This is an optimization exercise on Yosys and OpenROAD, whose aim is small area, not a production implementation. The RTL was checked by simulation tests, not by an equivalence proof against the original design. The series may have gaps, and a smaller design here may also do less where the tests do not look. Power is estimated from default activity; no workload was simulated.

==> flow/design.v, too long to show whole: its modules and the start of the top module <==
// module latency: 17 lines
// module RGB_YCbCr: 1688 lines
// module rgb_fa: 4 lines
// module rgb_maj: 3 lines
// module rgb_g2_1: 3 lines
// module rgb_g2_2: 3 lines
// module rgb_g2_4: 3 lines
// module rgb_g2_6: 3 lines
// module rgb_g2_8: 3 lines
// module rgb_g2_9: 3 lines
// module rgb_g2_b: 3 lines
// module rgb_g2_e: 3 lines
module RGB_YCbCr #(
	parameter	DSIZE	= 16,
	parameter	MSIZE	= 12
)(
	input				clock,
	input				invsync,
	input				inhsync,
	input				inde,
	input [DSIZE-1:0]	inR,
	input [DSIZE-1:0]	inG,
	input [DSIZE-1:0]	inB,
	output				outvsync,
	output				outhsync,
	output				outde,
	output[DSIZE-1:0]	outY,
	output[DSIZE-1:0]	outCb,
	output[DSIZE-1:0]	outCr
);
  // ...
==> flow/run.sh <==
#!/bin/bash
# synth_recipe.tcl (not shown) runs the flow's synth.tcl, then flattens the netlist and writes it again
# the make line also repeats each setting of config.mk as NAME=value (left out here)
make -C /OpenROAD-flow-scripts/flow DESIGN_CONFIG=/design/flow/config.mk WORK_HOME=/design/flow/orfs CLKGATE_MAP_FILE= SYNTH_SCRIPT=/design/flow/synth_recipe.tcl finish
==> flow/config.mk <==
export PLATFORM = sky130hd
export DESIGN_NAME = RGB_YCbCr
export DESIGN_NICKNAME = RGB_YCbCr
export VERILOG_FILES = /design/flow/design.v
export SDC_FILE = /design/flow/constraint.sdc
export NUM_CORES = 4
export LEC_CHECK = 0
export CAP_MARGIN = 20
export CORE_MARGIN = 2
export CORE_UTILIZATION = 40
export SLEW_MARGIN = 20
export SYNTH_HIERARCHICAL = 1
export SYNTH_MINIMUM_KEEP_SIZE = 0
==> flow/constraint.sdc <==
create_clock -name core_clock -period 7.0 [get_ports {clock}]
set_input_delay 1.4000 -clock core_clock [delete_from_list [all_inputs] [get_ports {clock}]]
set_output_delay 1.4000 -clock core_clock [all_outputs]
set_load 0.01 [all_outputs]
Run 1, I/O pins on the die edge:
Pins as bars across the die edge, other pins in gray.
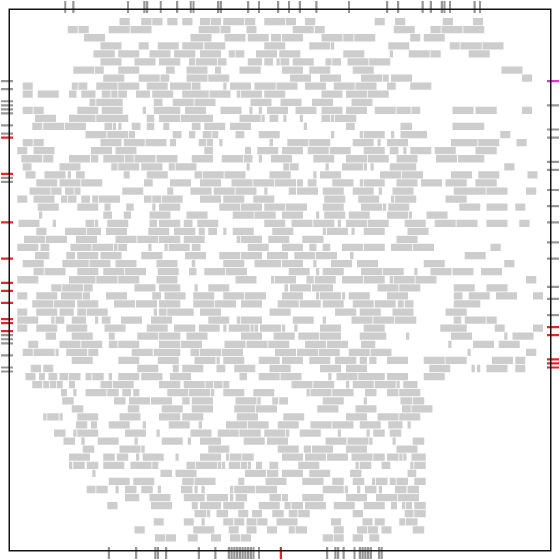
Key: `outde` = magenta [pins 1, direction output, edge east]; `outCb` = red [pins 16, direction output, edge 10 west, 5 east, 1 south]
All pins by edge: 31 south, 27 north, 26 west, 19 east.

Run 1, routing view:
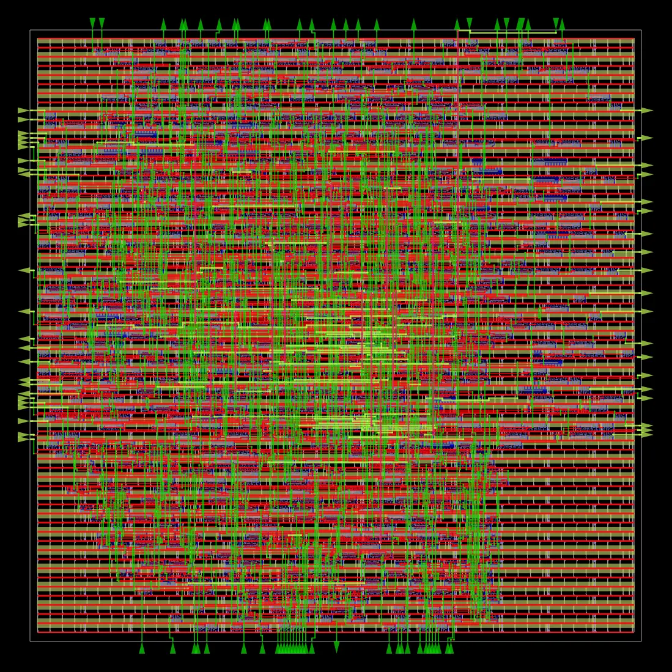
met1 WL: 12.2 mm
uppermost layer routed: met4
routed length per instance: 20.1 um

Run 1, signal wires on met2:
Bar = 50 um.
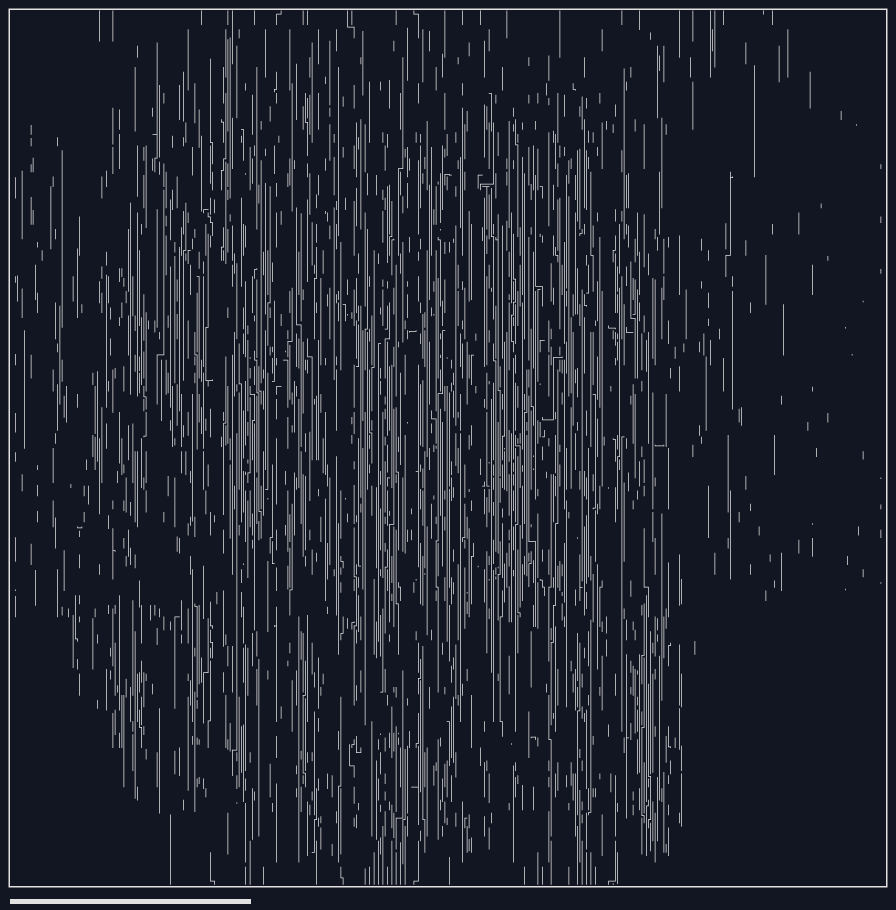
The layer carries 13700 um of wire. The longest straight run is 65.8 um.

Run 1, signal metal coverage by tile:
36 x 36 tiles, from black (low) to pale yellow (high), scaled to the fullest tile. Values are wire area over tile area, all layers added.
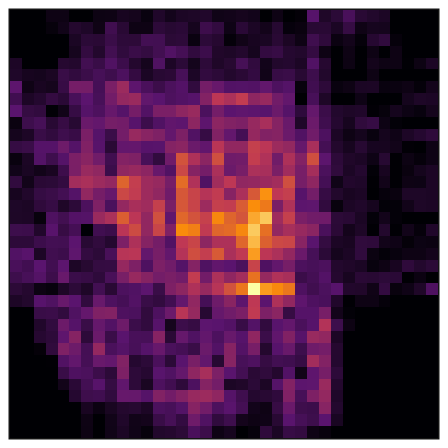
The densest ninth of the die: center. 5.6% of the tiles are over half the peak. The fullest tile reaches 0.72.

==> key figures, run 1 <==
Run status
  – Run status: timing/DRC/antenna clean

Die
  – CORE AREA: 31400 um2
  – Std-Cell Rows: 65
  – Die area: 33200 um2
  – Chip width: 182 um
  – Die Height: 182 um
  – I/O pin cnt: 103
  – Initial core utilization: 0.404

CTS
  – Cts bufs inserted: 17
  – Clk slew on worst S/H paths: 70 ps
  – # resized after CTS: 0
  – CTS tree: done
  – Num Clock Sinks: 170
  – Worst-skew pair later-pin latency: 440 ps
  – H-tree depth reported by CTS: 4
  – Clock buffer depth: 2
  – Post CTS Setup Buffer Count: 0
  – Hold_buf cts: 0
  – CTS Root Cell: clkbuf_16

Finish
  – Share of post-route cells with drive strength above 1: 0.123
  – Syn-to-layout area delta: 18.3%
  – Nets: 1386
  – Antenna cell count: 0
  – Final Core Density: 0.478
  – Finished Layout Cells: 1394

Timing
  – Fmax: 165 MHz
  – Minimum clock period after layout: 6060 ps
  – Max Slew Vio Count: 0
  – Total negative setup slack: 0 ps
  – Setup violations, final: 0
  – Worst-margin pin slew: 906 ps
  – RSZ-0062 raised after global routing: no
  – Endpoints failing hold: 0
  – Tcrit/Tclk final: 0.865
  – Clock Skew: 14.3 ps
  – Slew HR: 0.395

Route
  – DRC: 0
  – DR pass1 iterations: 4
  – DR vias/cell: 4.60
  – Initial DRC count: 239
  – DRT Wirelength: 28.1 mm
  – Vias after detailed routing: 6410
  – Routed Antenna Nets: 0

Synth
  – Avg Inst Size Synth: 15.2 um2
  – Post-synth EDFFs: 0
  – Flops & latches, synth: 170
  – Post-synth top cells: 355 x fa_1, 170 x dfxtp_1, 111 x inv_1
  – Fraction of registers with async set/reset: 0
  – Cells after synthesis: 837
  – Count leader, synth: fa_1
  – Yosys top cell area share: 0.560
  – Post-synth cell types: 11
  – Mapped cell area: 12700 um2
  – Synth warn: 9
  – Synth area leaders: fa_1 56%, dfxtp_1 27%, maj3_2 5.2%
  – Yosys top cell by area: fa_1
  – Syn nets: 1244
  – Ys flop type: dfxtp_1
  – Sequential fraction of the synthesis area: 0.268

Placement
  – DPL Wire Length: 23.3 mm
  – Placed cells: 1362
  – I/O Buffers: 102
  – Gp weighted congestion: 0.917

Global routing
  – Number of global-route vias before repair: 7733
  – Largest net degree at the start of global routing: 17
  – Initial antenna violation count: 0
  – First-pass GRT wire length: 46.1 mm
  – Tot GR Track Use: 0.192
  – Global route overflow: 0

Power
  – P_leak: 0.00606 uW
  – Power Density: 478 nW/um2
  – Worst vdd ir: 352 uV

Worst setup path
  – Worst Path Required: 7310 ps
  – Worst-path maximum fanout: 8
  – Worst R2R Path Depth: 14
  – Critical path startpoint category: flop
  – R2r setup slk: 940 ps
  – Crit. End Element: flop
  – Kind of critical path: flop to flop
  – CP Data Arrival Time: 6370 ps

Min path
  – HP Class: flop to flop
  – Hold Path Depth: 0

Flow run
  – Max cap viols: 0
run 1: where the power goes:
group | switching [uW] | internal, uW | leakage, uW
Clock | 408 | 621 | 0.000301
Combinational | 2290 | 2280 | 0.00432
Sequential | 141 | 1450 | 0.00143
run 1: placed cells by master, fill, tap and decap left out:
cell type        instances
clkbuf_16               17
maj3_2                  59
or2_1                   19
dfxtp_1                170
clkinvlp_4               4
buf_4                   21
inv_8                    1
clkbuf_1                 1
bufinv_16                4
fa_1                   355
nand2b_1                 8
clkdlybuf4s50_1        102
xnor2_1                 25
and2_1                  25
xor2_1                  39
nor2b_4                 11
clkinv_4                 1
inv_6                    2
inv_1                  111
clkbuf_8                 2
nor2_1                  15
run 1: cells by family after synthesis:
| kind of cell | after synthesis | synth area share |
|---|---|---|
| XOR/XNOR | 64 | 0.0442 |
| buffers and inverters | 111 | 0.0328 |
| adder cells (fa/ha/maj) | 414 | 0.613 |
| flip-flops | 170 | 0.268 |
| AND/OR/NAND/NOR | 78 | 0.0420 |
run 1: per-layer routing:
metal  track usage  vias up  wire length [um]
met5             0        -                 0
met4        0.0568        0               570
met3        0.0387       37              1560
met2         0.309      169             13700
met1         0.264     3438             12200
li1              -     2766                 -
run 1: critical path: stages (launching register included):
cell     delay (ps)
dfxtp_1         510
fa_1            520
fa_1            420
fa_1            440
fa_1            460
fa_1            400
fa_1            390
fa_1            390
fa_1            390
fa_1            390
fa_1            470
and2_1          170
fa_1            390
and2_1          170
fa_1            440
run 1: layout make-up:
class                      instances  area, um2
fill                            2744      16400
inverter                         111        417
sequential                       170       3400
clock buffer                      20        457
timing repair buffer             123       1180
clock inverter                    12        188
multi-input combinational        556       8860
tap                              402        503
run 1: metrics by stage:
stage          instance area (um2)  hold slack [ps]  setup WS (ps)  total power, uW
6_report                     15000              326            942             7180
5_1_grt                      15000              331            694             7980
4_1_cts                      15000              328            906             7330
3_5_place_dp                 14400              312            933             6250
3_3_place_gp                 14400              311            983             6240
2_1_floorplan                12700              310           1070             4740
--- run 2: outline of the changes from run 1 ---
flow/design.v: 1738 -> 1716 lines; modules unchanged: 10
  RGB_YCbCr: edited, 1688 -> 1669 lines
  removed: rgb_g2_2
Run 2, signal wires on met2:
Bar = 50 um.
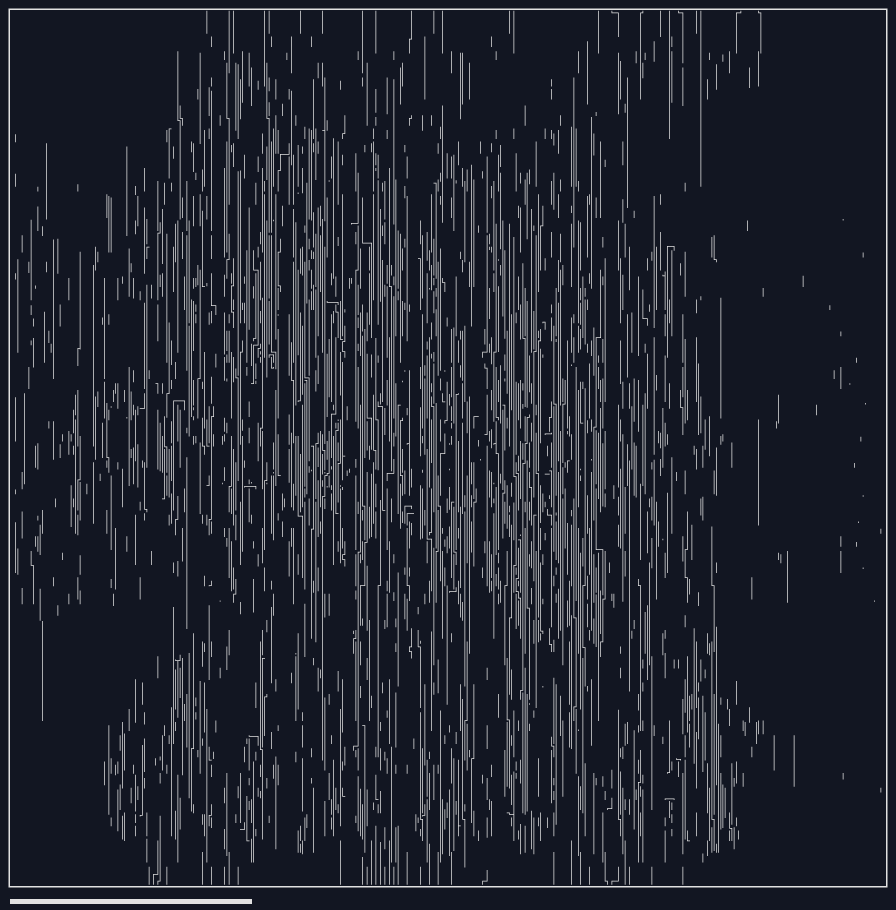
1192 nets have wire on it. The layer holds 50% of the routed length. The longest straight run is 54.6 um. The wires run mostly vertical. The layer carries 14100 um of wire.

Run 2, clock wires, drivers and flops:
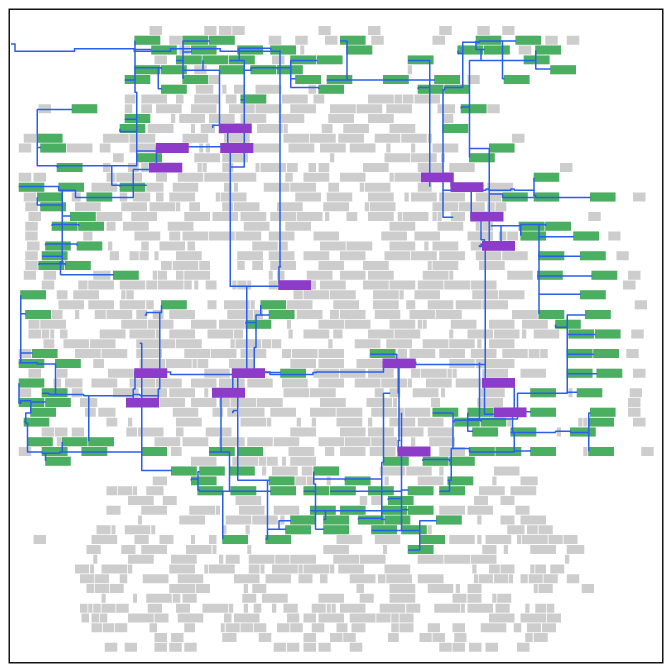
Key: flip-flops = green [count 166]; clock wires = blue [length 2270 um]; clock-net drivers = purple [count 17]
There are 18 routed clock nets.

Run 2, signal metal coverage by tile:
36 x 36 tiles, from black (low) to pale yellow (high), scaled to the fullest tile. Values are wire area over tile area, all layers added.
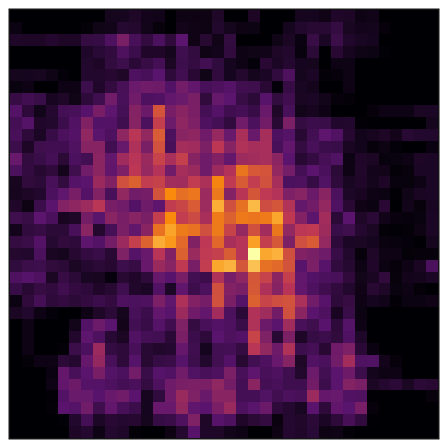
18% of the tiles are nearly empty. 7.4% of the tiles are over half the peak. The densest ninth of the die: center. The fullest tile reaches 0.74. The emptiest ninth of the die: north-east. The mean over all tiles is 0.14.

Run 2, routing view:
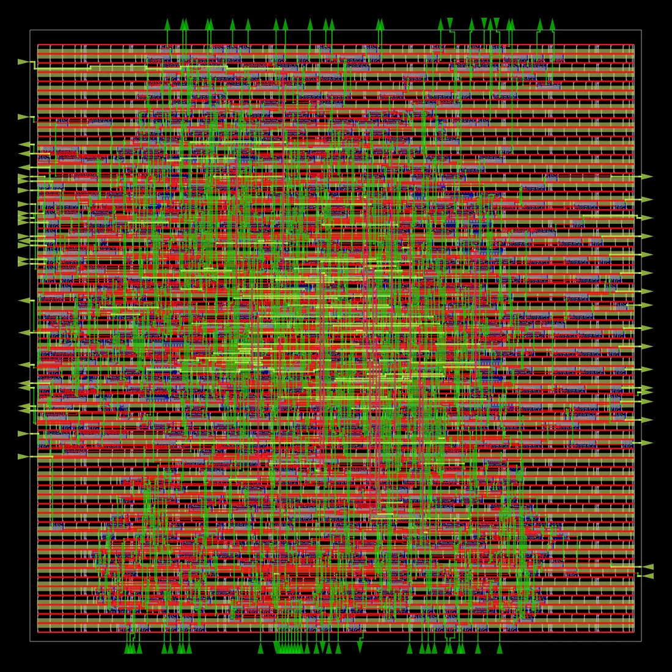
routed length per instance: 20.5 um
metal3 WL: 1.76 mm
DRT Wirelength: 28.4 mm
met2 WL: 14.1 mm
met1 WL: 11.7 mm

==> key figures, run 2 <==
CTS
  – CTS tree: done
  – Cts bufs inserted: 17 (unchanged)
  – Num Clock Sinks: 166 (-2.4%)
  – Worst-skew pair later-pin latency: 430 ps (about the same)
  – Clk slew on worst S/H paths: 70 ps (about the same)
  – CTS Root Cell: clkbuf_16
  – H-tree depth reported by CTS: 4 (unchanged)
  – Post CTS Setup Buffer Count: 0 (unchanged)
  – Clock buffer depth: 2 (unchanged)
  – # resized after CTS: 0 (unchanged)
  – Hold_buf cts: 0 (unchanged)

Power
  – P_sw: 2770 uW (-2.4%)
  – Cell-internal power: 4250 uW (-2.3%)
  – Clock power share: 0.139 (-0.004)
  – Worst vdd ir: 343 uV (-2.7%)
  – P_leak: 0.00602 uW (-0.66%)
  – Comb power frac: 0.639 (+0.003)
  – Sw frac: 0.395 (about the same)
  – Power Density: 471 nW/um2 (-1.5%)
  – Sequential Power Share: 0.222 (about the same)

Placement
  – DPL Wire Length: 23.7 mm (+1.7%)
  – Gp weighted congestion: 0.912 (-0.55%)
  – Placement-stage cell area: 14300 um2 (-0.67%)
  – I/O Buffers: 102 (unchanged)

Timing
  – Slew HR: 0.498 (+0.103)
  – Fmax: 158 MHz (-4.2%)
  – Worst-margin pin slew: 752 ps (-154 ps)
  – RSZ-0062 raised after global routing: no
  – Total negative setup slack: 0 ps (unchanged)
  – Max Slew Vio Count: 0 (unchanged)
  – Endpoints failing hold: 0 (unchanged)
  – Tcrit/Tclk final: 0.904 (+0.0384)
  – Minimum clock period after layout: 6330 ps (+269 ps)
  – Clock Skew: 10.3 ps (-3.93 ps)
  – Setup violations, final: 0 (unchanged)

Synth
  – Count leader, synth: fa_1
  – Post-synth cell types: 11 (unchanged)
  – Yosys top cell by area: fa_1
  – Synth warn: 9 (unchanged)
  – Ys flop type: dfxtp_1
  – Fraction of registers with async set/reset: 0 (unchanged)
  – Syn nets: 1233 (-0.88%)
  – Sequential fraction of the synthesis area: 0.265 (-0.00352)
  – Avg Inst Size Synth: 15.2 um2 (+0.38%)
  – Cells after synthesis: 825 (-1.4%)
  – Mapped cell area: 12600 um2 (-1.1%)
  – Flops & latches, synth: 166 (-2.4%)
  – Yosys top cell area share: 0.568 (+0.00757)
  – Post-synth EDFFs: 0 (unchanged)
  – Post-synth top cells: 356 x fa_1, 166 x dfxtp_1, 111 x inv_1
  – Synth area leaders: fa_1 57%, dfxtp_1 26%, maj3_2 5.3%

Worst setup path
  – Worst R2R Path Depth: 18 (+4)
  – Slowest cell delay on critical path: 690 ps (+170 ps)
  – Critical path startpoint category: flop
  – Worst-path maximum fanout: 10 (+2)
  – Worst Path Required: 7360 ps (+50 ps)
  – CP Data Arrival Time: 6690 ps (+320 ps)
  – Crit-path most repeated cell: fa_1
  – Crit. End Element: flop
  – CP max-delay cell: dfxtp_1
  – R2r setup slk: 670 ps (-270 ps)
  – Kind of critical path: flop to flop
  – Critical-path cell list: inv_1 -> fa_1 -> fa_1 -> fa_1 -> fa_1 -> fa_1 -> fa_1 -> fa_1 -> nor2_1 -> nand2b_1 -> fa_1 -> or2_1 -> fa_1 -> nor2_1 -> nor2b_4 -> nor2b_4 -> nor2b_4 -> xor2_1

Min path
  – HP Class: flop to flop
  – Hold Path Depth: 0 (unchanged)

Die
  – Std-Cell Rows: 64 (-1.5%)
  – Die area: 32800 um2 (-1.0%)
  – Chip width: 181 um (-0.52%)
  – Die Height: 181 um (-0.52%)
  – I/O pin cnt: 103 (unchanged)
  – Initial core utilization: 0.408 (+0.00410)
  – CORE AREA: 30700 um2 (-2.0%)

Global routing
  – Met2 Usage GRT: 0.322 (+0.0121)
  – Global route overflow: 0 (unchanged)
  – Grt met1 use: 0.251 (-0.0130)
  – Number of global-route vias before repair: 8056 (+4.2%)
  – Met3 usage: 0.0425 (+0.00382)
  – First-pass GRT wire length: 46.5 mm (+0.82%)
  – Largest net degree at the start of global routing: 17 (unchanged)
  – Layer carrying the most global-route usage: met2
  – Initial antenna violation count: 0 (unchanged)
  – Tot GR Track Use: 0.194 (+0.00221)

Finish
  – Register Area: 3320 um2 (-2.4%)
  – Nets: 1381 (-0.36%)
  – Commonest non-fill, non-tap cells in the layout: 356 x fa_1, 166 x dfxtp_1, 111 x inv_1
  – Share of post-route cells with drive strength above 1: 0.130 (+0.00683)
  – Area occupied by multi-input gates: 8810 um2 (-0.61%)
  – Most common cell after layout, fill and taps aside: fa_1
  – # fillers: 2707 (-1.3%)
  – Design Area, Final: 14900 um2 (-0.85%)
  – Antenna cell count: 0 (unchanged)
  – Syn-to-layout area delta: 18.6%

Route
  – Routed Antenna Nets: 0 (unchanged)
  – DR vias/cell: 4.63 (+0.66%)
  – DR pass1 iterations: 4 (unchanged)
  – Initial DRC count: 323 (+35%)
  – Vias after detailed routing: 6397 (-0.20%)
  – DRC: 0 (unchanged)

Run status
  – Run status: timing/DRC/antenna clean

Flow run
  – Max cap viols: 0 (unchanged)
## run 2: cell families after synthesis
| kind of cell | synth area share |
|---|---|
| XOR/XNOR | 0.0412 |
| flip-flops | 0.265 |
| AND/OR/NAND/NOR | 0.0401 |
| adder cells (fa/ha/maj) | 0.621 |
| buffers and inverters | 0.0332 |
## run 2: power groups by stage
| stage | combinational (uW) | sequential, uW | clock [uW] |
|---|---|---|---|
| 2_1_floorplan | 3120 | 1630 | 0 |
| 3_3_place_gp | 4550 | 1580 | 0 |
| 3_5_place_dp | 4580 | 1580 | 0 |
| 4_1_cts | 4630 | 1560 | 1010 |
| 5_1_grt | 5220 | 1600 | 1050 |
| 6_report | 4480 | 1560 | 978 |
## run 2: routing by layer
| layer | routed length, um | vias to the layer above |
|---|---|---|
| li1 | - | 2737 |
| met1 | 11700 | 3427 |
| met2 | 14100 | 191 |
| met3 | 1760 | 42 |
| met4 | 850 | 0 |
| met5 | 0 | - |
## run 2: stage by stage
step                      total power (uW)  utilization  setup WS (ps)  instances  hold slack, ps
after floorplan                       4750            -            863        825             310
after global placement                6130        0.464            760       1350             310
after detailed placement              6160        0.464            668       1350             312
after CTS                             7200        0.484            654       1382             322
after global routing                  7870        0.484            264       1382             328
final                                 7020        0.484            673       1382             324
## run 2: cell type report
type / count / area share
clock inverter: 13 / 0.0108
sequential: 166 / 0.223
clock buffer: 19 / 0.0304
multi-input combinational: 548 / 0.592
timing repair buffer: 129 / 0.0822
tap: 396 / 0.0333
inverter: 111 / 0.0280
## run 2: worst max-delay path, delay by kind of cell, from the launching register on
family	cells	cell delay [ps]
adder cells (fa/ha/maj)	9	3900
AND/OR/NAND/NOR	7	1220
flip-flops	1	690
buffers and inverters	1	320
XOR/XNOR	1	130
## Run 3: what changed since run 2
==> flow/flow/run.sh (new file) <==
#!/bin/bash
# Own layout flow: the standard layout (standard.sh) with two changes:
#  - ports are buffered with the smallest buffer (buf_1) instead of clkdlybuf4s50_1;
#  - clock tree synthesis uses small clock buffers and inserts no dummy loads.
# Every tool's output goes to the ORFS logs under orfs/logs; make's own output to flow.log.
set -euo pipefail
cd "$(dirname "$0")/.."
export BUFFER_PORTS_ARGS="-buffer_cell sky130_fd_sc_hd__buf_1"
export CTS_ARGS="-sink_clustering_enable -repair_clock_nets -dont_use_dummy_load -buf_list {sky130_fd_sc_hd__clkbuf_4 sky130_fd_sc_hd__clkbuf_8}"
bash standard.sh > flow.log 2>&1
==> flow/standard.sh (new file) <==
#!/bin/bash
# synth_recipe.tcl (not shown) runs the flow's synth.tcl, then flattens the netlist and writes it again
# the make line also repeats each setting of config.mk as NAME=value (left out here)
make -C /OpenROAD-flow-scripts/flow DESIGN_CONFIG=/design/flow/config.mk WORK_HOME=/design/flow/orfs CLKGATE_MAP_FILE= SYNTH_SCRIPT=/design/flow/synth_recipe.tcl "${@:-finish}"
removed: flow/run.sh
Run 3, signal wires on met2:
Bar = 50 um.
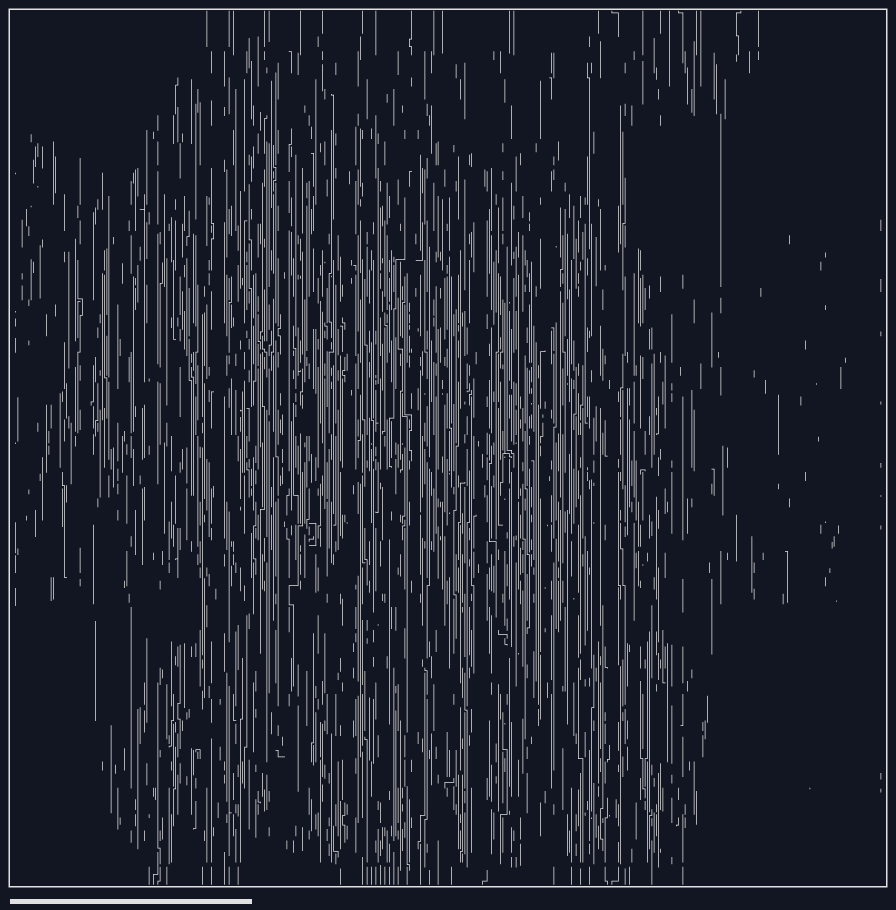
1216 nets have wire on it. The layer carries 14300 um of wire. The wires run mostly vertical. The layer holds 51% of the routed length. The longest straight run is 70.0 um.

Run 3, I/O pins on the die edge:
Pins as bars across the die edge, other pins in gray.
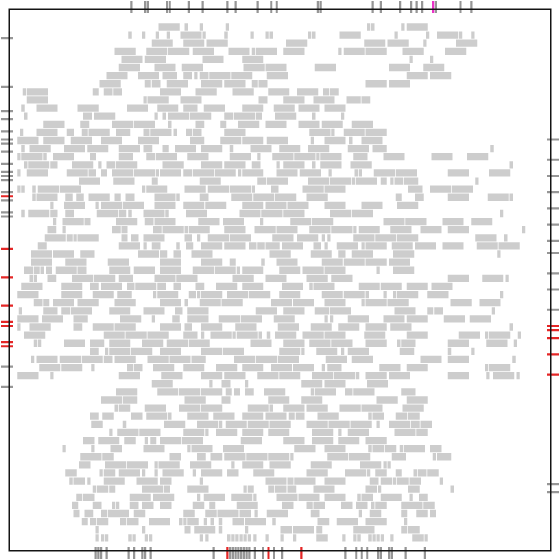
Key: `outde` = magenta [pins 1, direction output, edge north]; `outCb` = red [pins 16, direction output, edge 8 west, 5 east, 3 south]
All pins by edge: 35 south, 26 west, 24 north, 18 east.

Run 3, routing view:
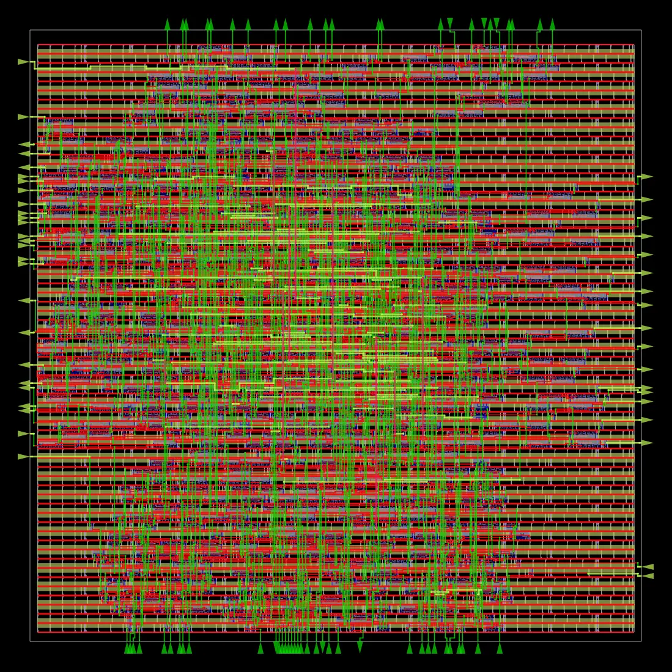
routed length per instance: 20.5 um
Tot GR Track Use: 0.191
met2 WL: 14.3 mm
DRT Wirelength: 28.0 mm
vias after detailed routing: 6346

Run 3, signal metal coverage by tile:
36 x 36 tiles, from black (low) to pale yellow (high), scaled to the fullest tile. Values are wire area over tile area, all layers added.
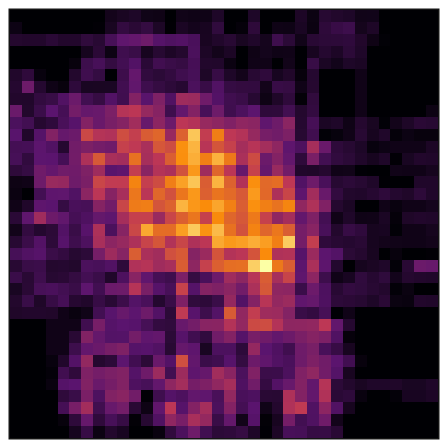
19% of the tiles are nearly empty. 11% of the tiles are over half the peak. The densest ninth of the die: center. The fullest tile reaches 0.64.

==> key figures, run 3 <==
Finish
  – Share of post-route cells with drive strength above 1: 0.114 (-0.0162)
  – Most common cell after layout, fill and taps aside: fa_1
  – Nets: 1378 (-0.22%)
  – Commonest non-fill, non-tap cells in the layout: 356 x fa_1, 166 x dfxtp_1, 111 x inv_1
  – Antenna cell count: 0 (unchanged)
  – Syn-to-layout area delta: 10.3%
  – # fillers: 2839 (+4.9%)

Power
  – P_sw: 2690 uW (-2.9%)
  – Clock power share: 0.082 (-0.057)
  – Power Density: 464 nW/um2 (-1.7%)
  – Cell-internal power: 3730 uW (-12%)
  – Sequential Power Share: 0.242 (+0.020)
  – P_leak: 0.00554 uW (-7.9%)
  – Design Power: 6420 uW (-8.5%)
  – Worst vdd ir: 345 uV (+0.53%)
  – Sw frac: 0.419 (+0.0243)
  – Comb power frac: 0.675 (+0.036)

CTS
  – Worst-skew pair later-pin latency: 470 ps (+40 ps)
  – Num Clock Sinks: 166 (unchanged)
  – H-tree depth reported by CTS: 4 (unchanged)
  – CTS tree: done
  – # resized after CTS: 0 (unchanged)
  – Clock buffer depth: 2 (unchanged)
  – CTS Root Cell: clkbuf_8
  – Cts bufs inserted: 17 (unchanged)
  – Post CTS Setup Buffer Count: 0 (unchanged)
  – Clk slew on worst S/H paths: 80 ps (about the same)
  – Hold_buf cts: 0 (unchanged)

Synth
  – Count leader, synth: fa_1
  – Synth area leaders: fa_1 57%, dfxtp_1 26%, maj3_2 5.3%
  – Post-synth top cells: 356 x fa_1, 166 x dfxtp_1, 111 x inv_1
  – Post-Synth Adder-Cell Area: 0.621 (unchanged)
  – Fraction of the mapped netlist area in compound gates: 0 (unchanged)
  – Cells after synthesis: 825 (unchanged)
  – Sequential fraction of the synthesis area: 0.265 (unchanged)
  – Main combinational cell family by area after synthesis: adder cells
  – Syn nets: 1233 (unchanged)
  – Avg Inst Size Synth: 15.2 um2 (unchanged)
  – Multiplexer area fraction after synthesis: 0 (unchanged)
  – Flops & latches, synth: 166 (unchanged)
  – Fraction of registers with async set/reset: 0 (unchanged)
  – Synth warn: 9 (unchanged)
  – Post-synth EDFFs: 0 (unchanged)
  – Post-synth cell types: 11 (unchanged)
  – Ys flop type: dfxtp_1
  – Mapped cell area: 12600 um2 (unchanged)
  – Post-Synth Simple-Gate Area: 0.0401 (unchanged)
  – Post-synthesis xor/xnor area fraction: 0.0412 (unchanged)
  – Yosys top cell by area: fa_1
  – Yosys top cell area share: 0.568 (unchanged)

Worst setup path
  – Crit-path most repeated cell: fa_1
  – Critical-path cell list: inv_1 -> fa_1 -> fa_1 -> fa_1 -> fa_1 -> fa_1 -> fa_1 -> fa_1 -> nor2_1 -> nand2b_1 -> fa_1 -> or2_1 -> fa_1 -> nor2_1 -> nor2b_4 -> nor2b_4 -> nor2b_4 -> xor2_1
  – Worst R2R Path Depth: 18 (unchanged)
  – CP max-delay cell: dfxtp_1
  – Worst Path Required: 7380 ps (+20 ps)
  – R2r setup slk: 770 ps (+90 ps)
  – WP buf/inv: 1 (unchanged)
  – Critical path startpoint category: flop
  – Kind of critical path: flop to flop
  – CP Data Arrival Time: 6610 ps (-80 ps)
  – Crit. End Element: flop
  – Stages on the worst setup path: 18 (unchanged)
  – Worst-path maximum fanout: 6 (-4)
  – Slowest cell delay on critical path: 560 ps (-130 ps)
  – Top delay family on crit path: adder cells

Run status
  – Run status: timing/DRC/antenna clean

Flow run
  – Max cap viols: 0 (unchanged)

Timing
  – Clock Skew: 33.0 ps (+22.7 ps)
  – Max Slew Vio Count: 0 (unchanged)
  – Setup violations, final: 0 (unchanged)
  – Slew HR: 0.479 (-0.0195)
  – Endpoints failing hold: 0 (unchanged)
  – Minimum clock period after layout: 6230 ps (-92.4 ps)
  – Worst-margin pin slew: 782 ps (+30.3 ps)
  – Total negative setup slack: 0 ps (unchanged)
  – Fmax: 160 MHz (+1.5%)
  – PnR worst setup slack: 766 ps (+92.4 ps)
  – Tcrit/Tclk final: 0.891 (-0.0132)
  – RSZ-0062 raised after global routing: no

Die
  – I/O pin cnt: 103 (unchanged)
  – Std-Cell Rows: 64 (unchanged)
  – Initial core utilization: 0.408 (unchanged)
  – Die area: 32800 um2 (unchanged)
  – Die Height: 181 um (unchanged)
  – CORE AREA: 30700 um2 (unchanged)
  – Chip width: 181 um (unchanged)

Global routing
  – First-pass GRT wire length: 45.5 mm (-2.1%)
  – Initial antenna violation count: 0 (unchanged)
  – Global route overflow: 0 (unchanged)
  – Largest net degree at the start of global routing: 18 (+1)
  – Number of global-route vias before repair: 7831 (-2.8%)

Placement
  – Gp weighted congestion: 0.922 (+1.2%)
  – DP Worst Slack: 715 ps (+46.8 ps)
  – I/O Buffers: 102 (unchanged)
  – DPL Wire Length: 23.8 mm (+0.23%)

Route
  – DR vias/cell: 4.65 (+0.51%)
  – Routed Antenna Nets: 0 (unchanged)
  – Initial DRC count: 315 (-2.5%)
  – DR pass1 iterations: 4 (unchanged)
  – DRC: 0 (unchanged)

Min path
  – HP Class: flop to flop
  – Hold Path Depth: 0 (unchanged)
==> run 3: cell counts after synthesis <==
Identical to the previous run, type by type.
==> run 3: logic make-up after synthesis <==
group,count (synthesis)
xor gates and xnor gates,59
adders and majority gates,415
buffers and inverters,111
DFF,166
and+or+nand+nor,74
==> run 3: metrics by stage <==
| stage | hold WS [ps] | cells | area, um2 | util |
|---|---|---|---|---|
| 3_5_place_dp | 312 | 1347 | 13600 | 0.443 |
| 4_1_cts | 326 | 1364 | 13800 | 0.450 |
| 3_3_place_gp | 310 | 1347 | 13600 | 0.443 |
| 6_report | 323 | 1364 | 13800 | 0.450 |
| 5_1_grt | 329 | 1364 | 13800 | 0.450 |
| 2_1_floorplan | 310 | 825 | 12600 | - |
==> run 3: metal layers <==
metal	track usage	vias up	share of wire
li1	-	2714	-
met1	0.248	3421	0.40
met2	0.326	189	0.51
met3	0.0437	22	0.076
met4	0.0436	0	0.014
met5	0	-	0
==> run 3: area by class of cell <==
cell class,instances,area [um2],area share
multi-input cells,548,8810,0.636
repair buffers,126,563,0.0407
inverters,111,417,0.0301
clock buffers,17,234,0.0169
flip-flops and latches,166,3320,0.240
well taps,396,495,0.0358
==> run 3: power groups by stage <==
| stage | sequential [uW] | clock, uW | combinational, uW |
|---|---|---|---|
| 3_3_place_gp | 1590 | 0 | 4360 |
| 5_1_grt | 1590 | 587 | 5030 |
| 4_1_cts | 1560 | 554 | 4480 |
| 6_report | 1560 | 529 | 4330 |
| 2_1_floorplan | 1630 | 0 | 3120 |
| 3_5_place_dp | 1580 | 0 | 4450 |
==> run 3: worst register-to-register path, cell delays in order (launching register included) <==
cell and delay, ps:
dfxtp_1 560, inv_1 280, fa_1 470, fa_1 460
fa_1 540, fa_1 430, fa_1 430, fa_1 400
fa_1 410, nor2_1 190, nand2b_1 120, fa_1 410
or2_1 250, fa_1 390, nor2_1 180, nor2b_4 180
nor2b_4 160, nor2b_4 150, xor2_1 140
--- run 4: outline of the changes from run 3 ---
flow/design.v: 1716 -> 1709 lines; modules unchanged: 9
  RGB_YCbCr: edited, 1669 -> 1659 lines
  rgb_g2_7: new, 3 lines
  rgb_g2_d: new, 3 lines
  removed: rgb_g2_4
==> module rgb_g2_7 as of run 4 <==
module rgb_g2_7(input a0, input a1, output y);
assign y = (~a0 & ~a1) | (a0 & ~a1) | (~a0 & a1);
endmodule
==> module rgb_g2_d as of run 4 <==
module rgb_g2_d(input a0, input a1, output y);
assign y = (~a0 & ~a1) | (~a0 & a1) | (a0 & a1);
endmodule
--- a/flow/config.mk
+++ b/flow/config.mk
@@ -9,4 +9,5 @@
 export CORE_MARGIN = 2
 export CORE_UTILIZATION = 40
+export GPL_TIMING_DRIVEN = 0
 export SLEW_MARGIN = 20
 export SYNTH_HIERARCHICAL = 1
Run 4, signal metal coverage by tile:
36 x 36 tiles, from black (low) to pale yellow (high), scaled to the fullest tile. Values are wire area over tile area, all layers added.
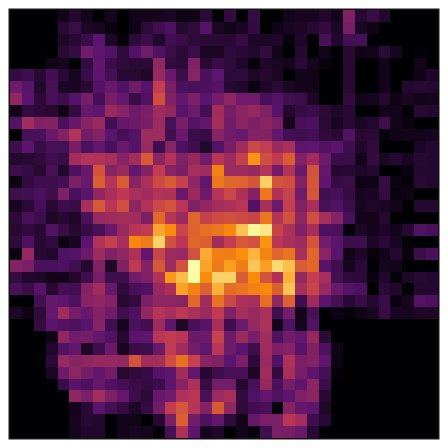
10% of the tiles are over half the peak. The densest ninth of the die: center. The fullest tile reaches 0.54. 18% of the tiles are nearly empty. The mean over all tiles is 0.12.

Run 4, signal wires on met2:
Bar = 50 um.
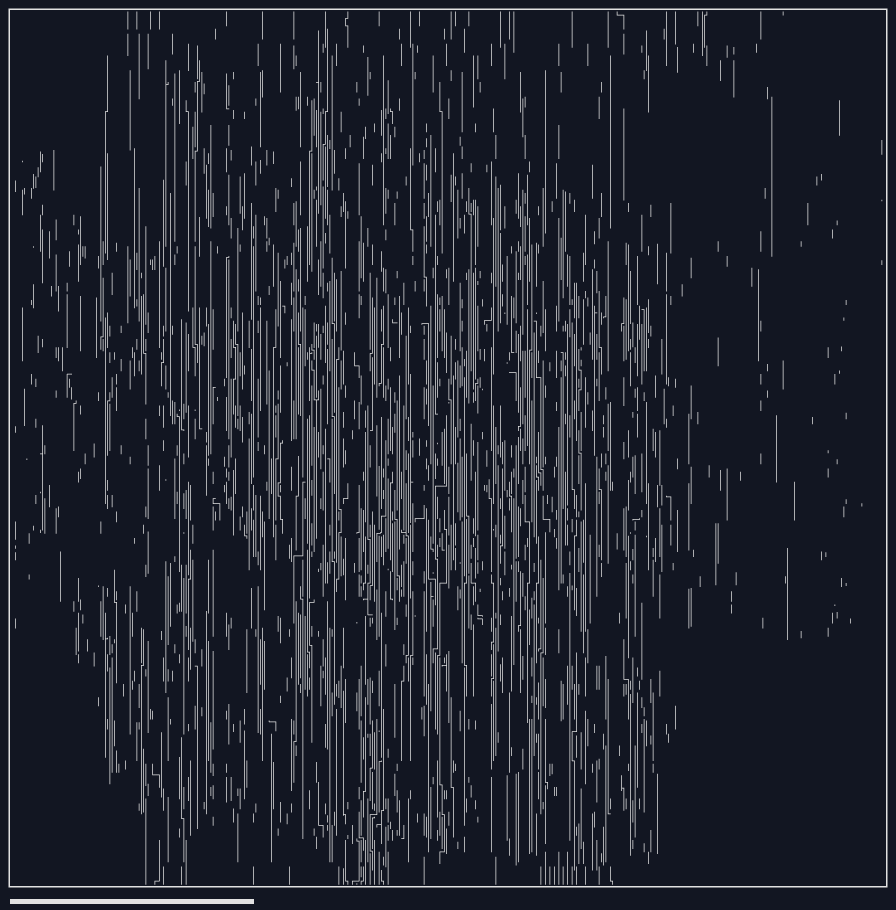
The layer holds 51% of the routed length. The layer carries 12900 um of wire.

Run 4, routing view:
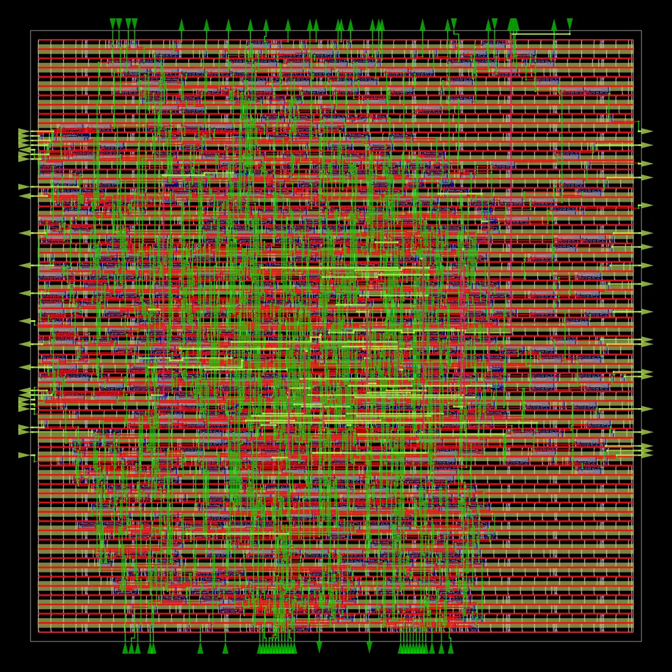
routed length per instance: 19.2 um
Tot GR Track Use: 0.174
met1 WL: 10.9 mm

Run 4, clock wires, drivers and flops:
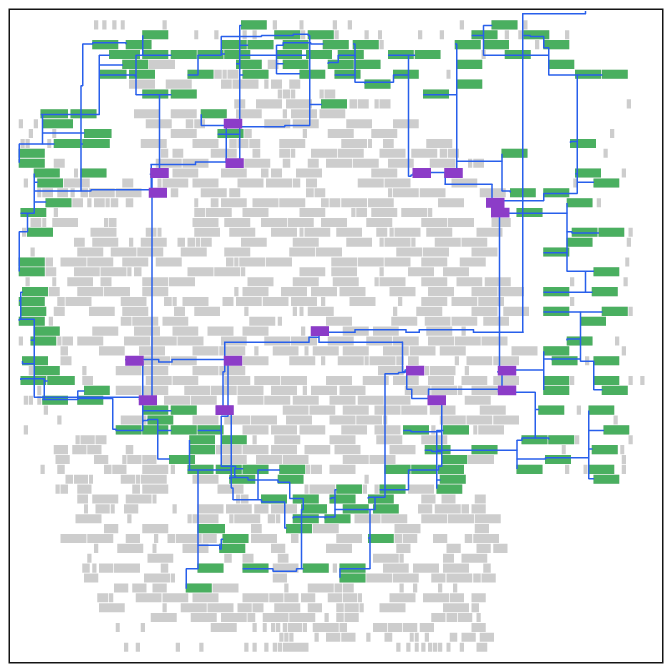
Key: clock-net drivers = purple [count 17]; flip-flops = green [count 166]; clock wires = blue [length 2140 um]
There are 18 routed clock nets.

==> key figures, run 4 <==
Synth
  – Post-Synth Adder-Cell Area: 0.624 (+0.00342)
  – Syn nets: 1209 (-1.9%)
  – Synth warn: 9 (unchanged)
  – Mapped cell area: 12300 um2 (-1.8%)
  – Sequential fraction of the synthesis area: 0.270 (+0.00484)
  – Post-synth cell types: 11 (unchanged)
  – Yosys top cell by area: fa_1
  – Flops & latches, synth: 166 (unchanged)
  – Multiplexer area fraction after synthesis: 0 (unchanged)
  – Ys flop type: dfxtp_1
  – Avg Inst Size Synth: 15.3 um2 (+0.40%)
  – Post-synth top cells: 350 x fa_1, 166 x dfxtp_1, 95 x inv_1
  – Count leader, synth: fa_1
  – Fraction of the mapped netlist area in compound gates: 0 (unchanged)
  – Main combinational cell family by area after synthesis: adder cells
  – Synth area leaders: fa_1 57%, dfxtp_1 27%, maj3_2 5.6%
  – Post-Synth Simple-Gate Area: 0.0339 (-0.00617)

Finish
  – Final Core Density: 0.442 (-0.00805)
  – Most common cell after layout, fill and taps aside: fa_1
  – Nets: 1330 (-3.5%)
  – Antenna cell count: 0 (unchanged)
  – Syn-to-layout area delta: 9.16%
  – Finished Layout Cells: 1322 (-3.1%)
  – Commonest non-fill, non-tap cells in the layout: 350 x fa_1, 157 x dfxtp_1, 102 x buf_1
  – Share of post-route cells with drive strength above 1: 0.0940 (-0.0197)

Die
  – Initial core utilization: 0.405 (-0.00310)
  – I/O pin cnt: 103 (unchanged)
  – CORE AREA: 30400 um2 (-1.0%)
  – Std-Cell Rows: 64 (unchanged)
  – Die area: 32200 um2 (-1.8%)
  – Chip width: 180 um (-0.88%)

Timing
  – Slew HR: 0.341 (-0.138)
  – RSZ-0062 raised after global routing: no
  – Worst-margin pin slew: 987 ps (+205 ps)
  – Fmax: 149 MHz (-7.3%)
  – Tcrit/Tclk final: 0.961 (+0.0706)
  – Hold_ws: 295 ps (-28.5 ps)
  – Clock Skew: 37.7 ps (+4.70 ps)
  – Max Slew Vio Count: 0 (unchanged)

Global routing
  – Global route overflow: 0 (unchanged)
  – Initial antenna violation count: 0 (unchanged)
  – First-pass GRT wire length: 42.1 mm (-7.4%)

Route
  – Routed Antenna Nets: 0 (unchanged)
  – DRC: 0 (unchanged)
  – DRT Wirelength: 25.4 mm (-9.2%)
  – Initial DRC count: 205 (-35%)
  – DR pass1 iterations: 4 (unchanged)
  – DR vias/cell: 4.63 (-0.46%)

Worst setup path
  – Crit-path most repeated cell: fa_1
  – Critical path startpoint category: flop
  – Top delay family on crit path: adder cells
  – R2r setup slk: 270 ps (-490 ps)
  – Critical-path cell list: inv_1 -> fa_1 -> fa_1 -> fa_1 -> fa_1 -> fa_1 -> fa_1 -> fa_1 -> fa_1 -> fa_1 -> fa_1 -> fa_1 -> fa_1 -> inv_1 -> fa_1 -> xor2_1
  – Slowest cell delay on critical path: 660 ps (+100 ps)
  – Worst R2R Path Depth: 16 (-2)
  – Worst Path Required: 7350 ps (-30 ps)
  – Kind of critical path: flop to flop
  – Crit. End Element: flop
  – Worst-path maximum fanout: 12 (+6)
  – CP Data Arrival Time: 7080 ps (+470 ps)
  – Stages on the worst setup path: 16 (-2)
  – WP buf/inv: 2 (+1)

Min path
  – HP Class: flop to flop
  – Hold Path Depth: 0 (unchanged)

CTS
  – Cts bufs inserted: 17 (unchanged)
  – Hold_buf cts: 0 (unchanged)
  – Worst-skew pair later-pin latency: 460 ps (about the same)
  – Clock buffer depth: 2 (unchanged)
  – Clk slew on worst S/H paths: 100 ps (+20 ps)
  – Num Clock Sinks: 166 (unchanged)
  – CTS tree: done
  – CTS Root Cell: clkbuf_8

Run status
  – Run status: timing/DRC/antenna clean

Power
  – Worst vdd ir: 325 uV (-5.6%)
  – P_leak: 0.00529 uW (-4.5%)
  – Power Density: 457 nW/um2 (-1.3%)

Placement
  – Gp weighted congestion: 0.883 (-4.3%)
  – Placed cells: 1305 (-3.1%)
  – DPL Wire Length: 20.5 mm (-14%)

Flow run
  – Max cap viols: 0 (unchanged)
-- run 4: changes by cell type after synthesis --
cell | previous run | this run
and2_1 | 21 | 23
fa_1 | 356 | 350
inv_1 | 111 | 95
maj3_2 | 59 | 61
nand2_1 | 0 | 5
nand2b_1 | 9 | 22
nor2_1 | 14 | 13
nor2b_4 | 10 | 0
or2_1 | 20 | 11
xnor2_1 | 27 | 25
xor2_1 | 32 | 36
-- run 4: per-stage QoR --
stage	worst slack, ps	cell area (um2)
2_1_floorplan	435	12300
3_3_place_gp	-196	13200
3_5_place_dp	-256	13200
4_1_cts	173	13400
5_1_grt	28.1	13500
6_report	271	13500
-- run 4: logic make-up after synthesis --
group	after synthesis
xor gates and xnor gates	61
adders and majority gates	411
DFF	166
buffers and inverters	95
and+or+nand+nor	74
-- run 4: final cells by class --
cell class	instances	area [um2]
well taps	396	495
fillers	2803	17000
flip-flops and latches	166	3340
repair buffers	102	383
clock buffers	17	234
inverters	95	357
multi-input cells	546	8650
-- run 4: what timing repair did --
item                       in CTS  in global routing
cloned                          0                  0
setup endpoints to repair       2                  4
gates resized for setup         7                  4
-- run 4: power breakdown --
| group | switching, uW | total [uW] | internal, uW | leakage [uW] |
|---|---|---|---|---|
| clock network | 300 | 514 | 215 | 0.000122 |
| registers | 163 | 1580 | 1410 | 0.00140 |
| logic | 2120 | 4060 | 1940 | 0.00377 |
| total | 2590 | 6160 | 3570 | 0.00529 |
-- run 4: per-layer routing --
| layer | GRT usage | vias up | wire length [um] |
|---|---|---|---|
| li1 | - | 2629 | - |
| met1 | 0.229 | 3327 | 10900 |
| met2 | 0.295 | 141 | 12900 |
| met3 | 0.0342 | 25 | 1220 |
| met4 | 0.0507 | 0 | 419 |
| met5 | 0 | - | 0 |
--- run 5: outline of the changes from run 4 ---
flow/design.v: 1709 -> 1701 lines; modules unchanged: 11
  RGB_YCbCr: edited, 1659 -> 1651 lines
Run 5, signal wires on met2:
Bar = 50 um.
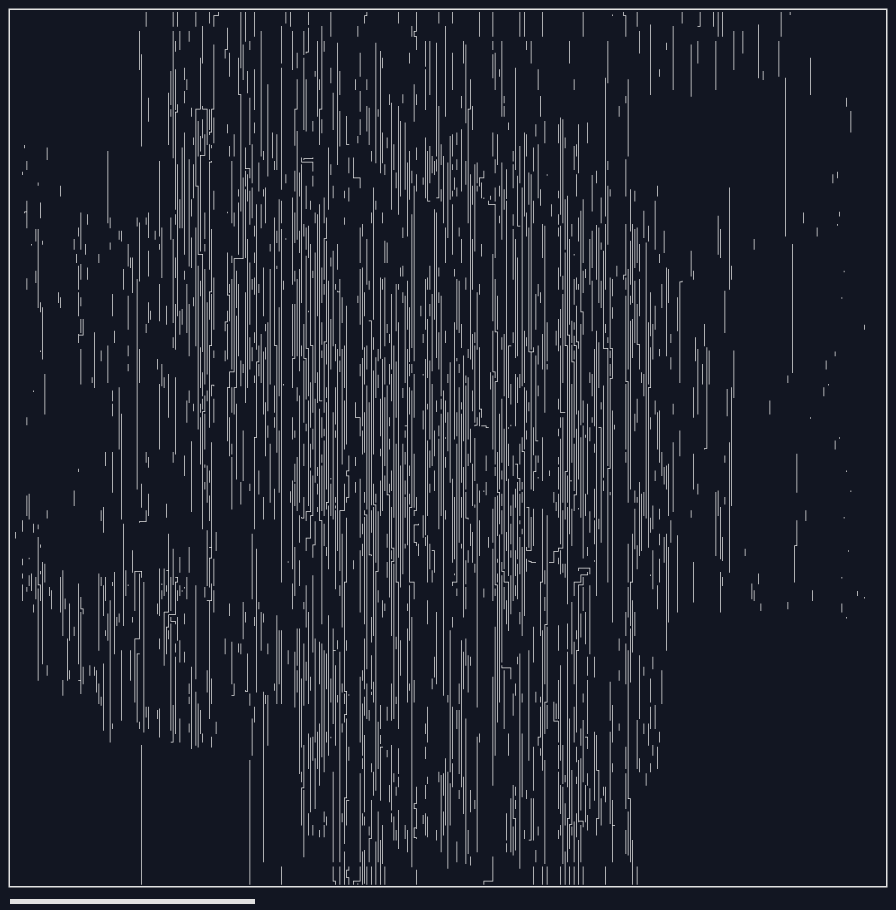
The wires run mostly vertical. The longest straight run is 72.1 um. The layer carries 13200 um of wire.

Run 5, I/O pins on the die edge:
Pins as bars across the die edge, other pins in gray.
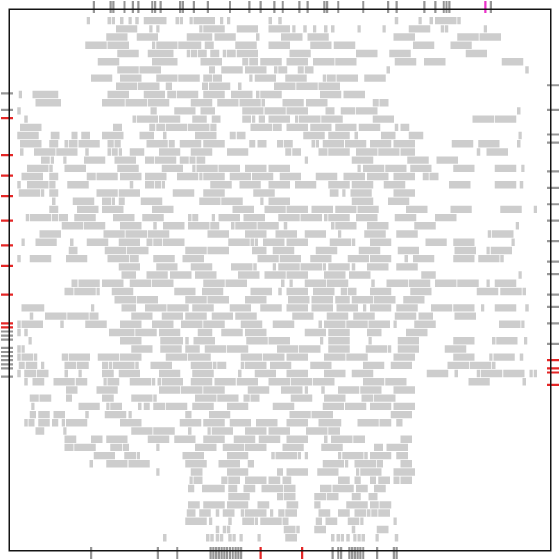
Key: `outCb` = red [pins 16, direction output, edge 10 west, 4 east, 2 south]; `outde` = magenta [pins 1, direction output, edge north]
All pins by edge: 33 north, 29 south, 22 west, 19 east.

Run 5, signal metal coverage by tile:
36 x 36 tiles, from black (low) to pale yellow (high), scaled to the fullest tile. Values are wire area over tile area, all layers added.
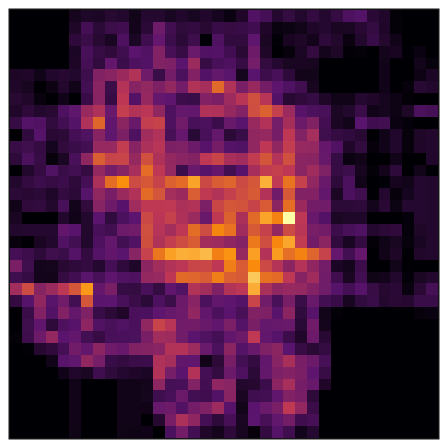
The mean over all tiles is 0.12. The emptiest ninth of the die: south-east. 20% of the tiles are nearly empty. The densest ninth of the die: center.

Run 5, clock wires, drivers and flops:
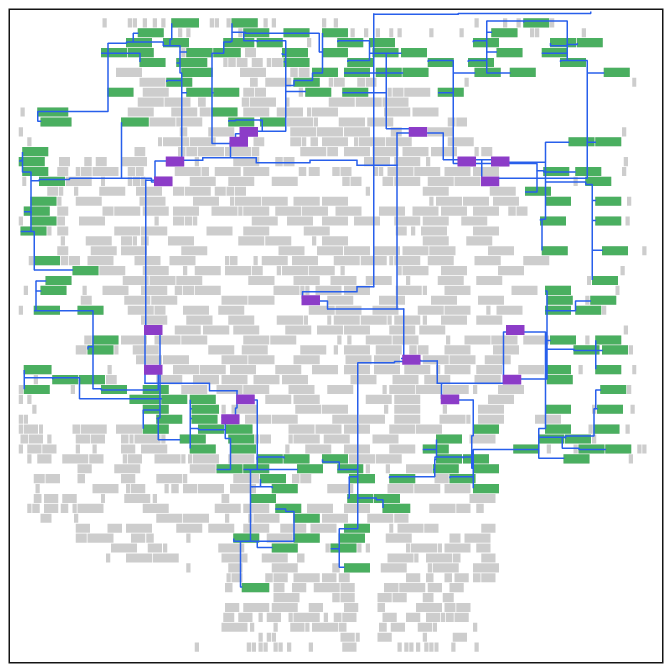
Key: flip-flops = green [count 162]; clock wires = blue [length 2070 um]; clock-net drivers = purple [count 17]
Position of the flops: all over the die. There are 18 routed clock nets.

==> key figures, run 5 <==
Die
  – Std-Cell Rows: 64 (unchanged)
  – I/O pin cnt: 103 (unchanged)
  – Die area: 32000 um2 (-0.64%)
  – Chip width: 179 um (-0.32%)
  – Initial core utilization: 0.403 (-0.00157)
  – CORE AREA: 30300 um2 (-0.26%)

Route
  – Vias after detailed routing: 6117
  – DRT Wirelength: 25.4 mm (-0.21%)
  – Routed Antenna Nets: 0 (unchanged)
  – DR vias/cell: 4.64 (+0.22%)
  – Initial DRC count: 288 (+40%)
  – DR pass1 iterations: 4 (unchanged)
  – DRC: 0 (unchanged)
  – Routed length per instance: 19.2 um (about the same)

Synth
  – Post-synth top cells: 350 x fa_1, 162 x dfxtp_1, 95 x inv_1
  – Ys flop type: dfxtp_1
  – Avg Inst Size Synth: 15.2 um2 (-0.15%)
  – Synth area leaders: fa_1 57%, dfxtp_1 26%, maj3_2 5.6%
  – Yosys top cell by area: fa_1
  – Yosys top cell area share: 0.572
  – Sequential fraction of the synthesis area: 0.265 (-0.00478)
  – Flops & latches, synth: 162 (-2.4%)
  – Syn nets: 1205 (-0.33%)
  – Synth warn: 9 (unchanged)
  – Mapped cell area: 12200 um2 (-0.65%)
  – Count leader, synth: fa_1

Worst setup path
  – Crit. End Element: flop
  – Critical path startpoint category: flop
  – Critical-path cell list: fa_1 -> fa_1 -> fa_1 -> fa_1 -> fa_1 -> fa_1 -> fa_1 -> fa_1 -> fa_1 -> fa_1 -> and2_1 -> fa_1 -> and2_1 -> fa_1 -> fa_1 -> fa_1
  – Kind of critical path: flop to flop
  – CP Data Arrival Time: 7090 ps (about the same)
  – Crit-path most repeated cell: fa_1
  – Worst Path Required: 7350 ps (about the same)
  – Slowest cell delay on critical path: 500 ps (-160 ps)
  – WP buf/inv: 0 (-2)
  – R2r setup slk: 260 ps (about the same)
  – Worst R2R Path Depth: 16 (unchanged)
  – Top delay family on crit path: adder cells
  – Stages on the worst setup path: 16 (unchanged)

Run status
  – Run status: timing/DRC/antenna clean

Placement
  – Gp weighted congestion: 0.881 (-0.22%)
  – Placed cells: 1301 (-0.31%)
  – DPL Wire Length: 20.4 mm (-0.25%)
  – DP Worst Slack: -272 ps (-15.8 ps)

Timing
  – Slew HR: 0.310 (-0.0306)
  – RSZ-0062 raised after global routing: no
  – Max Slew Vio Count: 0 (unchanged)
  – Clock Skew: 28.3 ps (-9.46 ps)
  – Worst-margin pin slew: 1030 ps (+45.9 ps)
  – PnR worst setup slack: 264 ps (-7.23 ps)
  – Tcrit/Tclk final: 0.962 (+0.00103)

Power
  – Sequential Power Share: 0.255 (about the same)
  – Power Density: 456 nW/um2 (-0.40%)
  – Clock power share: 0.083 (about the same)
  – Sw frac: 0.420 (about the same)
  – P_sw: 2560 uW (-0.85%)
  – Comb power frac: 0.662 (+0.002)
  – Cell-internal power: 3540 uW (-0.89%)
  – P_leak: 0.00526 uW (-0.60%)
  – Worst vdd ir: 304 uV (-6.5%)

Finish
  – Share of post-route cells with drive strength above 1: 0.0998 (+0.00583)
  – Nets: 1326 (-0.30%)
  – Syn-to-layout area delta: 9.35%
  – Most common cell after layout, fill and taps aside: fa_1
  – Commonest non-fill, non-tap cells in the layout: 350 x fa_1, 148 x dfxtp_1, 102 x buf_1
  – Antenna cell count: 0 (unchanged)

Global routing
  – Tot GR Track Use: 0.180 (+0.00596)
  – Global route overflow: 0 (unchanged)
  – First-pass GRT wire length: 41.6 mm (-1.4%)
  – Initial antenna violation count: 0 (unchanged)

CTS
  – Clk slew on worst S/H paths: 90 ps (about the same)
  – Clock buffer depth: 2 (unchanged)
  – CTS Root Cell: clkbuf_8
  – Num Clock Sinks: 162 (-2.4%)
  – Cts bufs inserted: 17 (unchanged)
  – Worst-skew pair later-pin latency: 460 ps (about the same)
  – Hold_buf cts: 0 (unchanged)

Min path
  – HP Class: flop to flop
  – Hold Path Depth: 0 (unchanged)

Flow run
  – Max cap viols: 0 (unchanged)
run 5: changes by cell type after synthesis:
| cell | before | now |
|---|---|---|
| dfxtp_1 | 166 | 162 |
run 5: layer usage:
metal | global-route usage | share of wire
met1 | 0.234 | 0.41
met2 | 0.309 | 0.52
met3 | 0.0373 | 0.054
met4 | 0.0467 | 0.013
met5 | 0 | 0
run 5: logic make-up after synthesis:
family,synth area share
XOR/XNOR,0.0436
AND/OR/NAND/NOR,0.0341
adder cells (fa/ha/maj),0.628
buffers and inverters,0.0291
flip-flops,0.265
run 5: through the flow:
step	instance area, um2	util	power, uW	hold slack, ps
2_1_floorplan	12200	-	4440	310
3_3_place_gp	13100	0.432	5650	310
3_5_place_dp	13100	0.432	5700	312
4_1_cts	13400	0.441	6250	310
5_1_grt	13400	0.441	6840	316
6_report	13400	0.441	6100	307
run 5: power groups by stage:
stage | Clock (uW) | Sequential [uW] | Combinational, uW
4_1_cts | 536 | 1570 | 4140
3_3_place_gp | 0 | 1580 | 4070
6_report | 508 | 1560 | 4040
3_5_place_dp | 0 | 1580 | 4110
2_1_floorplan | 0 | 1600 | 2840
5_1_grt | 567 | 1600 | 4670
run 5: worst register-to-register path: cells and delay by family (launching register included):
family	cells	cell delay, ps
simple gates	2	350
fa+ha+maj	14	5810
flops	1	490
run 5: repair_timing:
action / 4_1_cts / 5_1_grt
buffers inserted: 0 / 0
setup endpoints to repair: 5 / 5
gates resized for setup: 10 / 10
run 5: area by class of cell:
type                            instances  area, um2
Multi-Input combinational cell        546       8650
Inverter                               95        357
Clock buffer                           17        234
Tap cell                              396        495
Fill cell                            2734      17000
Timing Repair Buffer                  102        383
Sequential cell                       162       3280
--- run 6: outline of the changes from run 5 ---
flow/design.v: 1701 -> 1715 lines; modules unchanged: 11
  RGB_YCbCr: edited, 1651 -> 1665 lines
==> flow/flow/run.sh (replaced) <==
#!/bin/bash
# Own layout flow: the standard layout (standard.sh), unchanged synthesis, with:
#  - after synthesis, each maj3_2 cell is swapped for maj3_1 (same function, smaller);
#  - ports are buffered with the smallest buffer (buf_1) instead of clkdlybuf4s50_1;
#  - clock tree synthesis uses small clock buffers and inserts no dummy loads.
# Tool logs go to orfs/logs as in the standard flow; make's output to synth.log / flow.log.
set -euo pipefail
cd "$(dirname "$0")/.."
export BUFFER_PORTS_ARGS="-buffer_cell sky130_fd_sc_hd__buf_1"
export CTS_ARGS="-sink_clustering_enable -repair_clock_nets -dont_use_dummy_load -buf_list {sky130_fd_sc_hd__clkbuf_4 sky130_fd_sc_hd__clkbuf_8}"
bash standard.sh synth > synth.log 2>&1
R=orfs/results/${FLOW_PLATFORM:-sky130hd}/RGB_YCbCr/base
sed -i 's/sky130_fd_sc_hd__maj3_2 /sky130_fd_sc_hd__maj3_1 /' $R/1_2_yosys.v
rm -f $R/1_synth.odb $R/1_synth.sdc
bash standard.sh > flow.log 2>&1
Run 6, routing view:
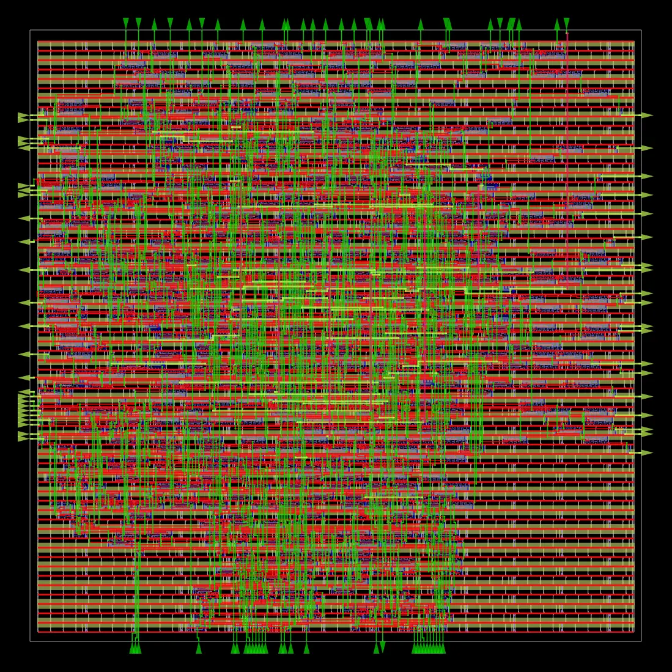
DRT Wirelength: 24.8 mm
met2 WL: 12.6 mm
met1 WL: 10.6 mm

Run 6, clock wires, drivers and flops:
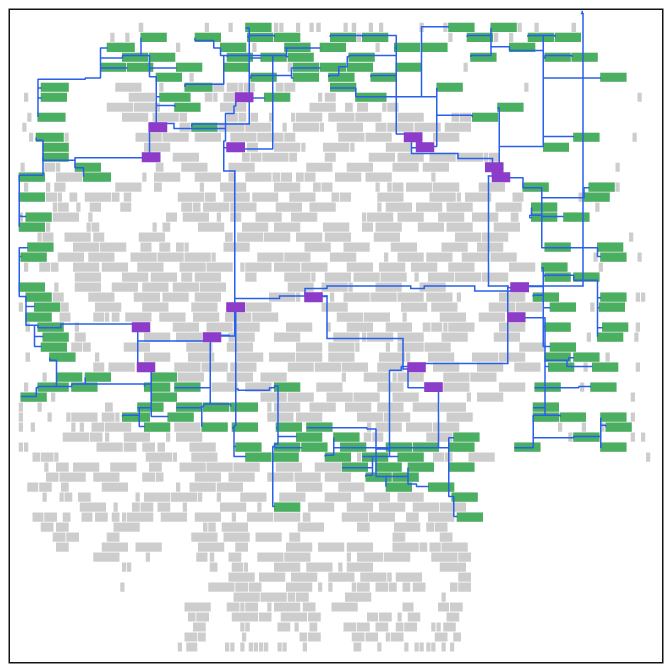
Key: flip-flops = green [count 157]; clock wires = blue [length 1950 um]; clock-net drivers = purple [count 17]
There are 18 routed clock nets.

Run 6, signal metal coverage by tile:
35 x 35 tiles, from black (low) to pale yellow (high), scaled to the fullest tile. Values are wire area over tile area, all layers added.
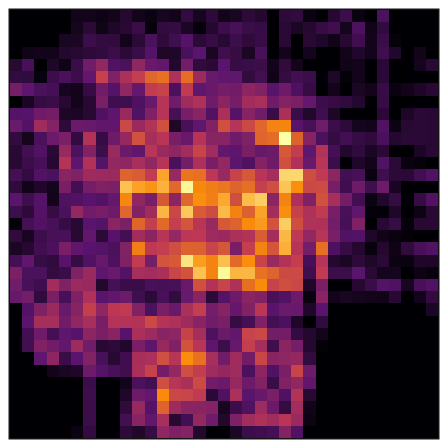
The emptiest ninth of the die: south-east. The fullest tile reaches 0.51. 20% of the tiles are nearly empty. 13% of the tiles are over half the peak. The mean over all tiles is 0.12.

Run 6, signal wires on met2:
Bar = 50 um.
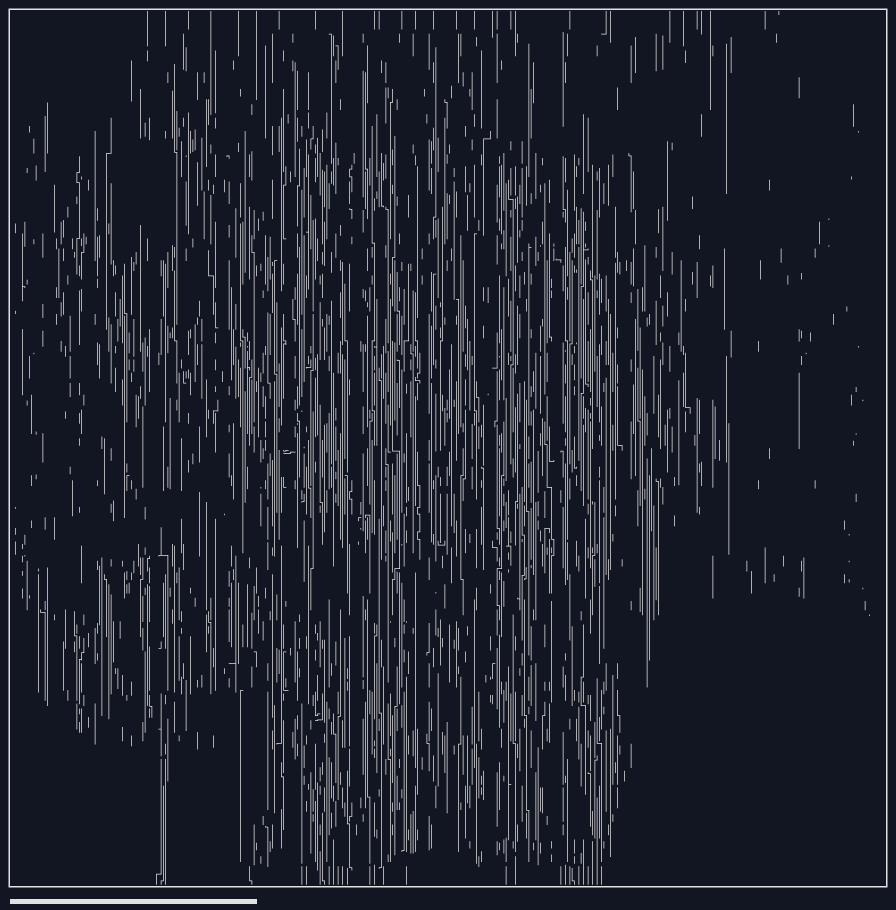
The layer carries 12600 um of wire. 1124 nets have wire on it. The longest straight run is 51.7 um. The layer holds 51% of the routed length.

==> key figures, run 6 <==
Timing
  – PnR worst setup slack: 259 ps (-5.26 ps)
  – Worst-margin pin slew: 1040 ps (+9.11 ps)
  – RSZ-0062 raised after global routing: no
  – Hold_ws: 303 ps (-3.74 ps)
  – Slew HR: 0.304 (-0.00608)
  – Setup violations, final: 0
  – Endpoints failing hold: 0
  – Minimum clock period after layout: 6740 ps
  – Fmax: 148 MHz
  – Total negative setup slack: 0 ps
  – Tcrit/Tclk final: 0.963 (about the same)
  – Max Slew Vio Count: 0 (unchanged)
  – Clock Skew: 35.7 ps (+7.45 ps)

Synth
  – Yosys chip area: 12100 um2
  – Mapped cell area: 12000 um2 (-1.8%)
  – Yosys top cell area share: 0.579 (+0.00656)
  – Cells after synthesis: 787
  – Synth warn: 9 (unchanged)
  – Synth area leaders: fa_1 58%, dfxtp_1 26%, maj3_2 5.7%
  – Post-synth cell types: 11
  – Post-synth EDFFs: 0
  – Yosys top cell by area: fa_1
  – Ys flop type: dfxtp_1
  – Post-synth top cells: 350 x fa_1, 157 x dfxtp_1, 84 x inv_1
  – Count leader, synth: fa_1
  – Syn nets: 1189 (-1.3%)
  – Fraction of registers with async set/reset: 0
  – Sequential fraction of the synthesis area: 0.260 (-0.00523)
  – Flops & latches, synth: 157 (-3.1%)
  – Avg Inst Size Synth: 15.3 um2 (+0.24%)

Die
  – Die area: 31500 um2 (-1.7%)
  – Die Height: 177 um
  – Std-Cell Rows: 63 (-1.6%)
  – CORE AREA: 29600 um2 (-2.3%)
  – I/O pin cnt: 103 (unchanged)
  – Chip width: 177 um (-0.86%)
  – Initial core utilization: 0.406 (+0.00241)

Global routing
  – Global route overflow: 0 (unchanged)
  – Largest net degree at the start of global routing: 17
  – Initial antenna violation count: 0 (unchanged)
  – First-pass GRT wire length: 40.7 mm (-2.0%)
  – Number of global-route vias before repair: 7179
  – Tot GR Track Use: 0.178 (-0.00247)

Min path
  – HP Class: flop to flop
  – Hold Path Depth: 0 (unchanged)

Worst setup path
  – Critical path startpoint category: flop
  – Worst Path Required: 7330 ps (-20 ps)
  – R2r setup slk: 260 ps (about the same)
  – CP Data Arrival Time: 7070 ps (-20 ps)
  – Crit. End Element: flop
  – Worst-path maximum fanout: 9
  – Kind of critical path: flop to flop
  – Worst R2R Path Depth: 15 (-1)

Placement
  – Placed cells: 1279 (-1.7%)
  – Gp weighted congestion: 0.842 (-4.4%)
  – DPL Wire Length: 19.8 mm (-2.9%)
  – DP Worst Slack: -361 ps (-89.3 ps)
  – I/O Buffers: 102

CTS
  – Clk slew on worst S/H paths: 80 ps (about the same)
  – H-tree depth reported by CTS: 4
  – CTS Root Cell: clkbuf_8
  – CTS tree: done
  – Num Clock Sinks: 157 (-3.1%)
  – Cts bufs inserted: 17 (unchanged)
  – Post CTS Setup Buffer Count: 0 (unchanged)
  – Worst-skew pair later-pin latency: 450 ps (about the same)
  – Hold_buf cts: 0 (unchanged)
  – Clock buffer depth: 2 (unchanged)

Power
  – Worst vdd ir: 328 uV (+7.9%)
  – Sequential Power Share: 0.256 (about the same)
  – Sw frac: 0.421 (+0.000570)
  – P_leak: 0.00509 uW (-3.1%)
  – Cell-internal power: 3510 uW (-0.81%)
  – P_sw: 2550 uW (-0.58%)
  – Clock power share: 0.081 (-0.002)
  – Comb power frac: 0.662 (about the same)
  – Power Density: 460 nW/um2 (+1.1%)

Finish
  – Most common cell after layout, fill and taps aside: fa_1
  – Share of post-route cells with drive strength above 1: 0.0309 (-0.0689)
  – Final Core Density: 0.444 (+0.00269)
  – Antenna cell count: 0 (unchanged)
  – Nets: 1310 (-1.2%)
  – # fillers: 2753 (+0.69%)
  – Finished Layout Cells: 1296
  – Area occupied by multi-input gates: 8570 um2 (-0.85%)
  – Syn-to-layout area delta: 9.36% (about the same)
  – Register Area: 3160 um2 (-3.4%)
  – Commonest non-fill, non-tap cells in the layout: 350 x fa_1, 146 x dfxtp_1, 102 x buf_1

Run status
  – Run status: timing/DRC/antenna clean

Route
  – Routed Antenna Nets: 0 (unchanged)
  – DRC: 0 (unchanged)
  – Vias after detailed routing: 5955 (-2.6%)
  – Routed length per instance: 19.1 um (-0.69%)
  – DR vias/cell: 4.59 (-1.0%)
  – Initial DRC count: 242 (-16%)
  – DR pass1 iterations: 4 (unchanged)

Flow run
  – Max cap viols: 0 (unchanged)
==> run 6: cell count changes in the layout (fill, tap and decap cells not counted), sizes merged <==
cell,previous run,this run
xnor2,25,27
nand2b,22,23
dfxtp,162,157
xor2,36,34
inv,95,84
nand2,5,4
==> run 6: cell type report <==
class / instances / area share
Sequential cell: 157 / 0.241
Clock buffer: 17 / 0.0178
Inverter: 84 / 0.0240
Tap cell: 390 / 0.0371
Timing Repair Buffer: 102 / 0.0291
Multi-Input combinational cell: 546 / 0.652
==> run 6: layer usage <==
metal / part of all wire / global-route usage / wire length, um / vias up
met2: 0.51 / 0.298 / 12600 / 131
met3: 0.048 / 0.0326 / 1190 / 17
met1: 0.43 / 0.238 / 10600 / 3225
met4: 0.014 / 0.0482 / 352 / 0
met5: 0 / 0 / 0 / -
li1: - / - / - / 2582
==> run 6: worst max-delay path: stages (launching register included) <==
cell,delay (ps)
dfxtp_1,780
fa_1,560
fa_1,400
fa_1,430
fa_1,440
fa_1,410
fa_1,380
fa_1,390
fa_1,400
fa_1,480
and2_1,190
fa_1,390
and2_1,170
fa_1,370
fa_1,380
fa_1,440
==> run 6: through the flow <==
| stage | instance area, um2 | power [uW] |
|---|---|---|
| global placement | 12900 | 5670 |
| floorplan | 12000 | 4430 |
| finish | 13200 | 6060 |
| global route | 13200 | 6840 |
| detailed placement | 12900 | 5690 |
| CTS | 13100 | 6230 |
==> run 6: timing repair <==
action	in CTS	in global routing
resized for setup	8	6
setup endpoints to repair	4	5
hold endpoints to repair	0	0
==> run 6: logic make-up (layout without fill, tap and decap cells) <==
| family | Yosys count | in the layout | share of synthesized area |
|---|---|---|---|
| DFF | 157 | 157 | 0.260 |
| buffers and inverters | 84 | 203 | 0.0260 |
| adders and majority gates | 411 | 411 | 0.635 |
| and+or+nand+nor | 74 | 74 | 0.0347 |
| xor gates and xnor gates | 61 | 61 | 0.0441 |
==> run 6: power groups by stage <==
stage          logic (uW)  clock network (uW)  registers, uW
2_1_floorplan        2830                   0           1600
3_3_place_gp         4100                   0           1580
3_5_place_dp         4110                   0           1580
4_1_cts              4150                 519           1560
5_1_grt              4690                 553           1590
6_report             4010                 493           1550
==> run 7: too many edits to list; what changed since run 6 <==
flow/design.v: 1715 -> 1663 lines; modules unchanged: 11
  RGB_YCbCr: edited, 1665 -> 1613 lines
Run 7, clock wires, drivers and flops:
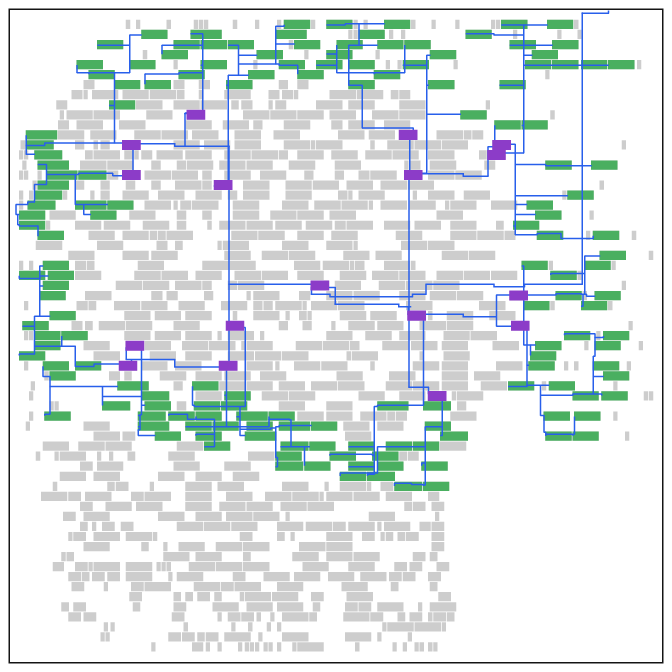
Key: flip-flops = green [count 157]; clock-net drivers = purple [count 17]; clock wires = blue [length 1920 um]
There are 18 routed clock nets. Position of the flops: all over the die.

Run 7, I/O pins on the die edge:
Pins as bars across the die edge, other pins in gray.
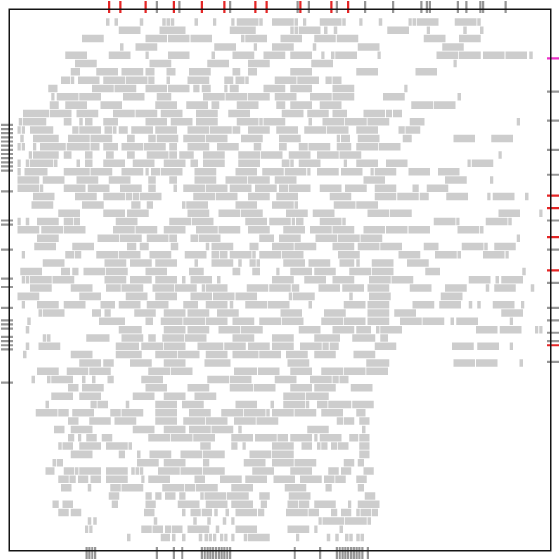
Key: `outCb` = red [pins 16, direction output, edge 11 north, 5 east]; `outde` = magenta [pins 1, direction output, edge east]

Run 7, routing view:
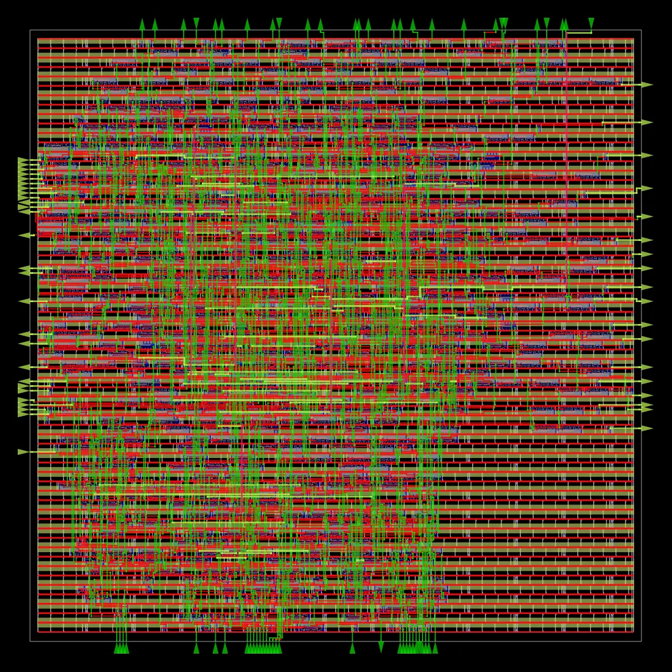
met1 WL: 10.5 mm
Tot GR Track Use: 0.178
DRT Wirelength: 24.5 mm

Run 7, signal metal coverage by tile:
35 x 35 tiles, from black (low) to pale yellow (high), scaled to the fullest tile. Values are wire area over tile area, all layers added.
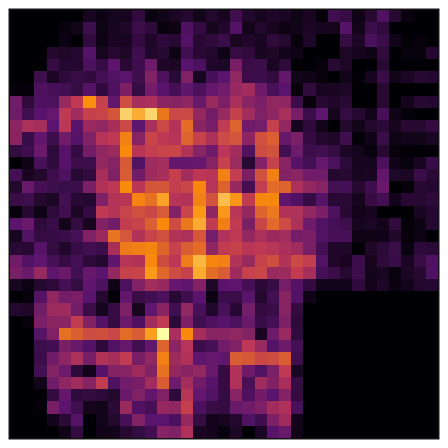
The mean over all tiles is 0.12. The emptiest ninth of the die: south-east. 20% of the tiles are nearly empty. The fullest tile reaches 0.55. The densest ninth of the die: center. 13% of the tiles are over half the peak.

==> key figures, run 7 <==
Timing
  – Hold_ws: 315 ps (+12.1 ps)
  – Setup violations, final: 0 (unchanged)
  – Slew HR: 0.432 (+0.128)
  – RSZ-0062 raised after global routing: yes
  – Fmax: 148 MHz (-0.13%)
  – Worst-margin pin slew: 851 ps (-191 ps)
  – Minimum clock period after layout: 6750 ps (+8.51 ps)
  – Max Slew Vio Count: 0 (unchanged)
  – Tcrit/Tclk final: 0.964 (+0.00122)
  – Clock Skew: 25.1 ps (-10.6 ps)
  – Endpoints failing hold: 0 (unchanged)

Finish
  – Syn-to-layout area delta: 12.1%
  – # fillers: 2684 (-2.5%)
  – Antenna cell count: 0 (unchanged)
  – Most common cell after layout, fill and taps aside: fa_1
  – Commonest non-fill, non-tap cells in the layout: 366 x fa_1, 130 x dfxtp_1, 102 x buf_1
  – Share of post-route cells with drive strength above 1: 0.0893 (+0.0584)
  – Nets: 1316 (+0.46%)
  – Final Core Density: 0.453 (+0.00925)

Min path
  – Hold Path Depth: 0 (unchanged)
  – HP Class: flop to flop

Synth
  – Syn nets: 1163 (-2.2%)
  – Avg Inst Size Synth: 16.0 um2 (+4.7%)
  – Yosys top cell by area: fa_1
  – Synth area leaders: fa_1 61%, dfxtp_1 26%, maj3_2 5.1%
  – Sequential fraction of the synthesis area: 0.262 (+0.00255)
  – Mapped cell area: 11900 um2 (-0.90%)
  – Post-synth EDFFs: 0 (unchanged)
  – Cells after synthesis: 745 (-5.3%)
  – Yosys chip area: 12000 um2 (-0.97%)
  – Ys flop type: dfxtp_1
  – Fraction of registers with async set/reset: 0 (unchanged)
  – Post-synth cell types: 11 (unchanged)
  – Count leader, synth: fa_1
  – Synth warn: 9 (unchanged)
  – Post-synth top cells: 366 x fa_1, 157 x dfxtp_1, 76 x inv_1
  – Flops & latches, synth: 157 (unchanged)
  – Yosys top cell area share: 0.611 (+0.0324)

Die
  – Die area: 31200 um2 (-0.89%)
  – Initial core utilization: 0.404 (-0.00152)
  – CORE AREA: 29500 um2 (-0.53%)
  – I/O pin cnt: 103 (unchanged)
  – Chip width: 177 um (-0.45%)
  – Std-Cell Rows: 63 (unchanged)
  – Die Height: 177 um (-0.45%)

Worst setup path
  – Kind of critical path: flop to flop
  – Worst-path maximum fanout: 7 (-2)
  – Crit. End Element: flop
  – R2r setup slk: 250 ps (about the same)
  – Worst R2R Path Depth: 17 (+2)
  – CP Data Arrival Time: 7080 ps (about the same)
  – Critical path startpoint category: flop
  – Worst Path Required: 7330 ps (about the same)

CTS
  – Num Clock Sinks: 157 (unchanged)
  – CTS Root Cell: clkbuf_8
  – H-tree depth reported by CTS: 4 (unchanged)
  – Clk slew on worst S/H paths: 70 ps (about the same)
  – CTS tree: done
  – Hold_buf cts: 0 (unchanged)
  – Worst-skew pair later-pin latency: 460 ps (about the same)
  – Clock buffer depth: 2 (unchanged)
  – Cts bufs inserted: 17 (unchanged)

Global routing
  – Initial antenna violation count: 0 (unchanged)
  – Largest net degree at the start of global routing: 17 (unchanged)
  – Number of global-route vias before repair: 7258 (+1.1%)
  – Global route overflow: 0 (unchanged)
  – First-pass GRT wire length: 40.7 mm (-0.20%)

Flow run
  – Max cap viols: 0 (unchanged)

Power
  – Worst vdd ir: 261 uV (-21%)
  – P_leak: 0.00518 uW (+1.6%)
  – Power Density: 438 nW/um2 (-4.9%)

Run status
  – Run status: timing/DRC/antenna clean

Route
  – DR pass1 iterations: 4 (unchanged)
  – Vias after detailed routing: 5874 (-1.4%)
  – Initial DRC count: 263 (+8.7%)
  – DRC: 0 (unchanged)
  – Routed Antenna Nets: 0 (unchanged)
  – DR vias/cell: 4.57 (-0.59%)
  – Routed length per instance: 19.1 um (-0.25%)

Placement
  – I/O Buffers: 102 (unchanged)
  – Gp weighted congestion: 0.875 (+3.9%)
  – DPL Wire Length: 19.8 mm (-0.17%)
[run 7: cell count changes in the layout (fill, tap and decap cells not counted), sizes merged, moves of 11 or more]
cell,before,now
xor2,34,23
buf,102,134
nand2b,23,6
xnor2,27,13
inv,84,73
fa,350,366
[run 7: worst max-delay path: stages (launching register included)]
cell     delay [ps]
dfxtp_2         550
fa_1            480
fa_1            430
fa_1            420
fa_1            460
fa_1            390
fa_1            390
fa_1            460
and2_1          190
fa_1            370
fa_1            400
and2_1          170
and2_1          150
fa_1            380
and2_1          170
fa_1            380
fa_1            390
fa_1            440
[run 7: timing repair]
| action | in CTS | in global routing |
|---|---|---|
| endpoints found under the setup margin | 8 | 6 |
| gates resized for setup | 30 | 14 |
| setup buffers | 4 | 28 |
[run 7: logic make-up (layout without fill, tap and decap cells)]
group	Yosys count	count (layout)	share of synthesized area
and+or+nand+nor	56	56	0.0259
DFF	157	157	0.262
buffers and inverters	76	227	0.0238
xor gates and xnor gates	36	36	0.0263
adders and majority gates	420	420	0.662
[run 7: power breakdown]
group | internal (uW) | switching [uW] | total [uW]
Sequential | 1380 | 164 | 1550
Clock | 214 | 279 | 492
Combinational | 1840 | 1980 | 3810
Total | 3430 | 2420 | 5850
[run 7: layer usage]
metal  GRT usage  routed length, um  share of wire  vias to the layer above
li1            -                  -              -                     2521
met2       0.298              12300           0.50                      141
met5           0                  0              0                        -
met3      0.0434               1350          0.055                       20
met1       0.236              10500           0.43                     3192
met4      0.0455                346          0.014                        0
[run 7: per-stage QoR]
step	instances	total power, uW	setup WS (ps)	TNS [ps]	cell area [um2]
after floorplan	745	4240	156	0	11900
after global placement	1237	5450	-534	-3100	12800
after detailed placement	1237	5460	-585	-3450	12800
final	1286	5850	250	0	13400
after global routing	1286	6620	-49.3	-49.3	13400
after CTS	1258	6000	16.1	0	13100
[run 7: cell type report]
class / count / area (um2) / area share
clock buffers: 17 / 234 / 0.0175
inverters: 76 / 297 / 0.0222
multi-input cells: 512 / 8500 / 0.636
flip-flops and latches: 157 / 3210 / 0.240
well taps: 390 / 488 / 0.0365
repair buffers: 134 / 636 / 0.0476
--- run 8: outline of the changes from run 7 ---
flow/design.v: 1663 -> 1719 lines; modules unchanged: 11
  RGB_YCbCr: edited, 1613 -> 1669 lines
--- a/flow/flow/run.sh
+++ b/flow/flow/run.sh
@@ -8,5 +8,5 @@
 cd "$(dirname "$0")/.."
 export BUFFER_PORTS_ARGS="-buffer_cell sky130_fd_sc_hd__buf_1"
-export CTS_ARGS="-sink_clustering_enable -repair_clock_nets -dont_use_dummy_load -buf_list {sky130_fd_sc_hd__clkbuf_4 sky130_fd_sc_hd__clkbuf_8}"
+export CTS_ARGS="-sink_clustering_enable -repair_clock_nets -dont_use_dummy_load -buf_list {sky130_fd_sc_hd__clkbuf_8 sky130_fd_sc_hd__clkbuf_16} -sink_clustering_size 30 -sink_clustering_max_diameter 100"
 bash standard.sh synth > synth.log 2>&1
 R=orfs/results/${FLOW_PLATFORM:-sky130hd}/RGB_YCbCr/base
Run 8, clock wires, drivers and flops:
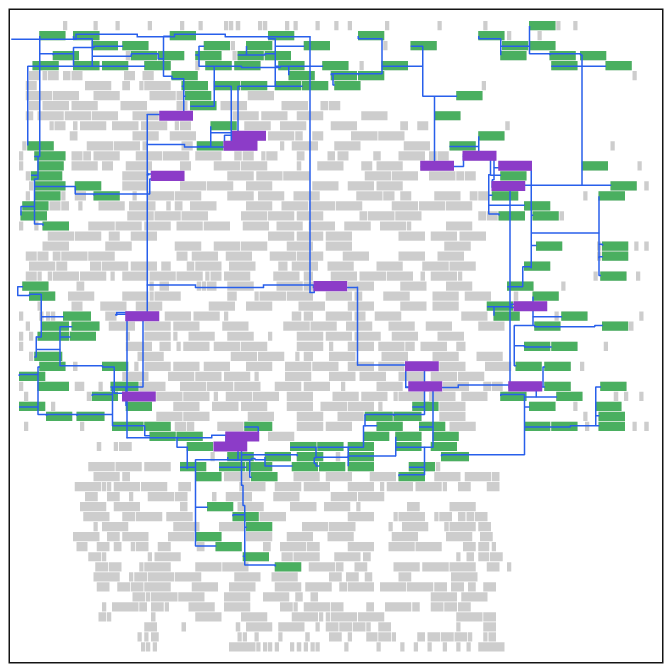
Key: flip-flops = green [count 157]; clock wires = blue [length 2010 um]; clock-net drivers = purple [count 17]
There are 18 routed clock nets.

Run 8, I/O pins on the die edge:
Pins as bars across the die edge, other pins in gray.
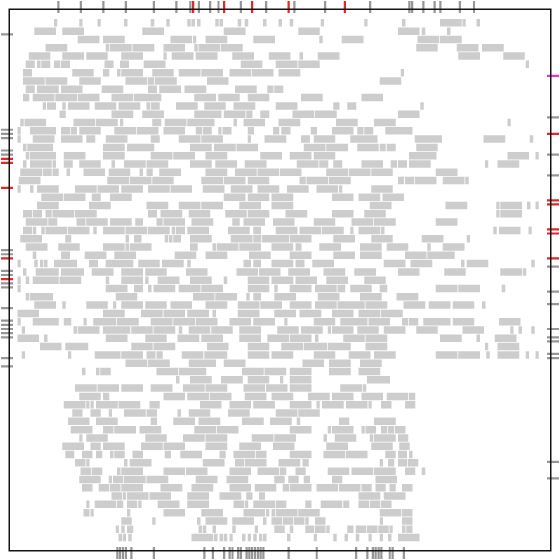
Key: `outde` = magenta [pins 1, direction output, edge east]; `outCb` = red [pins 16, direction output, edge 6 east, 5 north, 5 west]

Run 8, signal wires on met2:
Bar = 50 um.
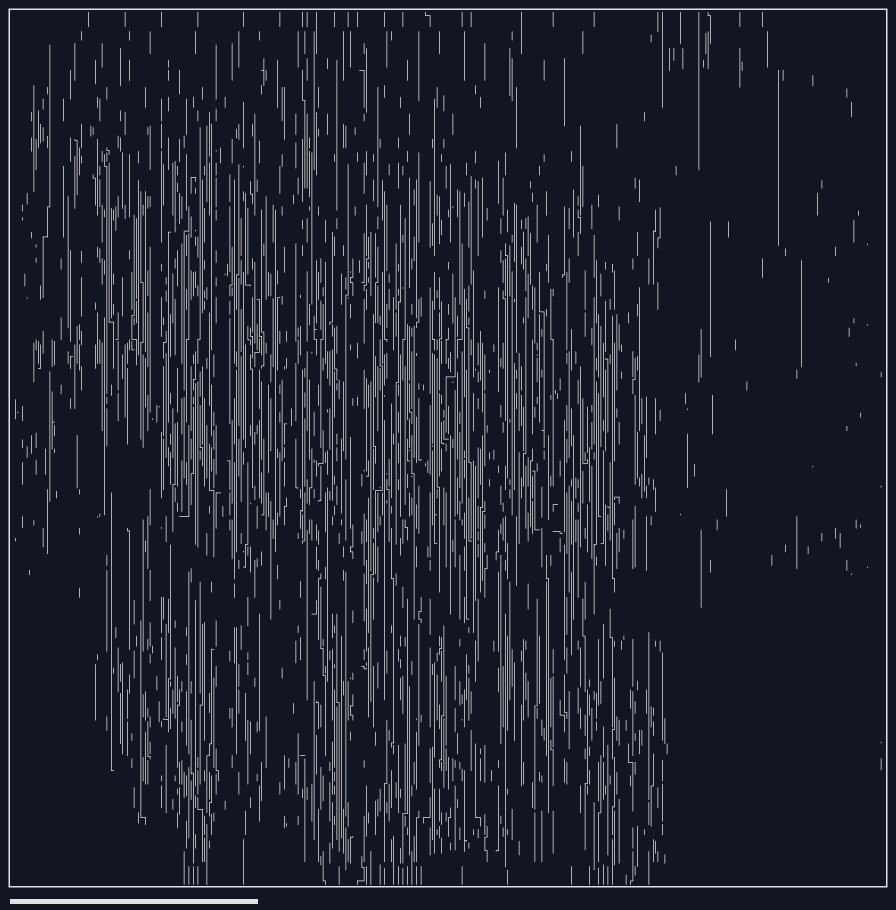
The layer carries 12500 um of wire. The layer holds 50% of the routed length. The wires run mostly vertical.

Run 8, routing view:
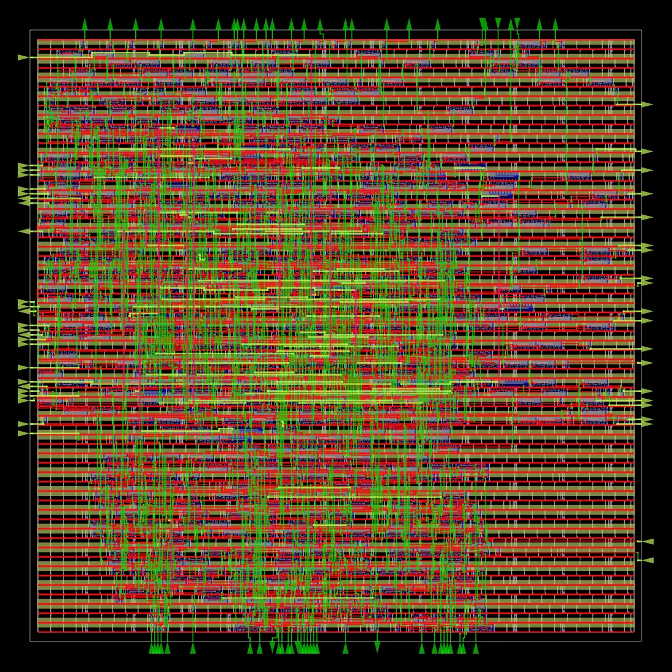
routed length per instance: 19.7 um
Tot GR Track Use: 0.185
vias after detailed routing: 5980
DRT Wirelength: 25.2 mm
metal3 WL: 1.87 mm

==> key figures, run 8 <==
Run status
  – Run status: timing/DRC/antenna clean

Synth
  – Sequential fraction of the synthesis area: 0.261 (-0.000900)
  – Post-synth cell types: 11 (unchanged)
  – Avg Inst Size Synth: 15.7 um2 (-1.6%)
  – Cells after synthesis: 760 (+2.0%)
  – Count leader, synth: fa_1
  – Synth area leaders: fa_1 60%, dfxtp_1 26%, maj3_2 5.1%
  – Flops & latches, synth: 157 (unchanged)
  – Yosys top cell area share: 0.599 (-0.0121)
  – Syn nets: 1172 (+0.77%)
  – Fraction of registers with async set/reset: 0 (unchanged)
  – Yosys top cell by area: fa_1

Flow run
  – Max cap viols: 0 (unchanged)

Power
  – Power Density: 467 nW/um2 (+6.7%)
  – Worst vdd ir: 416 uV (+60%)
  – P_leak: 0.00516 uW (-0.30%)

Route
  – DR vias/cell: 4.68 (+2.4%)
  – Initial DRC count: 227 (-14%)
  – Routed Antenna Nets: 0 (unchanged)
  – DRC: 0 (unchanged)
  – DR pass1 iterations: 4 (unchanged)

Die
  – Die area: 31300 um2 (+0.34%)
  – Chip width: 177 um (+0.17%)
  – I/O pin cnt: 103 (unchanged)
  – Initial core utilization: 0.405 (about the same)
  – Die Height: 177 um (+0.17%)
  – Std-Cell Rows: 63 (unchanged)

Worst setup path
  – CP Data Arrival Time: 6980 ps (-100 ps)
  – Critical-path cell list: inv_1 -> fa_1 -> fa_1 -> fa_1 -> fa_1 -> fa_1 -> fa_1 -> fa_1 -> fa_1 -> fa_1 -> and2_1 -> fa_1 -> and2_1 -> fa_1 -> fa_1 -> fa_1
  – Worst Path Required: 7300 ps (-30 ps)
  – Worst R2R Path Depth: 16 (-1)
  – Crit. End Element: flop
  – Critical path startpoint category: flop
  – Slowest cell delay on critical path: 530 ps (-20 ps)
  – CP max-delay cell: dfxtp_4

Timing
  – RSZ-0062 raised after global routing: no
  – Worst-margin pin slew: 1050 ps (+197 ps)
  – Endpoints failing hold: 0 (unchanged)
  – Minimum clock period after layout: 6680 ps (-69.3 ps)
  – Slew HR: 0.300 (-0.133)
  – PnR worst setup slack: 320 ps (+69.3 ps)
  – Setup violations, final: 0 (unchanged)
  – Max Slew Vio Count: 0 (unchanged)

Placement
  – Placed cells: 1252 (+1.2%)
  – DPL Wire Length: 20.3 mm (+2.7%)
  – Gp weighted congestion: 0.830 (-5.2%)

CTS
  – Cts bufs inserted: 17 (unchanged)
  – CTS tree: done
  – H-tree depth reported by CTS: 4 (unchanged)
  – Clock buffer depth: 2 (unchanged)
  – Clk slew on worst S/H paths: 70 ps (about the same)
  – CTS Root Cell: clkbuf_16
  – Num Clock Sinks: 157 (unchanged)
  – Worst-skew pair later-pin latency: 430 ps (-30 ps)

Finish
  – Final Core Density: 0.453 (-0.000489)
  – Most common cell after layout, fill and taps aside: fa_1
  – Finished Layout Cells: 1279 (-0.54%)
  – Nets: 1303 (-0.99%)
  – Share of post-route cells with drive strength above 1: 0.0517 (-0.0375)
  – Syn-to-layout area delta: 11.8%
  – Area occupied by multi-input gates: 8550 um2 (+0.59%)
  – Antenna cell count: 0 (unchanged)
  – Register Area: 3180 um2 (-0.97%)
  – Commonest non-fill, non-tap cells in the layout: 360 x fa_1, 141 x dfxtp_1, 102 x buf_1

Global routing
  – Initial antenna violation count: 0 (unchanged)
  – First-pass GRT wire length: 41.4 mm (+1.8%)
  – Largest net degree at the start of global routing: 17 (unchanged)
  – Number of global-route vias before repair: 7349 (+1.3%)

Min path
  – HP Class: flop to flop
  – Hold Path Depth: 0 (unchanged)
[run 8: changes by cell type in the layout (fill, tap and decap cells not counted), sizes merged]
cell,delta
xor2,+11
xnor2,+1
and2,+5
inv,-3
nor2,+2
nand2,+1
nand2b,+4
buf,-22
fa,-6
[run 8: cells by family (layout without fill, tap and decap cells)]
| kind of cell | Yosys count | in the layout | share of synthesized area |
|---|---|---|---|
| buffers and inverters | 73 | 202 | 0.0228 |
| flip-flops | 157 | 157 | 0.261 |
| AND/OR/NAND/NOR | 68 | 68 | 0.0314 |
| XOR/XNOR | 48 | 48 | 0.0349 |
| adder cells (fa/ha/maj) | 414 | 414 | 0.650 |
[run 8: area by class of cell]
type | instances | area share
Tap cell | 390 | 0.0365
Inverter | 73 | 0.0213
Clock buffer | 17 | 0.0318
Timing Repair Buffer | 112 | 0.0342
Multi-Input combinational cell | 530 | 0.639
Sequential cell | 157 | 0.238
[run 8: layer usage]
layer,vias to the layer above,routed length [um],track usage
met5,-,0,0
met4,0,552,0.0575
met3,35,1870,0.0488
met2,173,12500,0.302
met1,3241,10200,0.242
li1,2531,-,-
[run 8: worst max-delay path, delay by kind of cell, from the launching register on]
kind                     cells  cell delay (ps)
flip-flops                   1              530
adder cells (fa/ha/maj)     13             5450
AND/OR/NAND/NOR              2              360
buffers and inverters        1              220
[run 8: report_power, final]
group	total (uW)	switching [uW]	internal, uW
combinational	3970	2070	1890
clock	731	311	420
sequential	1560	173	1380
[run 8: timing repair]
item                                    4_1_cts  5_1_grt
endpoints found under the setup margin        5        6
gates resized for setup                       9       16
buffers inserted                              1        9
hold buffers                                  0        0
[run 8: stage by stage]
stage	hold WS, ps	area, um2	TNS (ps)	power, uW
floorplan	310	12000	0	4370
global placement	310	12800	-1030	5630
detailed placement	312	12800	-967	5650
CTS	314	13300	-33.0	6430
global route	318	13400	0	7040
finish	314	13400	0	6250
## Run 9: what changed since run 8
--- a/flow/flow/run.sh
+++ b/flow/flow/run.sh
@@ -7,7 +7,7 @@
 set -euo pipefail
 cd "$(dirname "$0")/.."
 export BUFFER_PORTS_ARGS="-buffer_cell sky130_fd_sc_hd__buf_1"
-export CTS_ARGS="-sink_clustering_enable -repair_clock_nets -dont_use_dummy_load -buf_list {sky130_fd_sc_hd__clkbuf_8 sky130_fd_sc_hd__clkbuf_16} -sink_clustering_size 30 -sink_clustering_max_diameter 100"
+export CTS_ARGS="-sink_clustering_enable -repair_clock_nets -dont_use_dummy_load -buf_list {sky130_fd_sc_hd__clkbuf_4 sky130_fd_sc_hd__clkbuf_8}"
 bash standard.sh synth > synth.log 2>&1
 R=orfs/results/${FLOW_PLATFORM:-sky130hd}/RGB_YCbCr/base
 sed -i 's/sky130_fd_sc_hd__maj3_2 /sky130_fd_sc_hd__maj3_1 /' $R/1_2_yosys.v
Run 9, clock wires, drivers and flops:
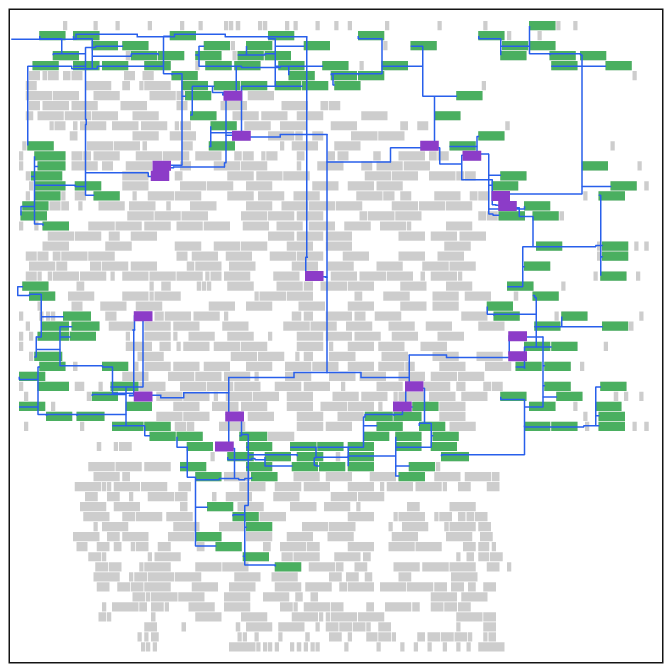
Key: clock wires = blue [length 1980 um]; clock-net drivers = purple [count 17]; flip-flops = green [count 157]
Position of the flops: all over the die.

Run 9, signal metal coverage by tile:
35 x 35 tiles, from black (low) to pale yellow (high), scaled to the fullest tile. Values are wire area over tile area, all layers added.
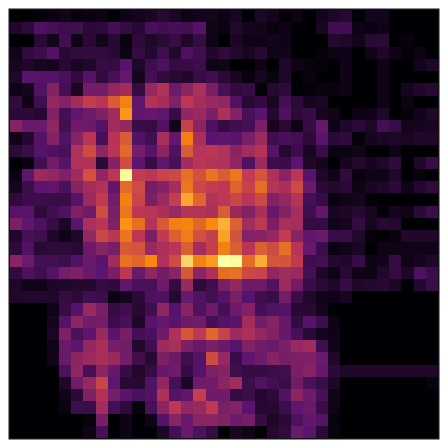
8.2% of the tiles are over half the peak. The mean over all tiles is 0.13. The emptiest ninth of the die: north-east. The densest ninth of the die: center.

Run 9, I/O pins on the die edge:
Pins as bars across the die edge, other pins in gray.
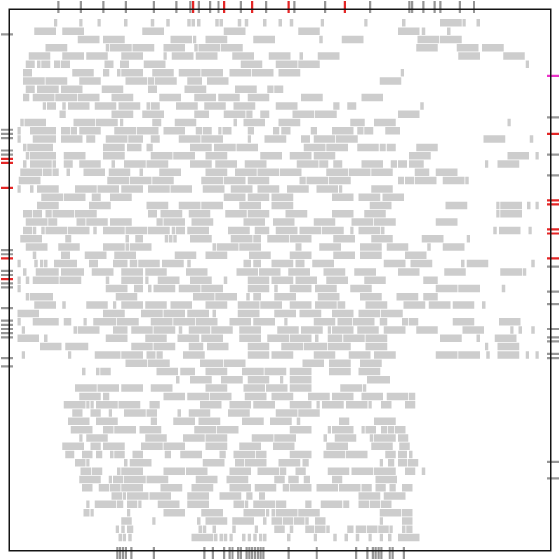
Key: `outCb` = red [pins 16, direction output, edge 6 east, 5 north, 5 west]; `outde` = magenta [pins 1, direction output, edge east]
All pins by edge: 31 south, 27 north, 25 west, 20 east.

Run 9, routing view:
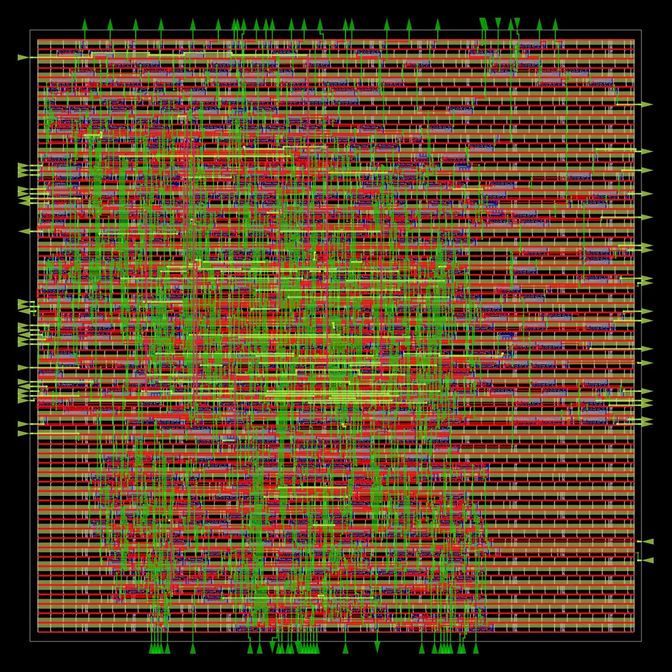
DRT Wirelength: 25.1 mm
vias after detailed routing: 5954
met2 WL: 12.5 mm
metal3 WL: 1.63 mm

==> key figures, run 9 <==
Finish
  – Syn-to-layout area delta: 10.0%
  – Nets: 1300 (-0.23%)
  – Antenna cell count: 0 (unchanged)
  – Commonest non-fill, non-tap cells in the layout: 360 x fa_1, 140 x dfxtp_1, 102 x buf_1
  – Most common cell after layout, fill and taps aside: fa_1
  – Share of post-route cells with drive strength above 1: 0.0485 (-0.00321)

Global routing
  – Global route overflow: 0
  – Initial antenna violation count: 0 (unchanged)
  – Largest net degree at the start of global routing: 17 (unchanged)
  – Tot GR Track Use: 0.184 (-0.000818)
  – First-pass GRT wire length: 41.2 mm (-0.38%)
  – Number of global-route vias before repair: 7343 (-0.082%)

Synth
  – Fraction of registers with async set/reset: 0 (unchanged)
  – Post-synth cell types: 11 (unchanged)
  – Yosys top cell by area: fa_1
  – Syn nets: 1172 (unchanged)
  – Sequential fraction of the synthesis area: 0.261 (unchanged)
  – Yosys top cell area share: 0.599 (unchanged)
  – Count leader, synth: fa_1
  – Flops & latches, synth: 157 (unchanged)
  – Avg Inst Size Synth: 15.7 um2 (unchanged)
  – Cells after synthesis: 760 (unchanged)
  – Synth area leaders: fa_1 60%, dfxtp_1 26%, maj3_2 5.1%

Timing
  – Clock Skew: 35.5 ps
  – Setup violations, final: 0 (unchanged)
  – Endpoints failing hold: 0 (unchanged)
  – Total negative setup slack: 0 ps (unchanged)
  – Slew HR: 0.301 (+0.00137)
  – RSZ-0062 raised after global routing: no
  – PnR worst setup slack: 269 ps (-51.2 ps)
  – Worst-margin pin slew: 1050 ps (-2.06 ps)
  – Minimum clock period after layout: 6730 ps (+51.2 ps)

Route
  – Routed Antenna Nets: 0 (unchanged)
  – Routed length per instance: 19.7 um (about the same)
  – DR pass1 iterations: 4 (unchanged)
  – DRC: 0 (unchanged)
  – Initial DRC count: 266 (+17%)
  – DR vias/cell: 4.67 (-0.20%)

Worst setup path
  – WP buf/inv: 1 (unchanged)
  – Stages on the worst setup path: 16 (unchanged)
  – Crit. End Element: flop
  – Worst R2R Path Depth: 16 (unchanged)
  – Critical path startpoint category: flop
  – CP Data Arrival Time: 7070 ps (+90 ps)
  – Worst Path Required: 7330 ps (+30 ps)
  – Critical-path cell list: inv_1 -> fa_1 -> fa_1 -> fa_1 -> fa_1 -> fa_1 -> fa_1 -> fa_1 -> fa_1 -> fa_1 -> and2_1 -> fa_1 -> and2_1 -> fa_1 -> fa_1 -> fa_1
  – CP max-delay cell: fa_1
  – Slowest cell delay on critical path: 530 ps (about the same)

Power
  – Design Power: 6030 uW (-3.6%)
  – P_leak: 0.00506 uW (-1.9%)
  – Cell-internal power: 3490 uW (-5.7%)
  – Power Density: 458 nW/um2 (-2.0%)
  – Clock power share: 0.082 (-0.035)
  – Comb power frac: 0.660 (+0.026)
  – Sequential Power Share: 0.258 (+0.009)
  – P_sw: 2540 uW (-0.63%)
  – Sw frac: 0.421 (+0.0127)
  – Worst vdd ir: 424 uV (+1.9%)

CTS
  – Clk slew on worst S/H paths: 80 ps (about the same)
  – Cts bufs inserted: 17 (unchanged)
  – Clock buffer depth: 2 (unchanged)
  – Hold_buf cts: 0 (unchanged)
  – Num Clock Sinks: 157 (unchanged)
  – CTS tree: done
  – CTS Root Cell: clkbuf_8
  – Worst-skew pair later-pin latency: 470 ps (+40 ps)
  – H-tree depth reported by CTS: 4 (unchanged)

Die
  – Die area: 31300 um2 (unchanged)
  – Die Height: 177 um (unchanged)
  – Initial core utilization: 0.405 (unchanged)
  – Chip width: 177 um (unchanged)
  – I/O pin cnt: 103 (unchanged)
  – Std-Cell Rows: 63 (unchanged)

Placement
  – Placed cells: 1252 (unchanged)
  – DPL Wire Length: 20.3 mm (unchanged)
  – Gp weighted congestion: 0.830 (unchanged)

Flow run
  – Max cap viols: 0 (unchanged)

Min path
  – HP Class: flop to flop
  – Hold Path Depth: 0 (unchanged)

Run status
  – Run status: timing/DRC/antenna clean
run 9: cell counts after synthesis:
No cell type changed its count.
run 9: logic make-up (layout without fill, tap and decap cells):
logic type,Yosys count,in the layout,synth area share
xor+xnor,48,48,0.0349
flops,157,157,0.261
buf+inv,73,199,0.0228
simple gates,68,68,0.0314
fa+ha+maj,414,414,0.650
run 9: cell type report:
cell class                      count  area, um2
Sequential cell                   157       3180
Timing Repair Buffer              109        435
Fill cell                        2684      16400
Multi-Input combinational cell    530       8550
Inverter                           73        282
Clock buffer                       17        234
Tap cell                          390        488
run 9: metrics by stage:
| stage | cell area, um2 | util | hold slack, ps |
|---|---|---|---|
| after floorplan | 12000 | - | 310 |
| after global placement | 12800 | 0.434 | 310 |
| after detailed placement | 12800 | 0.434 | 312 |
| after CTS | 13100 | 0.443 | 309 |
| after global routing | 13200 | 0.445 | 316 |
| final | 13200 | 0.445 | 310 |
run 9: power groups by stage:
| stage | combinational, uW | sequential (uW) | clock (uW) |
|---|---|---|---|
| 2_1_floorplan | 2780 | 1600 | 0 |
| 3_3_place_gp | 4040 | 1580 | 0 |
| 3_5_place_dp | 4070 | 1590 | 0 |
| 4_1_cts | 4100 | 1570 | 530 |
| 5_1_grt | 4640 | 1590 | 561 |
| 6_report | 3980 | 1550 | 497 |
run 9: worst register-to-register path, stage by stage, from the launching register on:
cell	delay [ps]
dfxtp_4	410
inv_1	300
fa_1	510
fa_1	440
fa_1	530
fa_1	430
fa_1	420
fa_1	390
fa_1	390
fa_1	390
fa_1	460
and2_1	190
fa_1	400
and2_1	170
fa_1	380
fa_1	390
fa_1	430
run 9: repair_timing:
item                                    4_1_cts  5_1_grt
endpoints found under the hold margin         0        0
endpoints found under the setup margin        5        5
buffers inserted                              1        6
gates resized for setup                       9       16
pin swaps                                     0        0
run 9: per-layer routing:
metal / share of wire / global-route usage
met2: 0.50 / 0.302
met1: 0.42 / 0.242
met5: 0 / 0
met3: 0.065 / 0.0488
met4: 0.019 / 0.0520
## Run 10: large edit since run 9, in outline
flow/design.v: 1719 -> 1687 lines; modules unchanged: 11
  RGB_YCbCr: edited, 1669 -> 1637 lines
--- a/flow/config.mk
+++ b/flow/config.mk
@@ -10,4 +10,5 @@
 export CORE_UTILIZATION = 40
 export GPL_TIMING_DRIVEN = 0
+export SETUP_SLACK_MARGIN = -0.15
 export SLEW_MARGIN = 20
 export SYNTH_HIERARCHICAL = 1
Run 10, sequential cells colored by netlist name:
Other sequential cells in the stronger gray, the rest of the logic in the fainter gray.
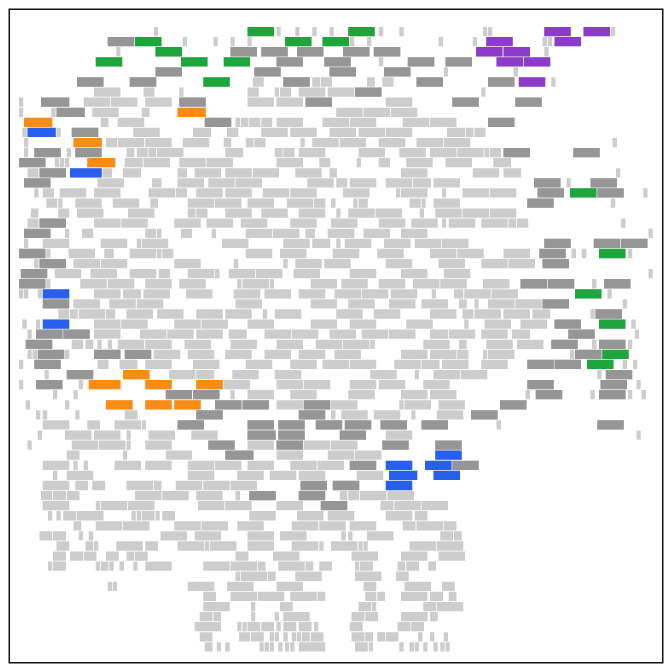
Key: `q1R` = orange [placed flops 11]; `lat_sync.ltc` = purple [placed flops 9, where north-east]; `q1B` = blue [placed flops 10]; `Y_q` = green [placed flops 16]
Another 111 sequential cells are not colored.

Run 10, signal wires on met2:
Bar = 50 um.
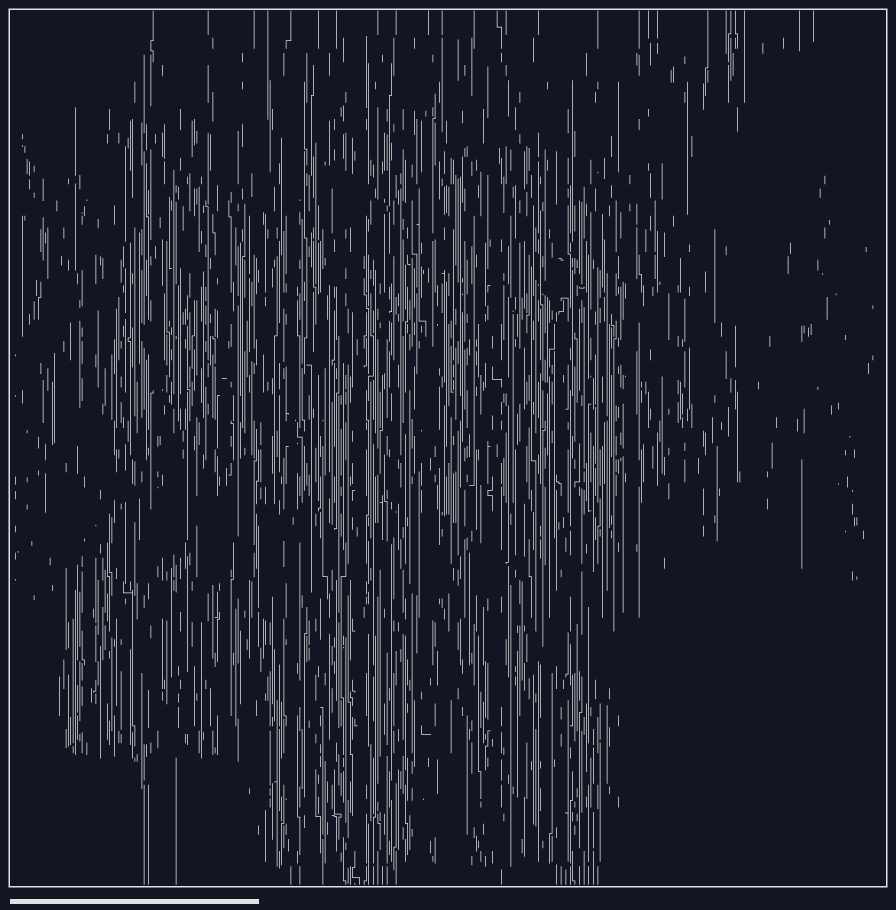
The layer carries 11800 um of wire. 1093 nets have wire on it. The wires run mostly vertical. The layer holds 50% of the routed length. The longest straight run is 58.6 um.

Run 10, clock wires, drivers and flops:
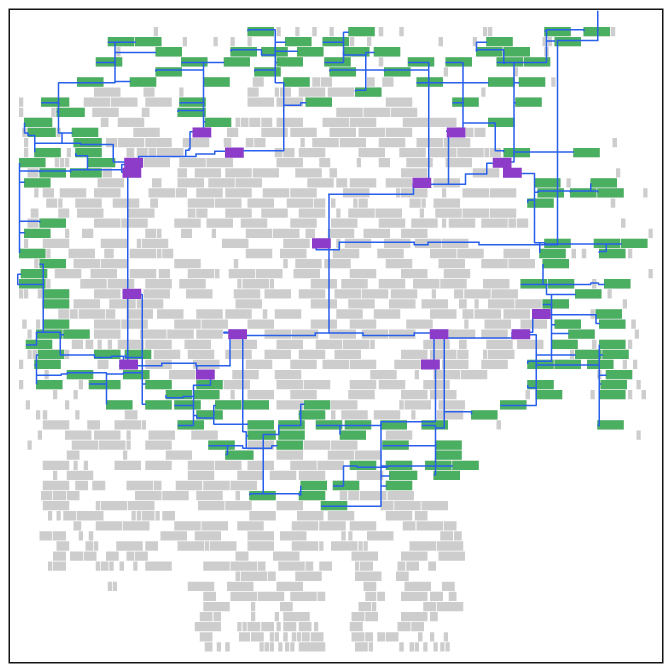
Key: clock-net drivers = purple [count 17]; flip-flops = green [count 157]; clock wires = blue [length 1900 um]
Position of the flops: all over the die. There are 18 routed clock nets.

Run 10, signal metal coverage by tile:
35 x 35 tiles, from black (low) to pale yellow (high), scaled to the fullest tile. Values are wire area over tile area, all layers added.
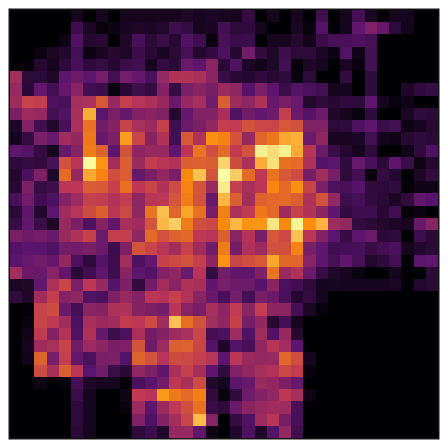
17% of the tiles are over half the peak. 21% of the tiles are nearly empty. The fullest tile reaches 0.45. The densest ninth of the die: center. The mean over all tiles is 0.12. The emptiest ninth of the die: south-east.

==> key figures, run 10 <==
Min path
  – HP Class: flop to flop
  – Hold Path Depth: 0 (unchanged)

Global routing
  – First-pass GRT wire length: 38.9 mm (-5.7%)
  – Global route overflow: 0 (unchanged)
  – Largest net degree at the start of global routing: 17 (unchanged)
  – Initial antenna violation count: 0 (unchanged)
  – Tot GR Track Use: 0.172 (-0.0119)
  – Number of global-route vias before repair: 6978 (-5.0%)

Finish
  – Nets: 1284 (-1.2%)
  – Share of post-route cells with drive strength above 1: 0.0424 (-0.00615)
  – Final Core Density: 0.450 (+0.00455)
  – Syn-to-layout area delta: 9.94% (about the same)
  – Antenna cell count: 0 (unchanged)
  – Commonest non-fill, non-tap cells in the layout: 357 x fa_1, 145 x dfxtp_1, 102 x buf_1
  – # fillers: 2638 (-1.7%)
  – Most common cell after layout, fill and taps aside: fa_1

Route
  – Routed length per instance: 18.7 um (-5.2%)
  – DRC: 0 (unchanged)
  – DRT Wirelength: 23.5 mm (-6.6%)
  – DR vias/cell: 4.56 (-2.2%)
  – Vias after detailed routing: 5738 (-3.6%)
  – Routed Antenna Nets: 0 (unchanged)
  – DR pass1 iterations: 4 (unchanged)
  – Initial DRC count: 210 (-21%)

Synth
  – Syn nets: 1156 (-1.4%)
  – Count leader, synth: fa_1
  – Post-synth EDFFs: 0
  – Post-synth top cells: 357 x fa_1, 157 x dfxtp_1, 75 x inv_1
  – Flops & latches, synth: 157 (unchanged)
  – Mapped cell area: 11800 um2
  – Yosys chip area: 11900 um2
  – Avg Inst Size Synth: 15.8 um2 (+0.43%)
  – Sequential fraction of the synthesis area: 0.265 (+0.00341)
  – Fraction of registers with async set/reset: 0 (unchanged)
  – Synth area leaders: fa_1 60%, dfxtp_1 26%, maj3_2 5.0%
  – Yosys top cell by area: fa_1
  – Synth warn: 9
  – Ys flop type: dfxtp_1
  – Yosys top cell area share: 0.602 (+0.00277)
  – Cells after synthesis: 747 (-1.7%)
  – Post-synth cell types: 11 (unchanged)

Worst setup path
  – Critical-path cell list: inv_1 -> fa_1 -> fa_1 -> fa_1 -> fa_1 -> fa_1 -> fa_1 -> fa_1 -> fa_1 -> fa_1 -> nor2_1 -> nand2b_1 -> or2_1 -> fa_1 -> fa_1 -> or2_1 -> nor2_1 -> xnor2_1
  – Critical path startpoint category: flop
  – Worst-path maximum fanout: 12
  – WP buf/inv: 1 (unchanged)
  – Worst Path Required: 7370 ps (+40 ps)
  – R2r setup slk: 140 ps
  – Stages on the worst setup path: 18 (+2)
  – Kind of critical path: flop to flop
  – Crit-path most repeated cell: fa_1
  – CP Data Arrival Time: 7220 ps (+150 ps)
  – Top delay family on crit path: adder cells
  – Crit. End Element: flop
  – Slowest cell delay on critical path: 620 ps (+90 ps)
  – CP max-delay cell: dfxtp_2
  – Worst R2R Path Depth: 18 (+2)

Die
  – Die area: 30900 um2 (-1.3%)
  – Std-Cell Rows: 62 (-1.6%)
  – Initial core utilization: 0.409 (+0.00451)
  – Chip width: 176 um (-0.63%)
  – Die Height: 176 um (-0.63%)
  – CORE AREA: 28900 um2
  – I/O pin cnt: 103 (unchanged)

CTS
  – CTS Root Cell: clkbuf_8
  – Clk slew on worst S/H paths: 70 ps (about the same)
  – Num Clock Sinks: 157 (unchanged)
  – Clock buffer depth: 2 (unchanged)
  – Cts bufs inserted: 17 (unchanged)
  – Worst-skew pair later-pin latency: 460 ps (about the same)
  – H-tree depth reported by CTS: 4 (unchanged)
  – CTS tree: done

Timing
  – Slew HR: 0.342 (+0.0405)
  – Worst-margin pin slew: 986 ps (-60.7 ps)
  – Minimum clock period after layout: 6860 ps (+124 ps)
  – Clock Skew: 29.6 ps (-5.90 ps)
  – Endpoints failing hold: 0 (unchanged)
  – Hold_ws: 306 ps (-4.50 ps)
  – Setup violations, final: 0 (unchanged)
  – Max Slew Vio Count: 0
  – Tcrit/Tclk final: 0.979
  – Fmax: 146 MHz

Placement
  – Gp weighted congestion: 0.832 (+0.31%)
  – I/O Buffers: 102
  – DPL Wire Length: 19.4 mm (-4.5%)

Power
  – Power Density: 453 nW/um2 (-1.0%)
  – P_leak: 0.00501 uW (-1.0%)
  – Worst vdd ir: 360 uV (-15%)

Run status
  – Run status: timing/DRC/antenna clean

Flow run
  – Max cap viols: 0 (unchanged)
==> run 10: changes by cell type after synthesis, sizes merged, moves of 2 or more <==
| cell | delta |
|---|---|
| xor2 | -3 |
| and2 | -9 |
| or2 | +3 |
| nand2b | -2 |
| fa | -3 |
| nor2 | +2 |
| inv | +2 |
| xnor2 | -3 |
==> run 10: kinds of logic after synthesis <==
group / after synthesis / synth area share
buffers and inverters: 75 / 0.0237
AND/OR/NAND/NOR: 63 / 0.0286
flip-flops: 157 / 0.265
XOR/XNOR: 42 / 0.0310
adder cells (fa/ha/maj): 410 / 0.652
==> run 10: timing repair <==
| item | CTS | global route |
|---|---|---|
| buffers inserted | 0 | 7 |
| hold buffers | 0 | 0 |
| setup endpoints to repair | 4 | 5 |
| resized for setup | 4 | 11 |
| hold endpoints to repair | 0 | 0 |
==> run 10: final cells by class <==
cell class / instances / area [um2] / area share
multi-input combinational: 515 / 8380 / 0.646
sequential: 157 / 3160 / 0.244
timing repair buffer: 109 / 435 / 0.0335
clock buffer: 17 / 234 / 0.0180
inverter: 75 / 285 / 0.0220
tap: 384 / 480 / 0.0370
==> run 10: power breakdown <==
group	internal [uW]	total (uW)	switching, uW
Sequential	1380	1550	167
Clock	214	493	279
Combinational	1830	3840	2010
Total	3420	5880	2460
==> run 10: through the flow <==
stage	setup slack, ps	power [uW]	std cells	area (um2)	TNS, ps
after floorplan	442	4240	747	11800	0
after global placement	-339	5480	1233	12700	-1210
after detailed placement	-424	5510	1233	12700	-1520
after CTS	-147	6050	1250	12900	-227
after global routing	-176	6640	1257	13000	-624
final	145	5880	1257	13000	0
==> run 10: per-layer routing <==
| layer | vias to the layer above | part of all wire | track usage |
|---|---|---|---|
| met2 | 105 | 0.50 | 0.287 |
| met5 | - | 0 | 0 |
| li1 | 2477 | - | - |
| met4 | 0 | 0.0082 | 0.0303 |
| met1 | 3142 | 0.45 | 0.242 |
| met3 | 14 | 0.040 | 0.0277 |
## Run 11: what changed since run 10
--- a/flow/config.mk
+++ b/flow/config.mk
@@ -9,7 +9,6 @@
 export CORE_MARGIN = 2
 export CORE_UTILIZATION = 40
 export GPL_TIMING_DRIVEN = 0
-export SETUP_SLACK_MARGIN = -0.15
 export SLEW_MARGIN = 20
 export SYNTH_HIERARCHICAL = 1
 export SYNTH_MINIMUM_KEEP_SIZE = 0
Run 11, signal wires on met2:
Bar = 50 um.
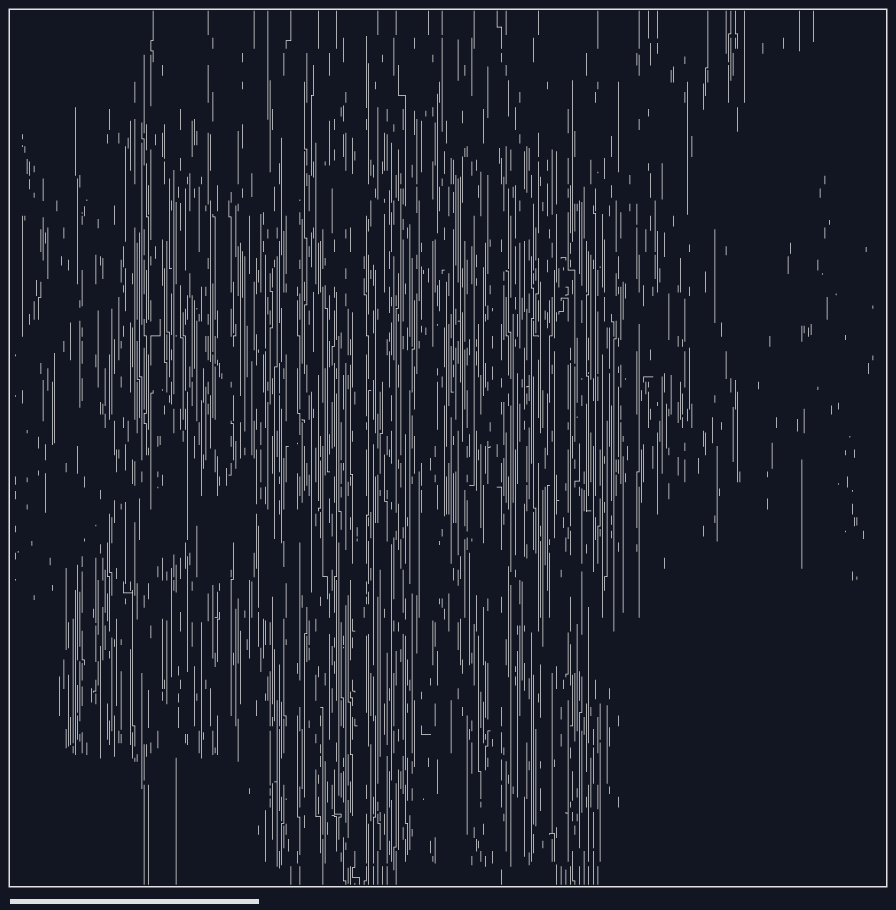
The layer holds 50% of the routed length. The longest straight run is 58.6 um. The layer carries 11700 um of wire.

Run 11, signal metal coverage by tile:
35 x 35 tiles, from black (low) to pale yellow (high), scaled to the fullest tile. Values are wire area over tile area, all layers added.
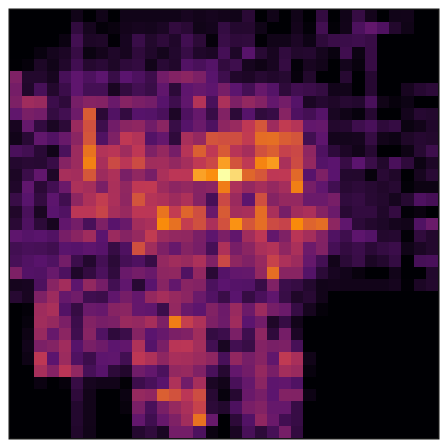
The mean over all tiles is 0.12. The emptiest ninth of the die: south-east. The fullest tile reaches 0.57. The densest ninth of the die: center.

Run 11, routing view:
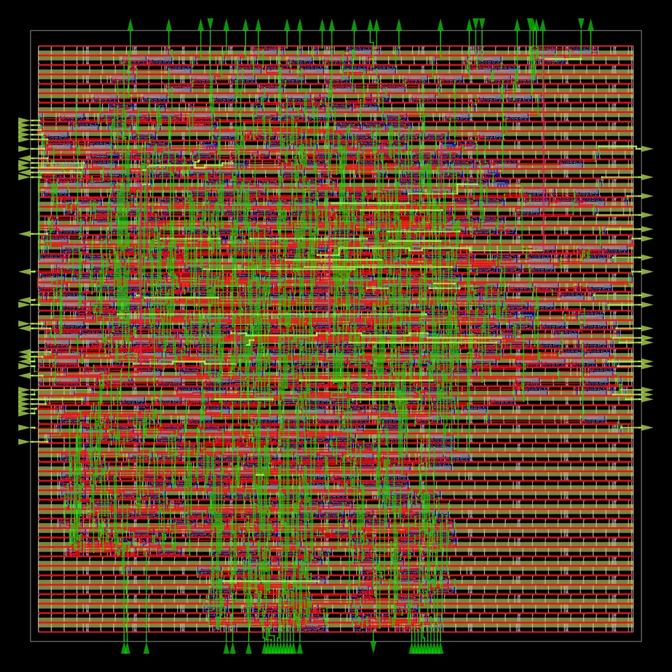
met2 WL: 11.7 mm
DRT Wirelength: 23.6 mm

Run 11, clock wires, drivers and flops:
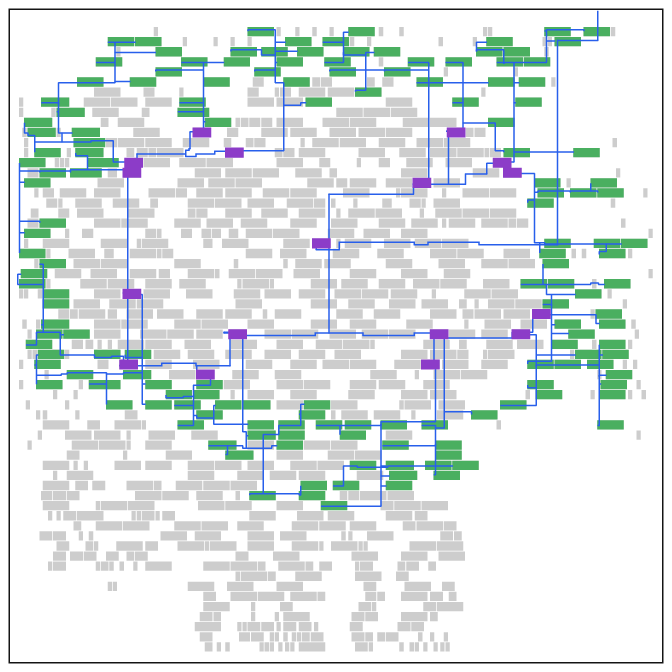
Key: flip-flops = green [count 157]; clock-net drivers = purple [count 17]; clock wires = blue [length 1900 um]
Position of the flops: all over the die.

==> key figures, run 11 <==
Synth
  – Yosys top cell area share: 0.602 (unchanged)
  – Post-synth cell types: 11 (unchanged)
  – Mapped cell area: 11800 um2 (unchanged)
  – Flops & latches, synth: 157 (unchanged)
  – Multiplexer area fraction after synthesis: 0 (unchanged)

Worst setup path
  – CP Data Arrival Time: 7100 ps (-120 ps)
  – Kind of critical path: flop to flop
  – Worst R2R Path Depth: 17 (-1)
  – Critical path startpoint category: flop
  – Worst Path Required: 7370 ps (about the same)
  – Crit. End Element: flop

Power
  – Sw frac: 0.418 (+0.000444)
  – Comb power frac: 0.654 (about the same)
  – Power Combinational: 3850 uW (about the same)

Timing
  – Hold_ws: 306 ps (+0.00300 ps)
  – Minimum clock period after layout: 6730 ps (-126 ps)
  – Slew HR: 0.385 (+0.0429)

Die
  – CORE AREA: 28900 um2 (unchanged)
  – Chip width: 176 um (unchanged)
  – Initial core utilization: 0.409 (unchanged)

Finish
  – Finished Layout Cells: 1256 (-0.080%)

CTS
  – Clk slew on worst S/H paths: 70 ps (about the same)

Run status
  – Run status: timing/DRC/antenna clean

Flow run
  – Max cap viols: 0 (unchanged)

Route
  – DR pass1 iterations: 4 (unchanged)
[run 11: cell types whose count changed in the layout (fill, tap and decap cells not counted)]
cell / delta
dfxtp_1: -7
clkinvlp_4: +1
buf_4: -1
dfxtp_4: +3
dfxtp_2: +4
inv_1: -1
[run 11: cell type report]
class / instances / area (um2) / area share
well taps: 384 / 480 / 0.0370
flip-flops and latches: 157 / 3180 / 0.245
clock buffers: 17 / 234 / 0.0180
multi-input cells: 515 / 8380 / 0.645
inverters: 75 / 289 / 0.0222
repair buffers: 108 / 428 / 0.0329
[run 11: per-layer routing]
| layer | share of wire | wire (um) | track usage |
|---|---|---|---|
| met5 | 0 | 0 | 0 |
| met4 | 0.0081 | 192 | 0.0303 |
| met3 | 0.045 | 1050 | 0.0305 |
| met2 | 0.50 | 11700 | 0.287 |
| met1 | 0.45 | 10600 | 0.242 |
[run 11: timing repair]
| action | CTS | global route |
|---|---|---|
| resized for setup | 7 | 19 |
| cloned | 0 | 0 |
| endpoints found under the setup margin | 5 | 6 |
| hold buffers | 0 | 0 |
| setup buffers | 2 | 4 |

Check on run 11: ideal ports give 0.271 ns setup slack; a clkbuf_16 on the clock port and buf_2 on the inputs give 0.271 ns; moving port delays by the midpoint clock arrival (0.485 ns) as well gives -0.177 ns.
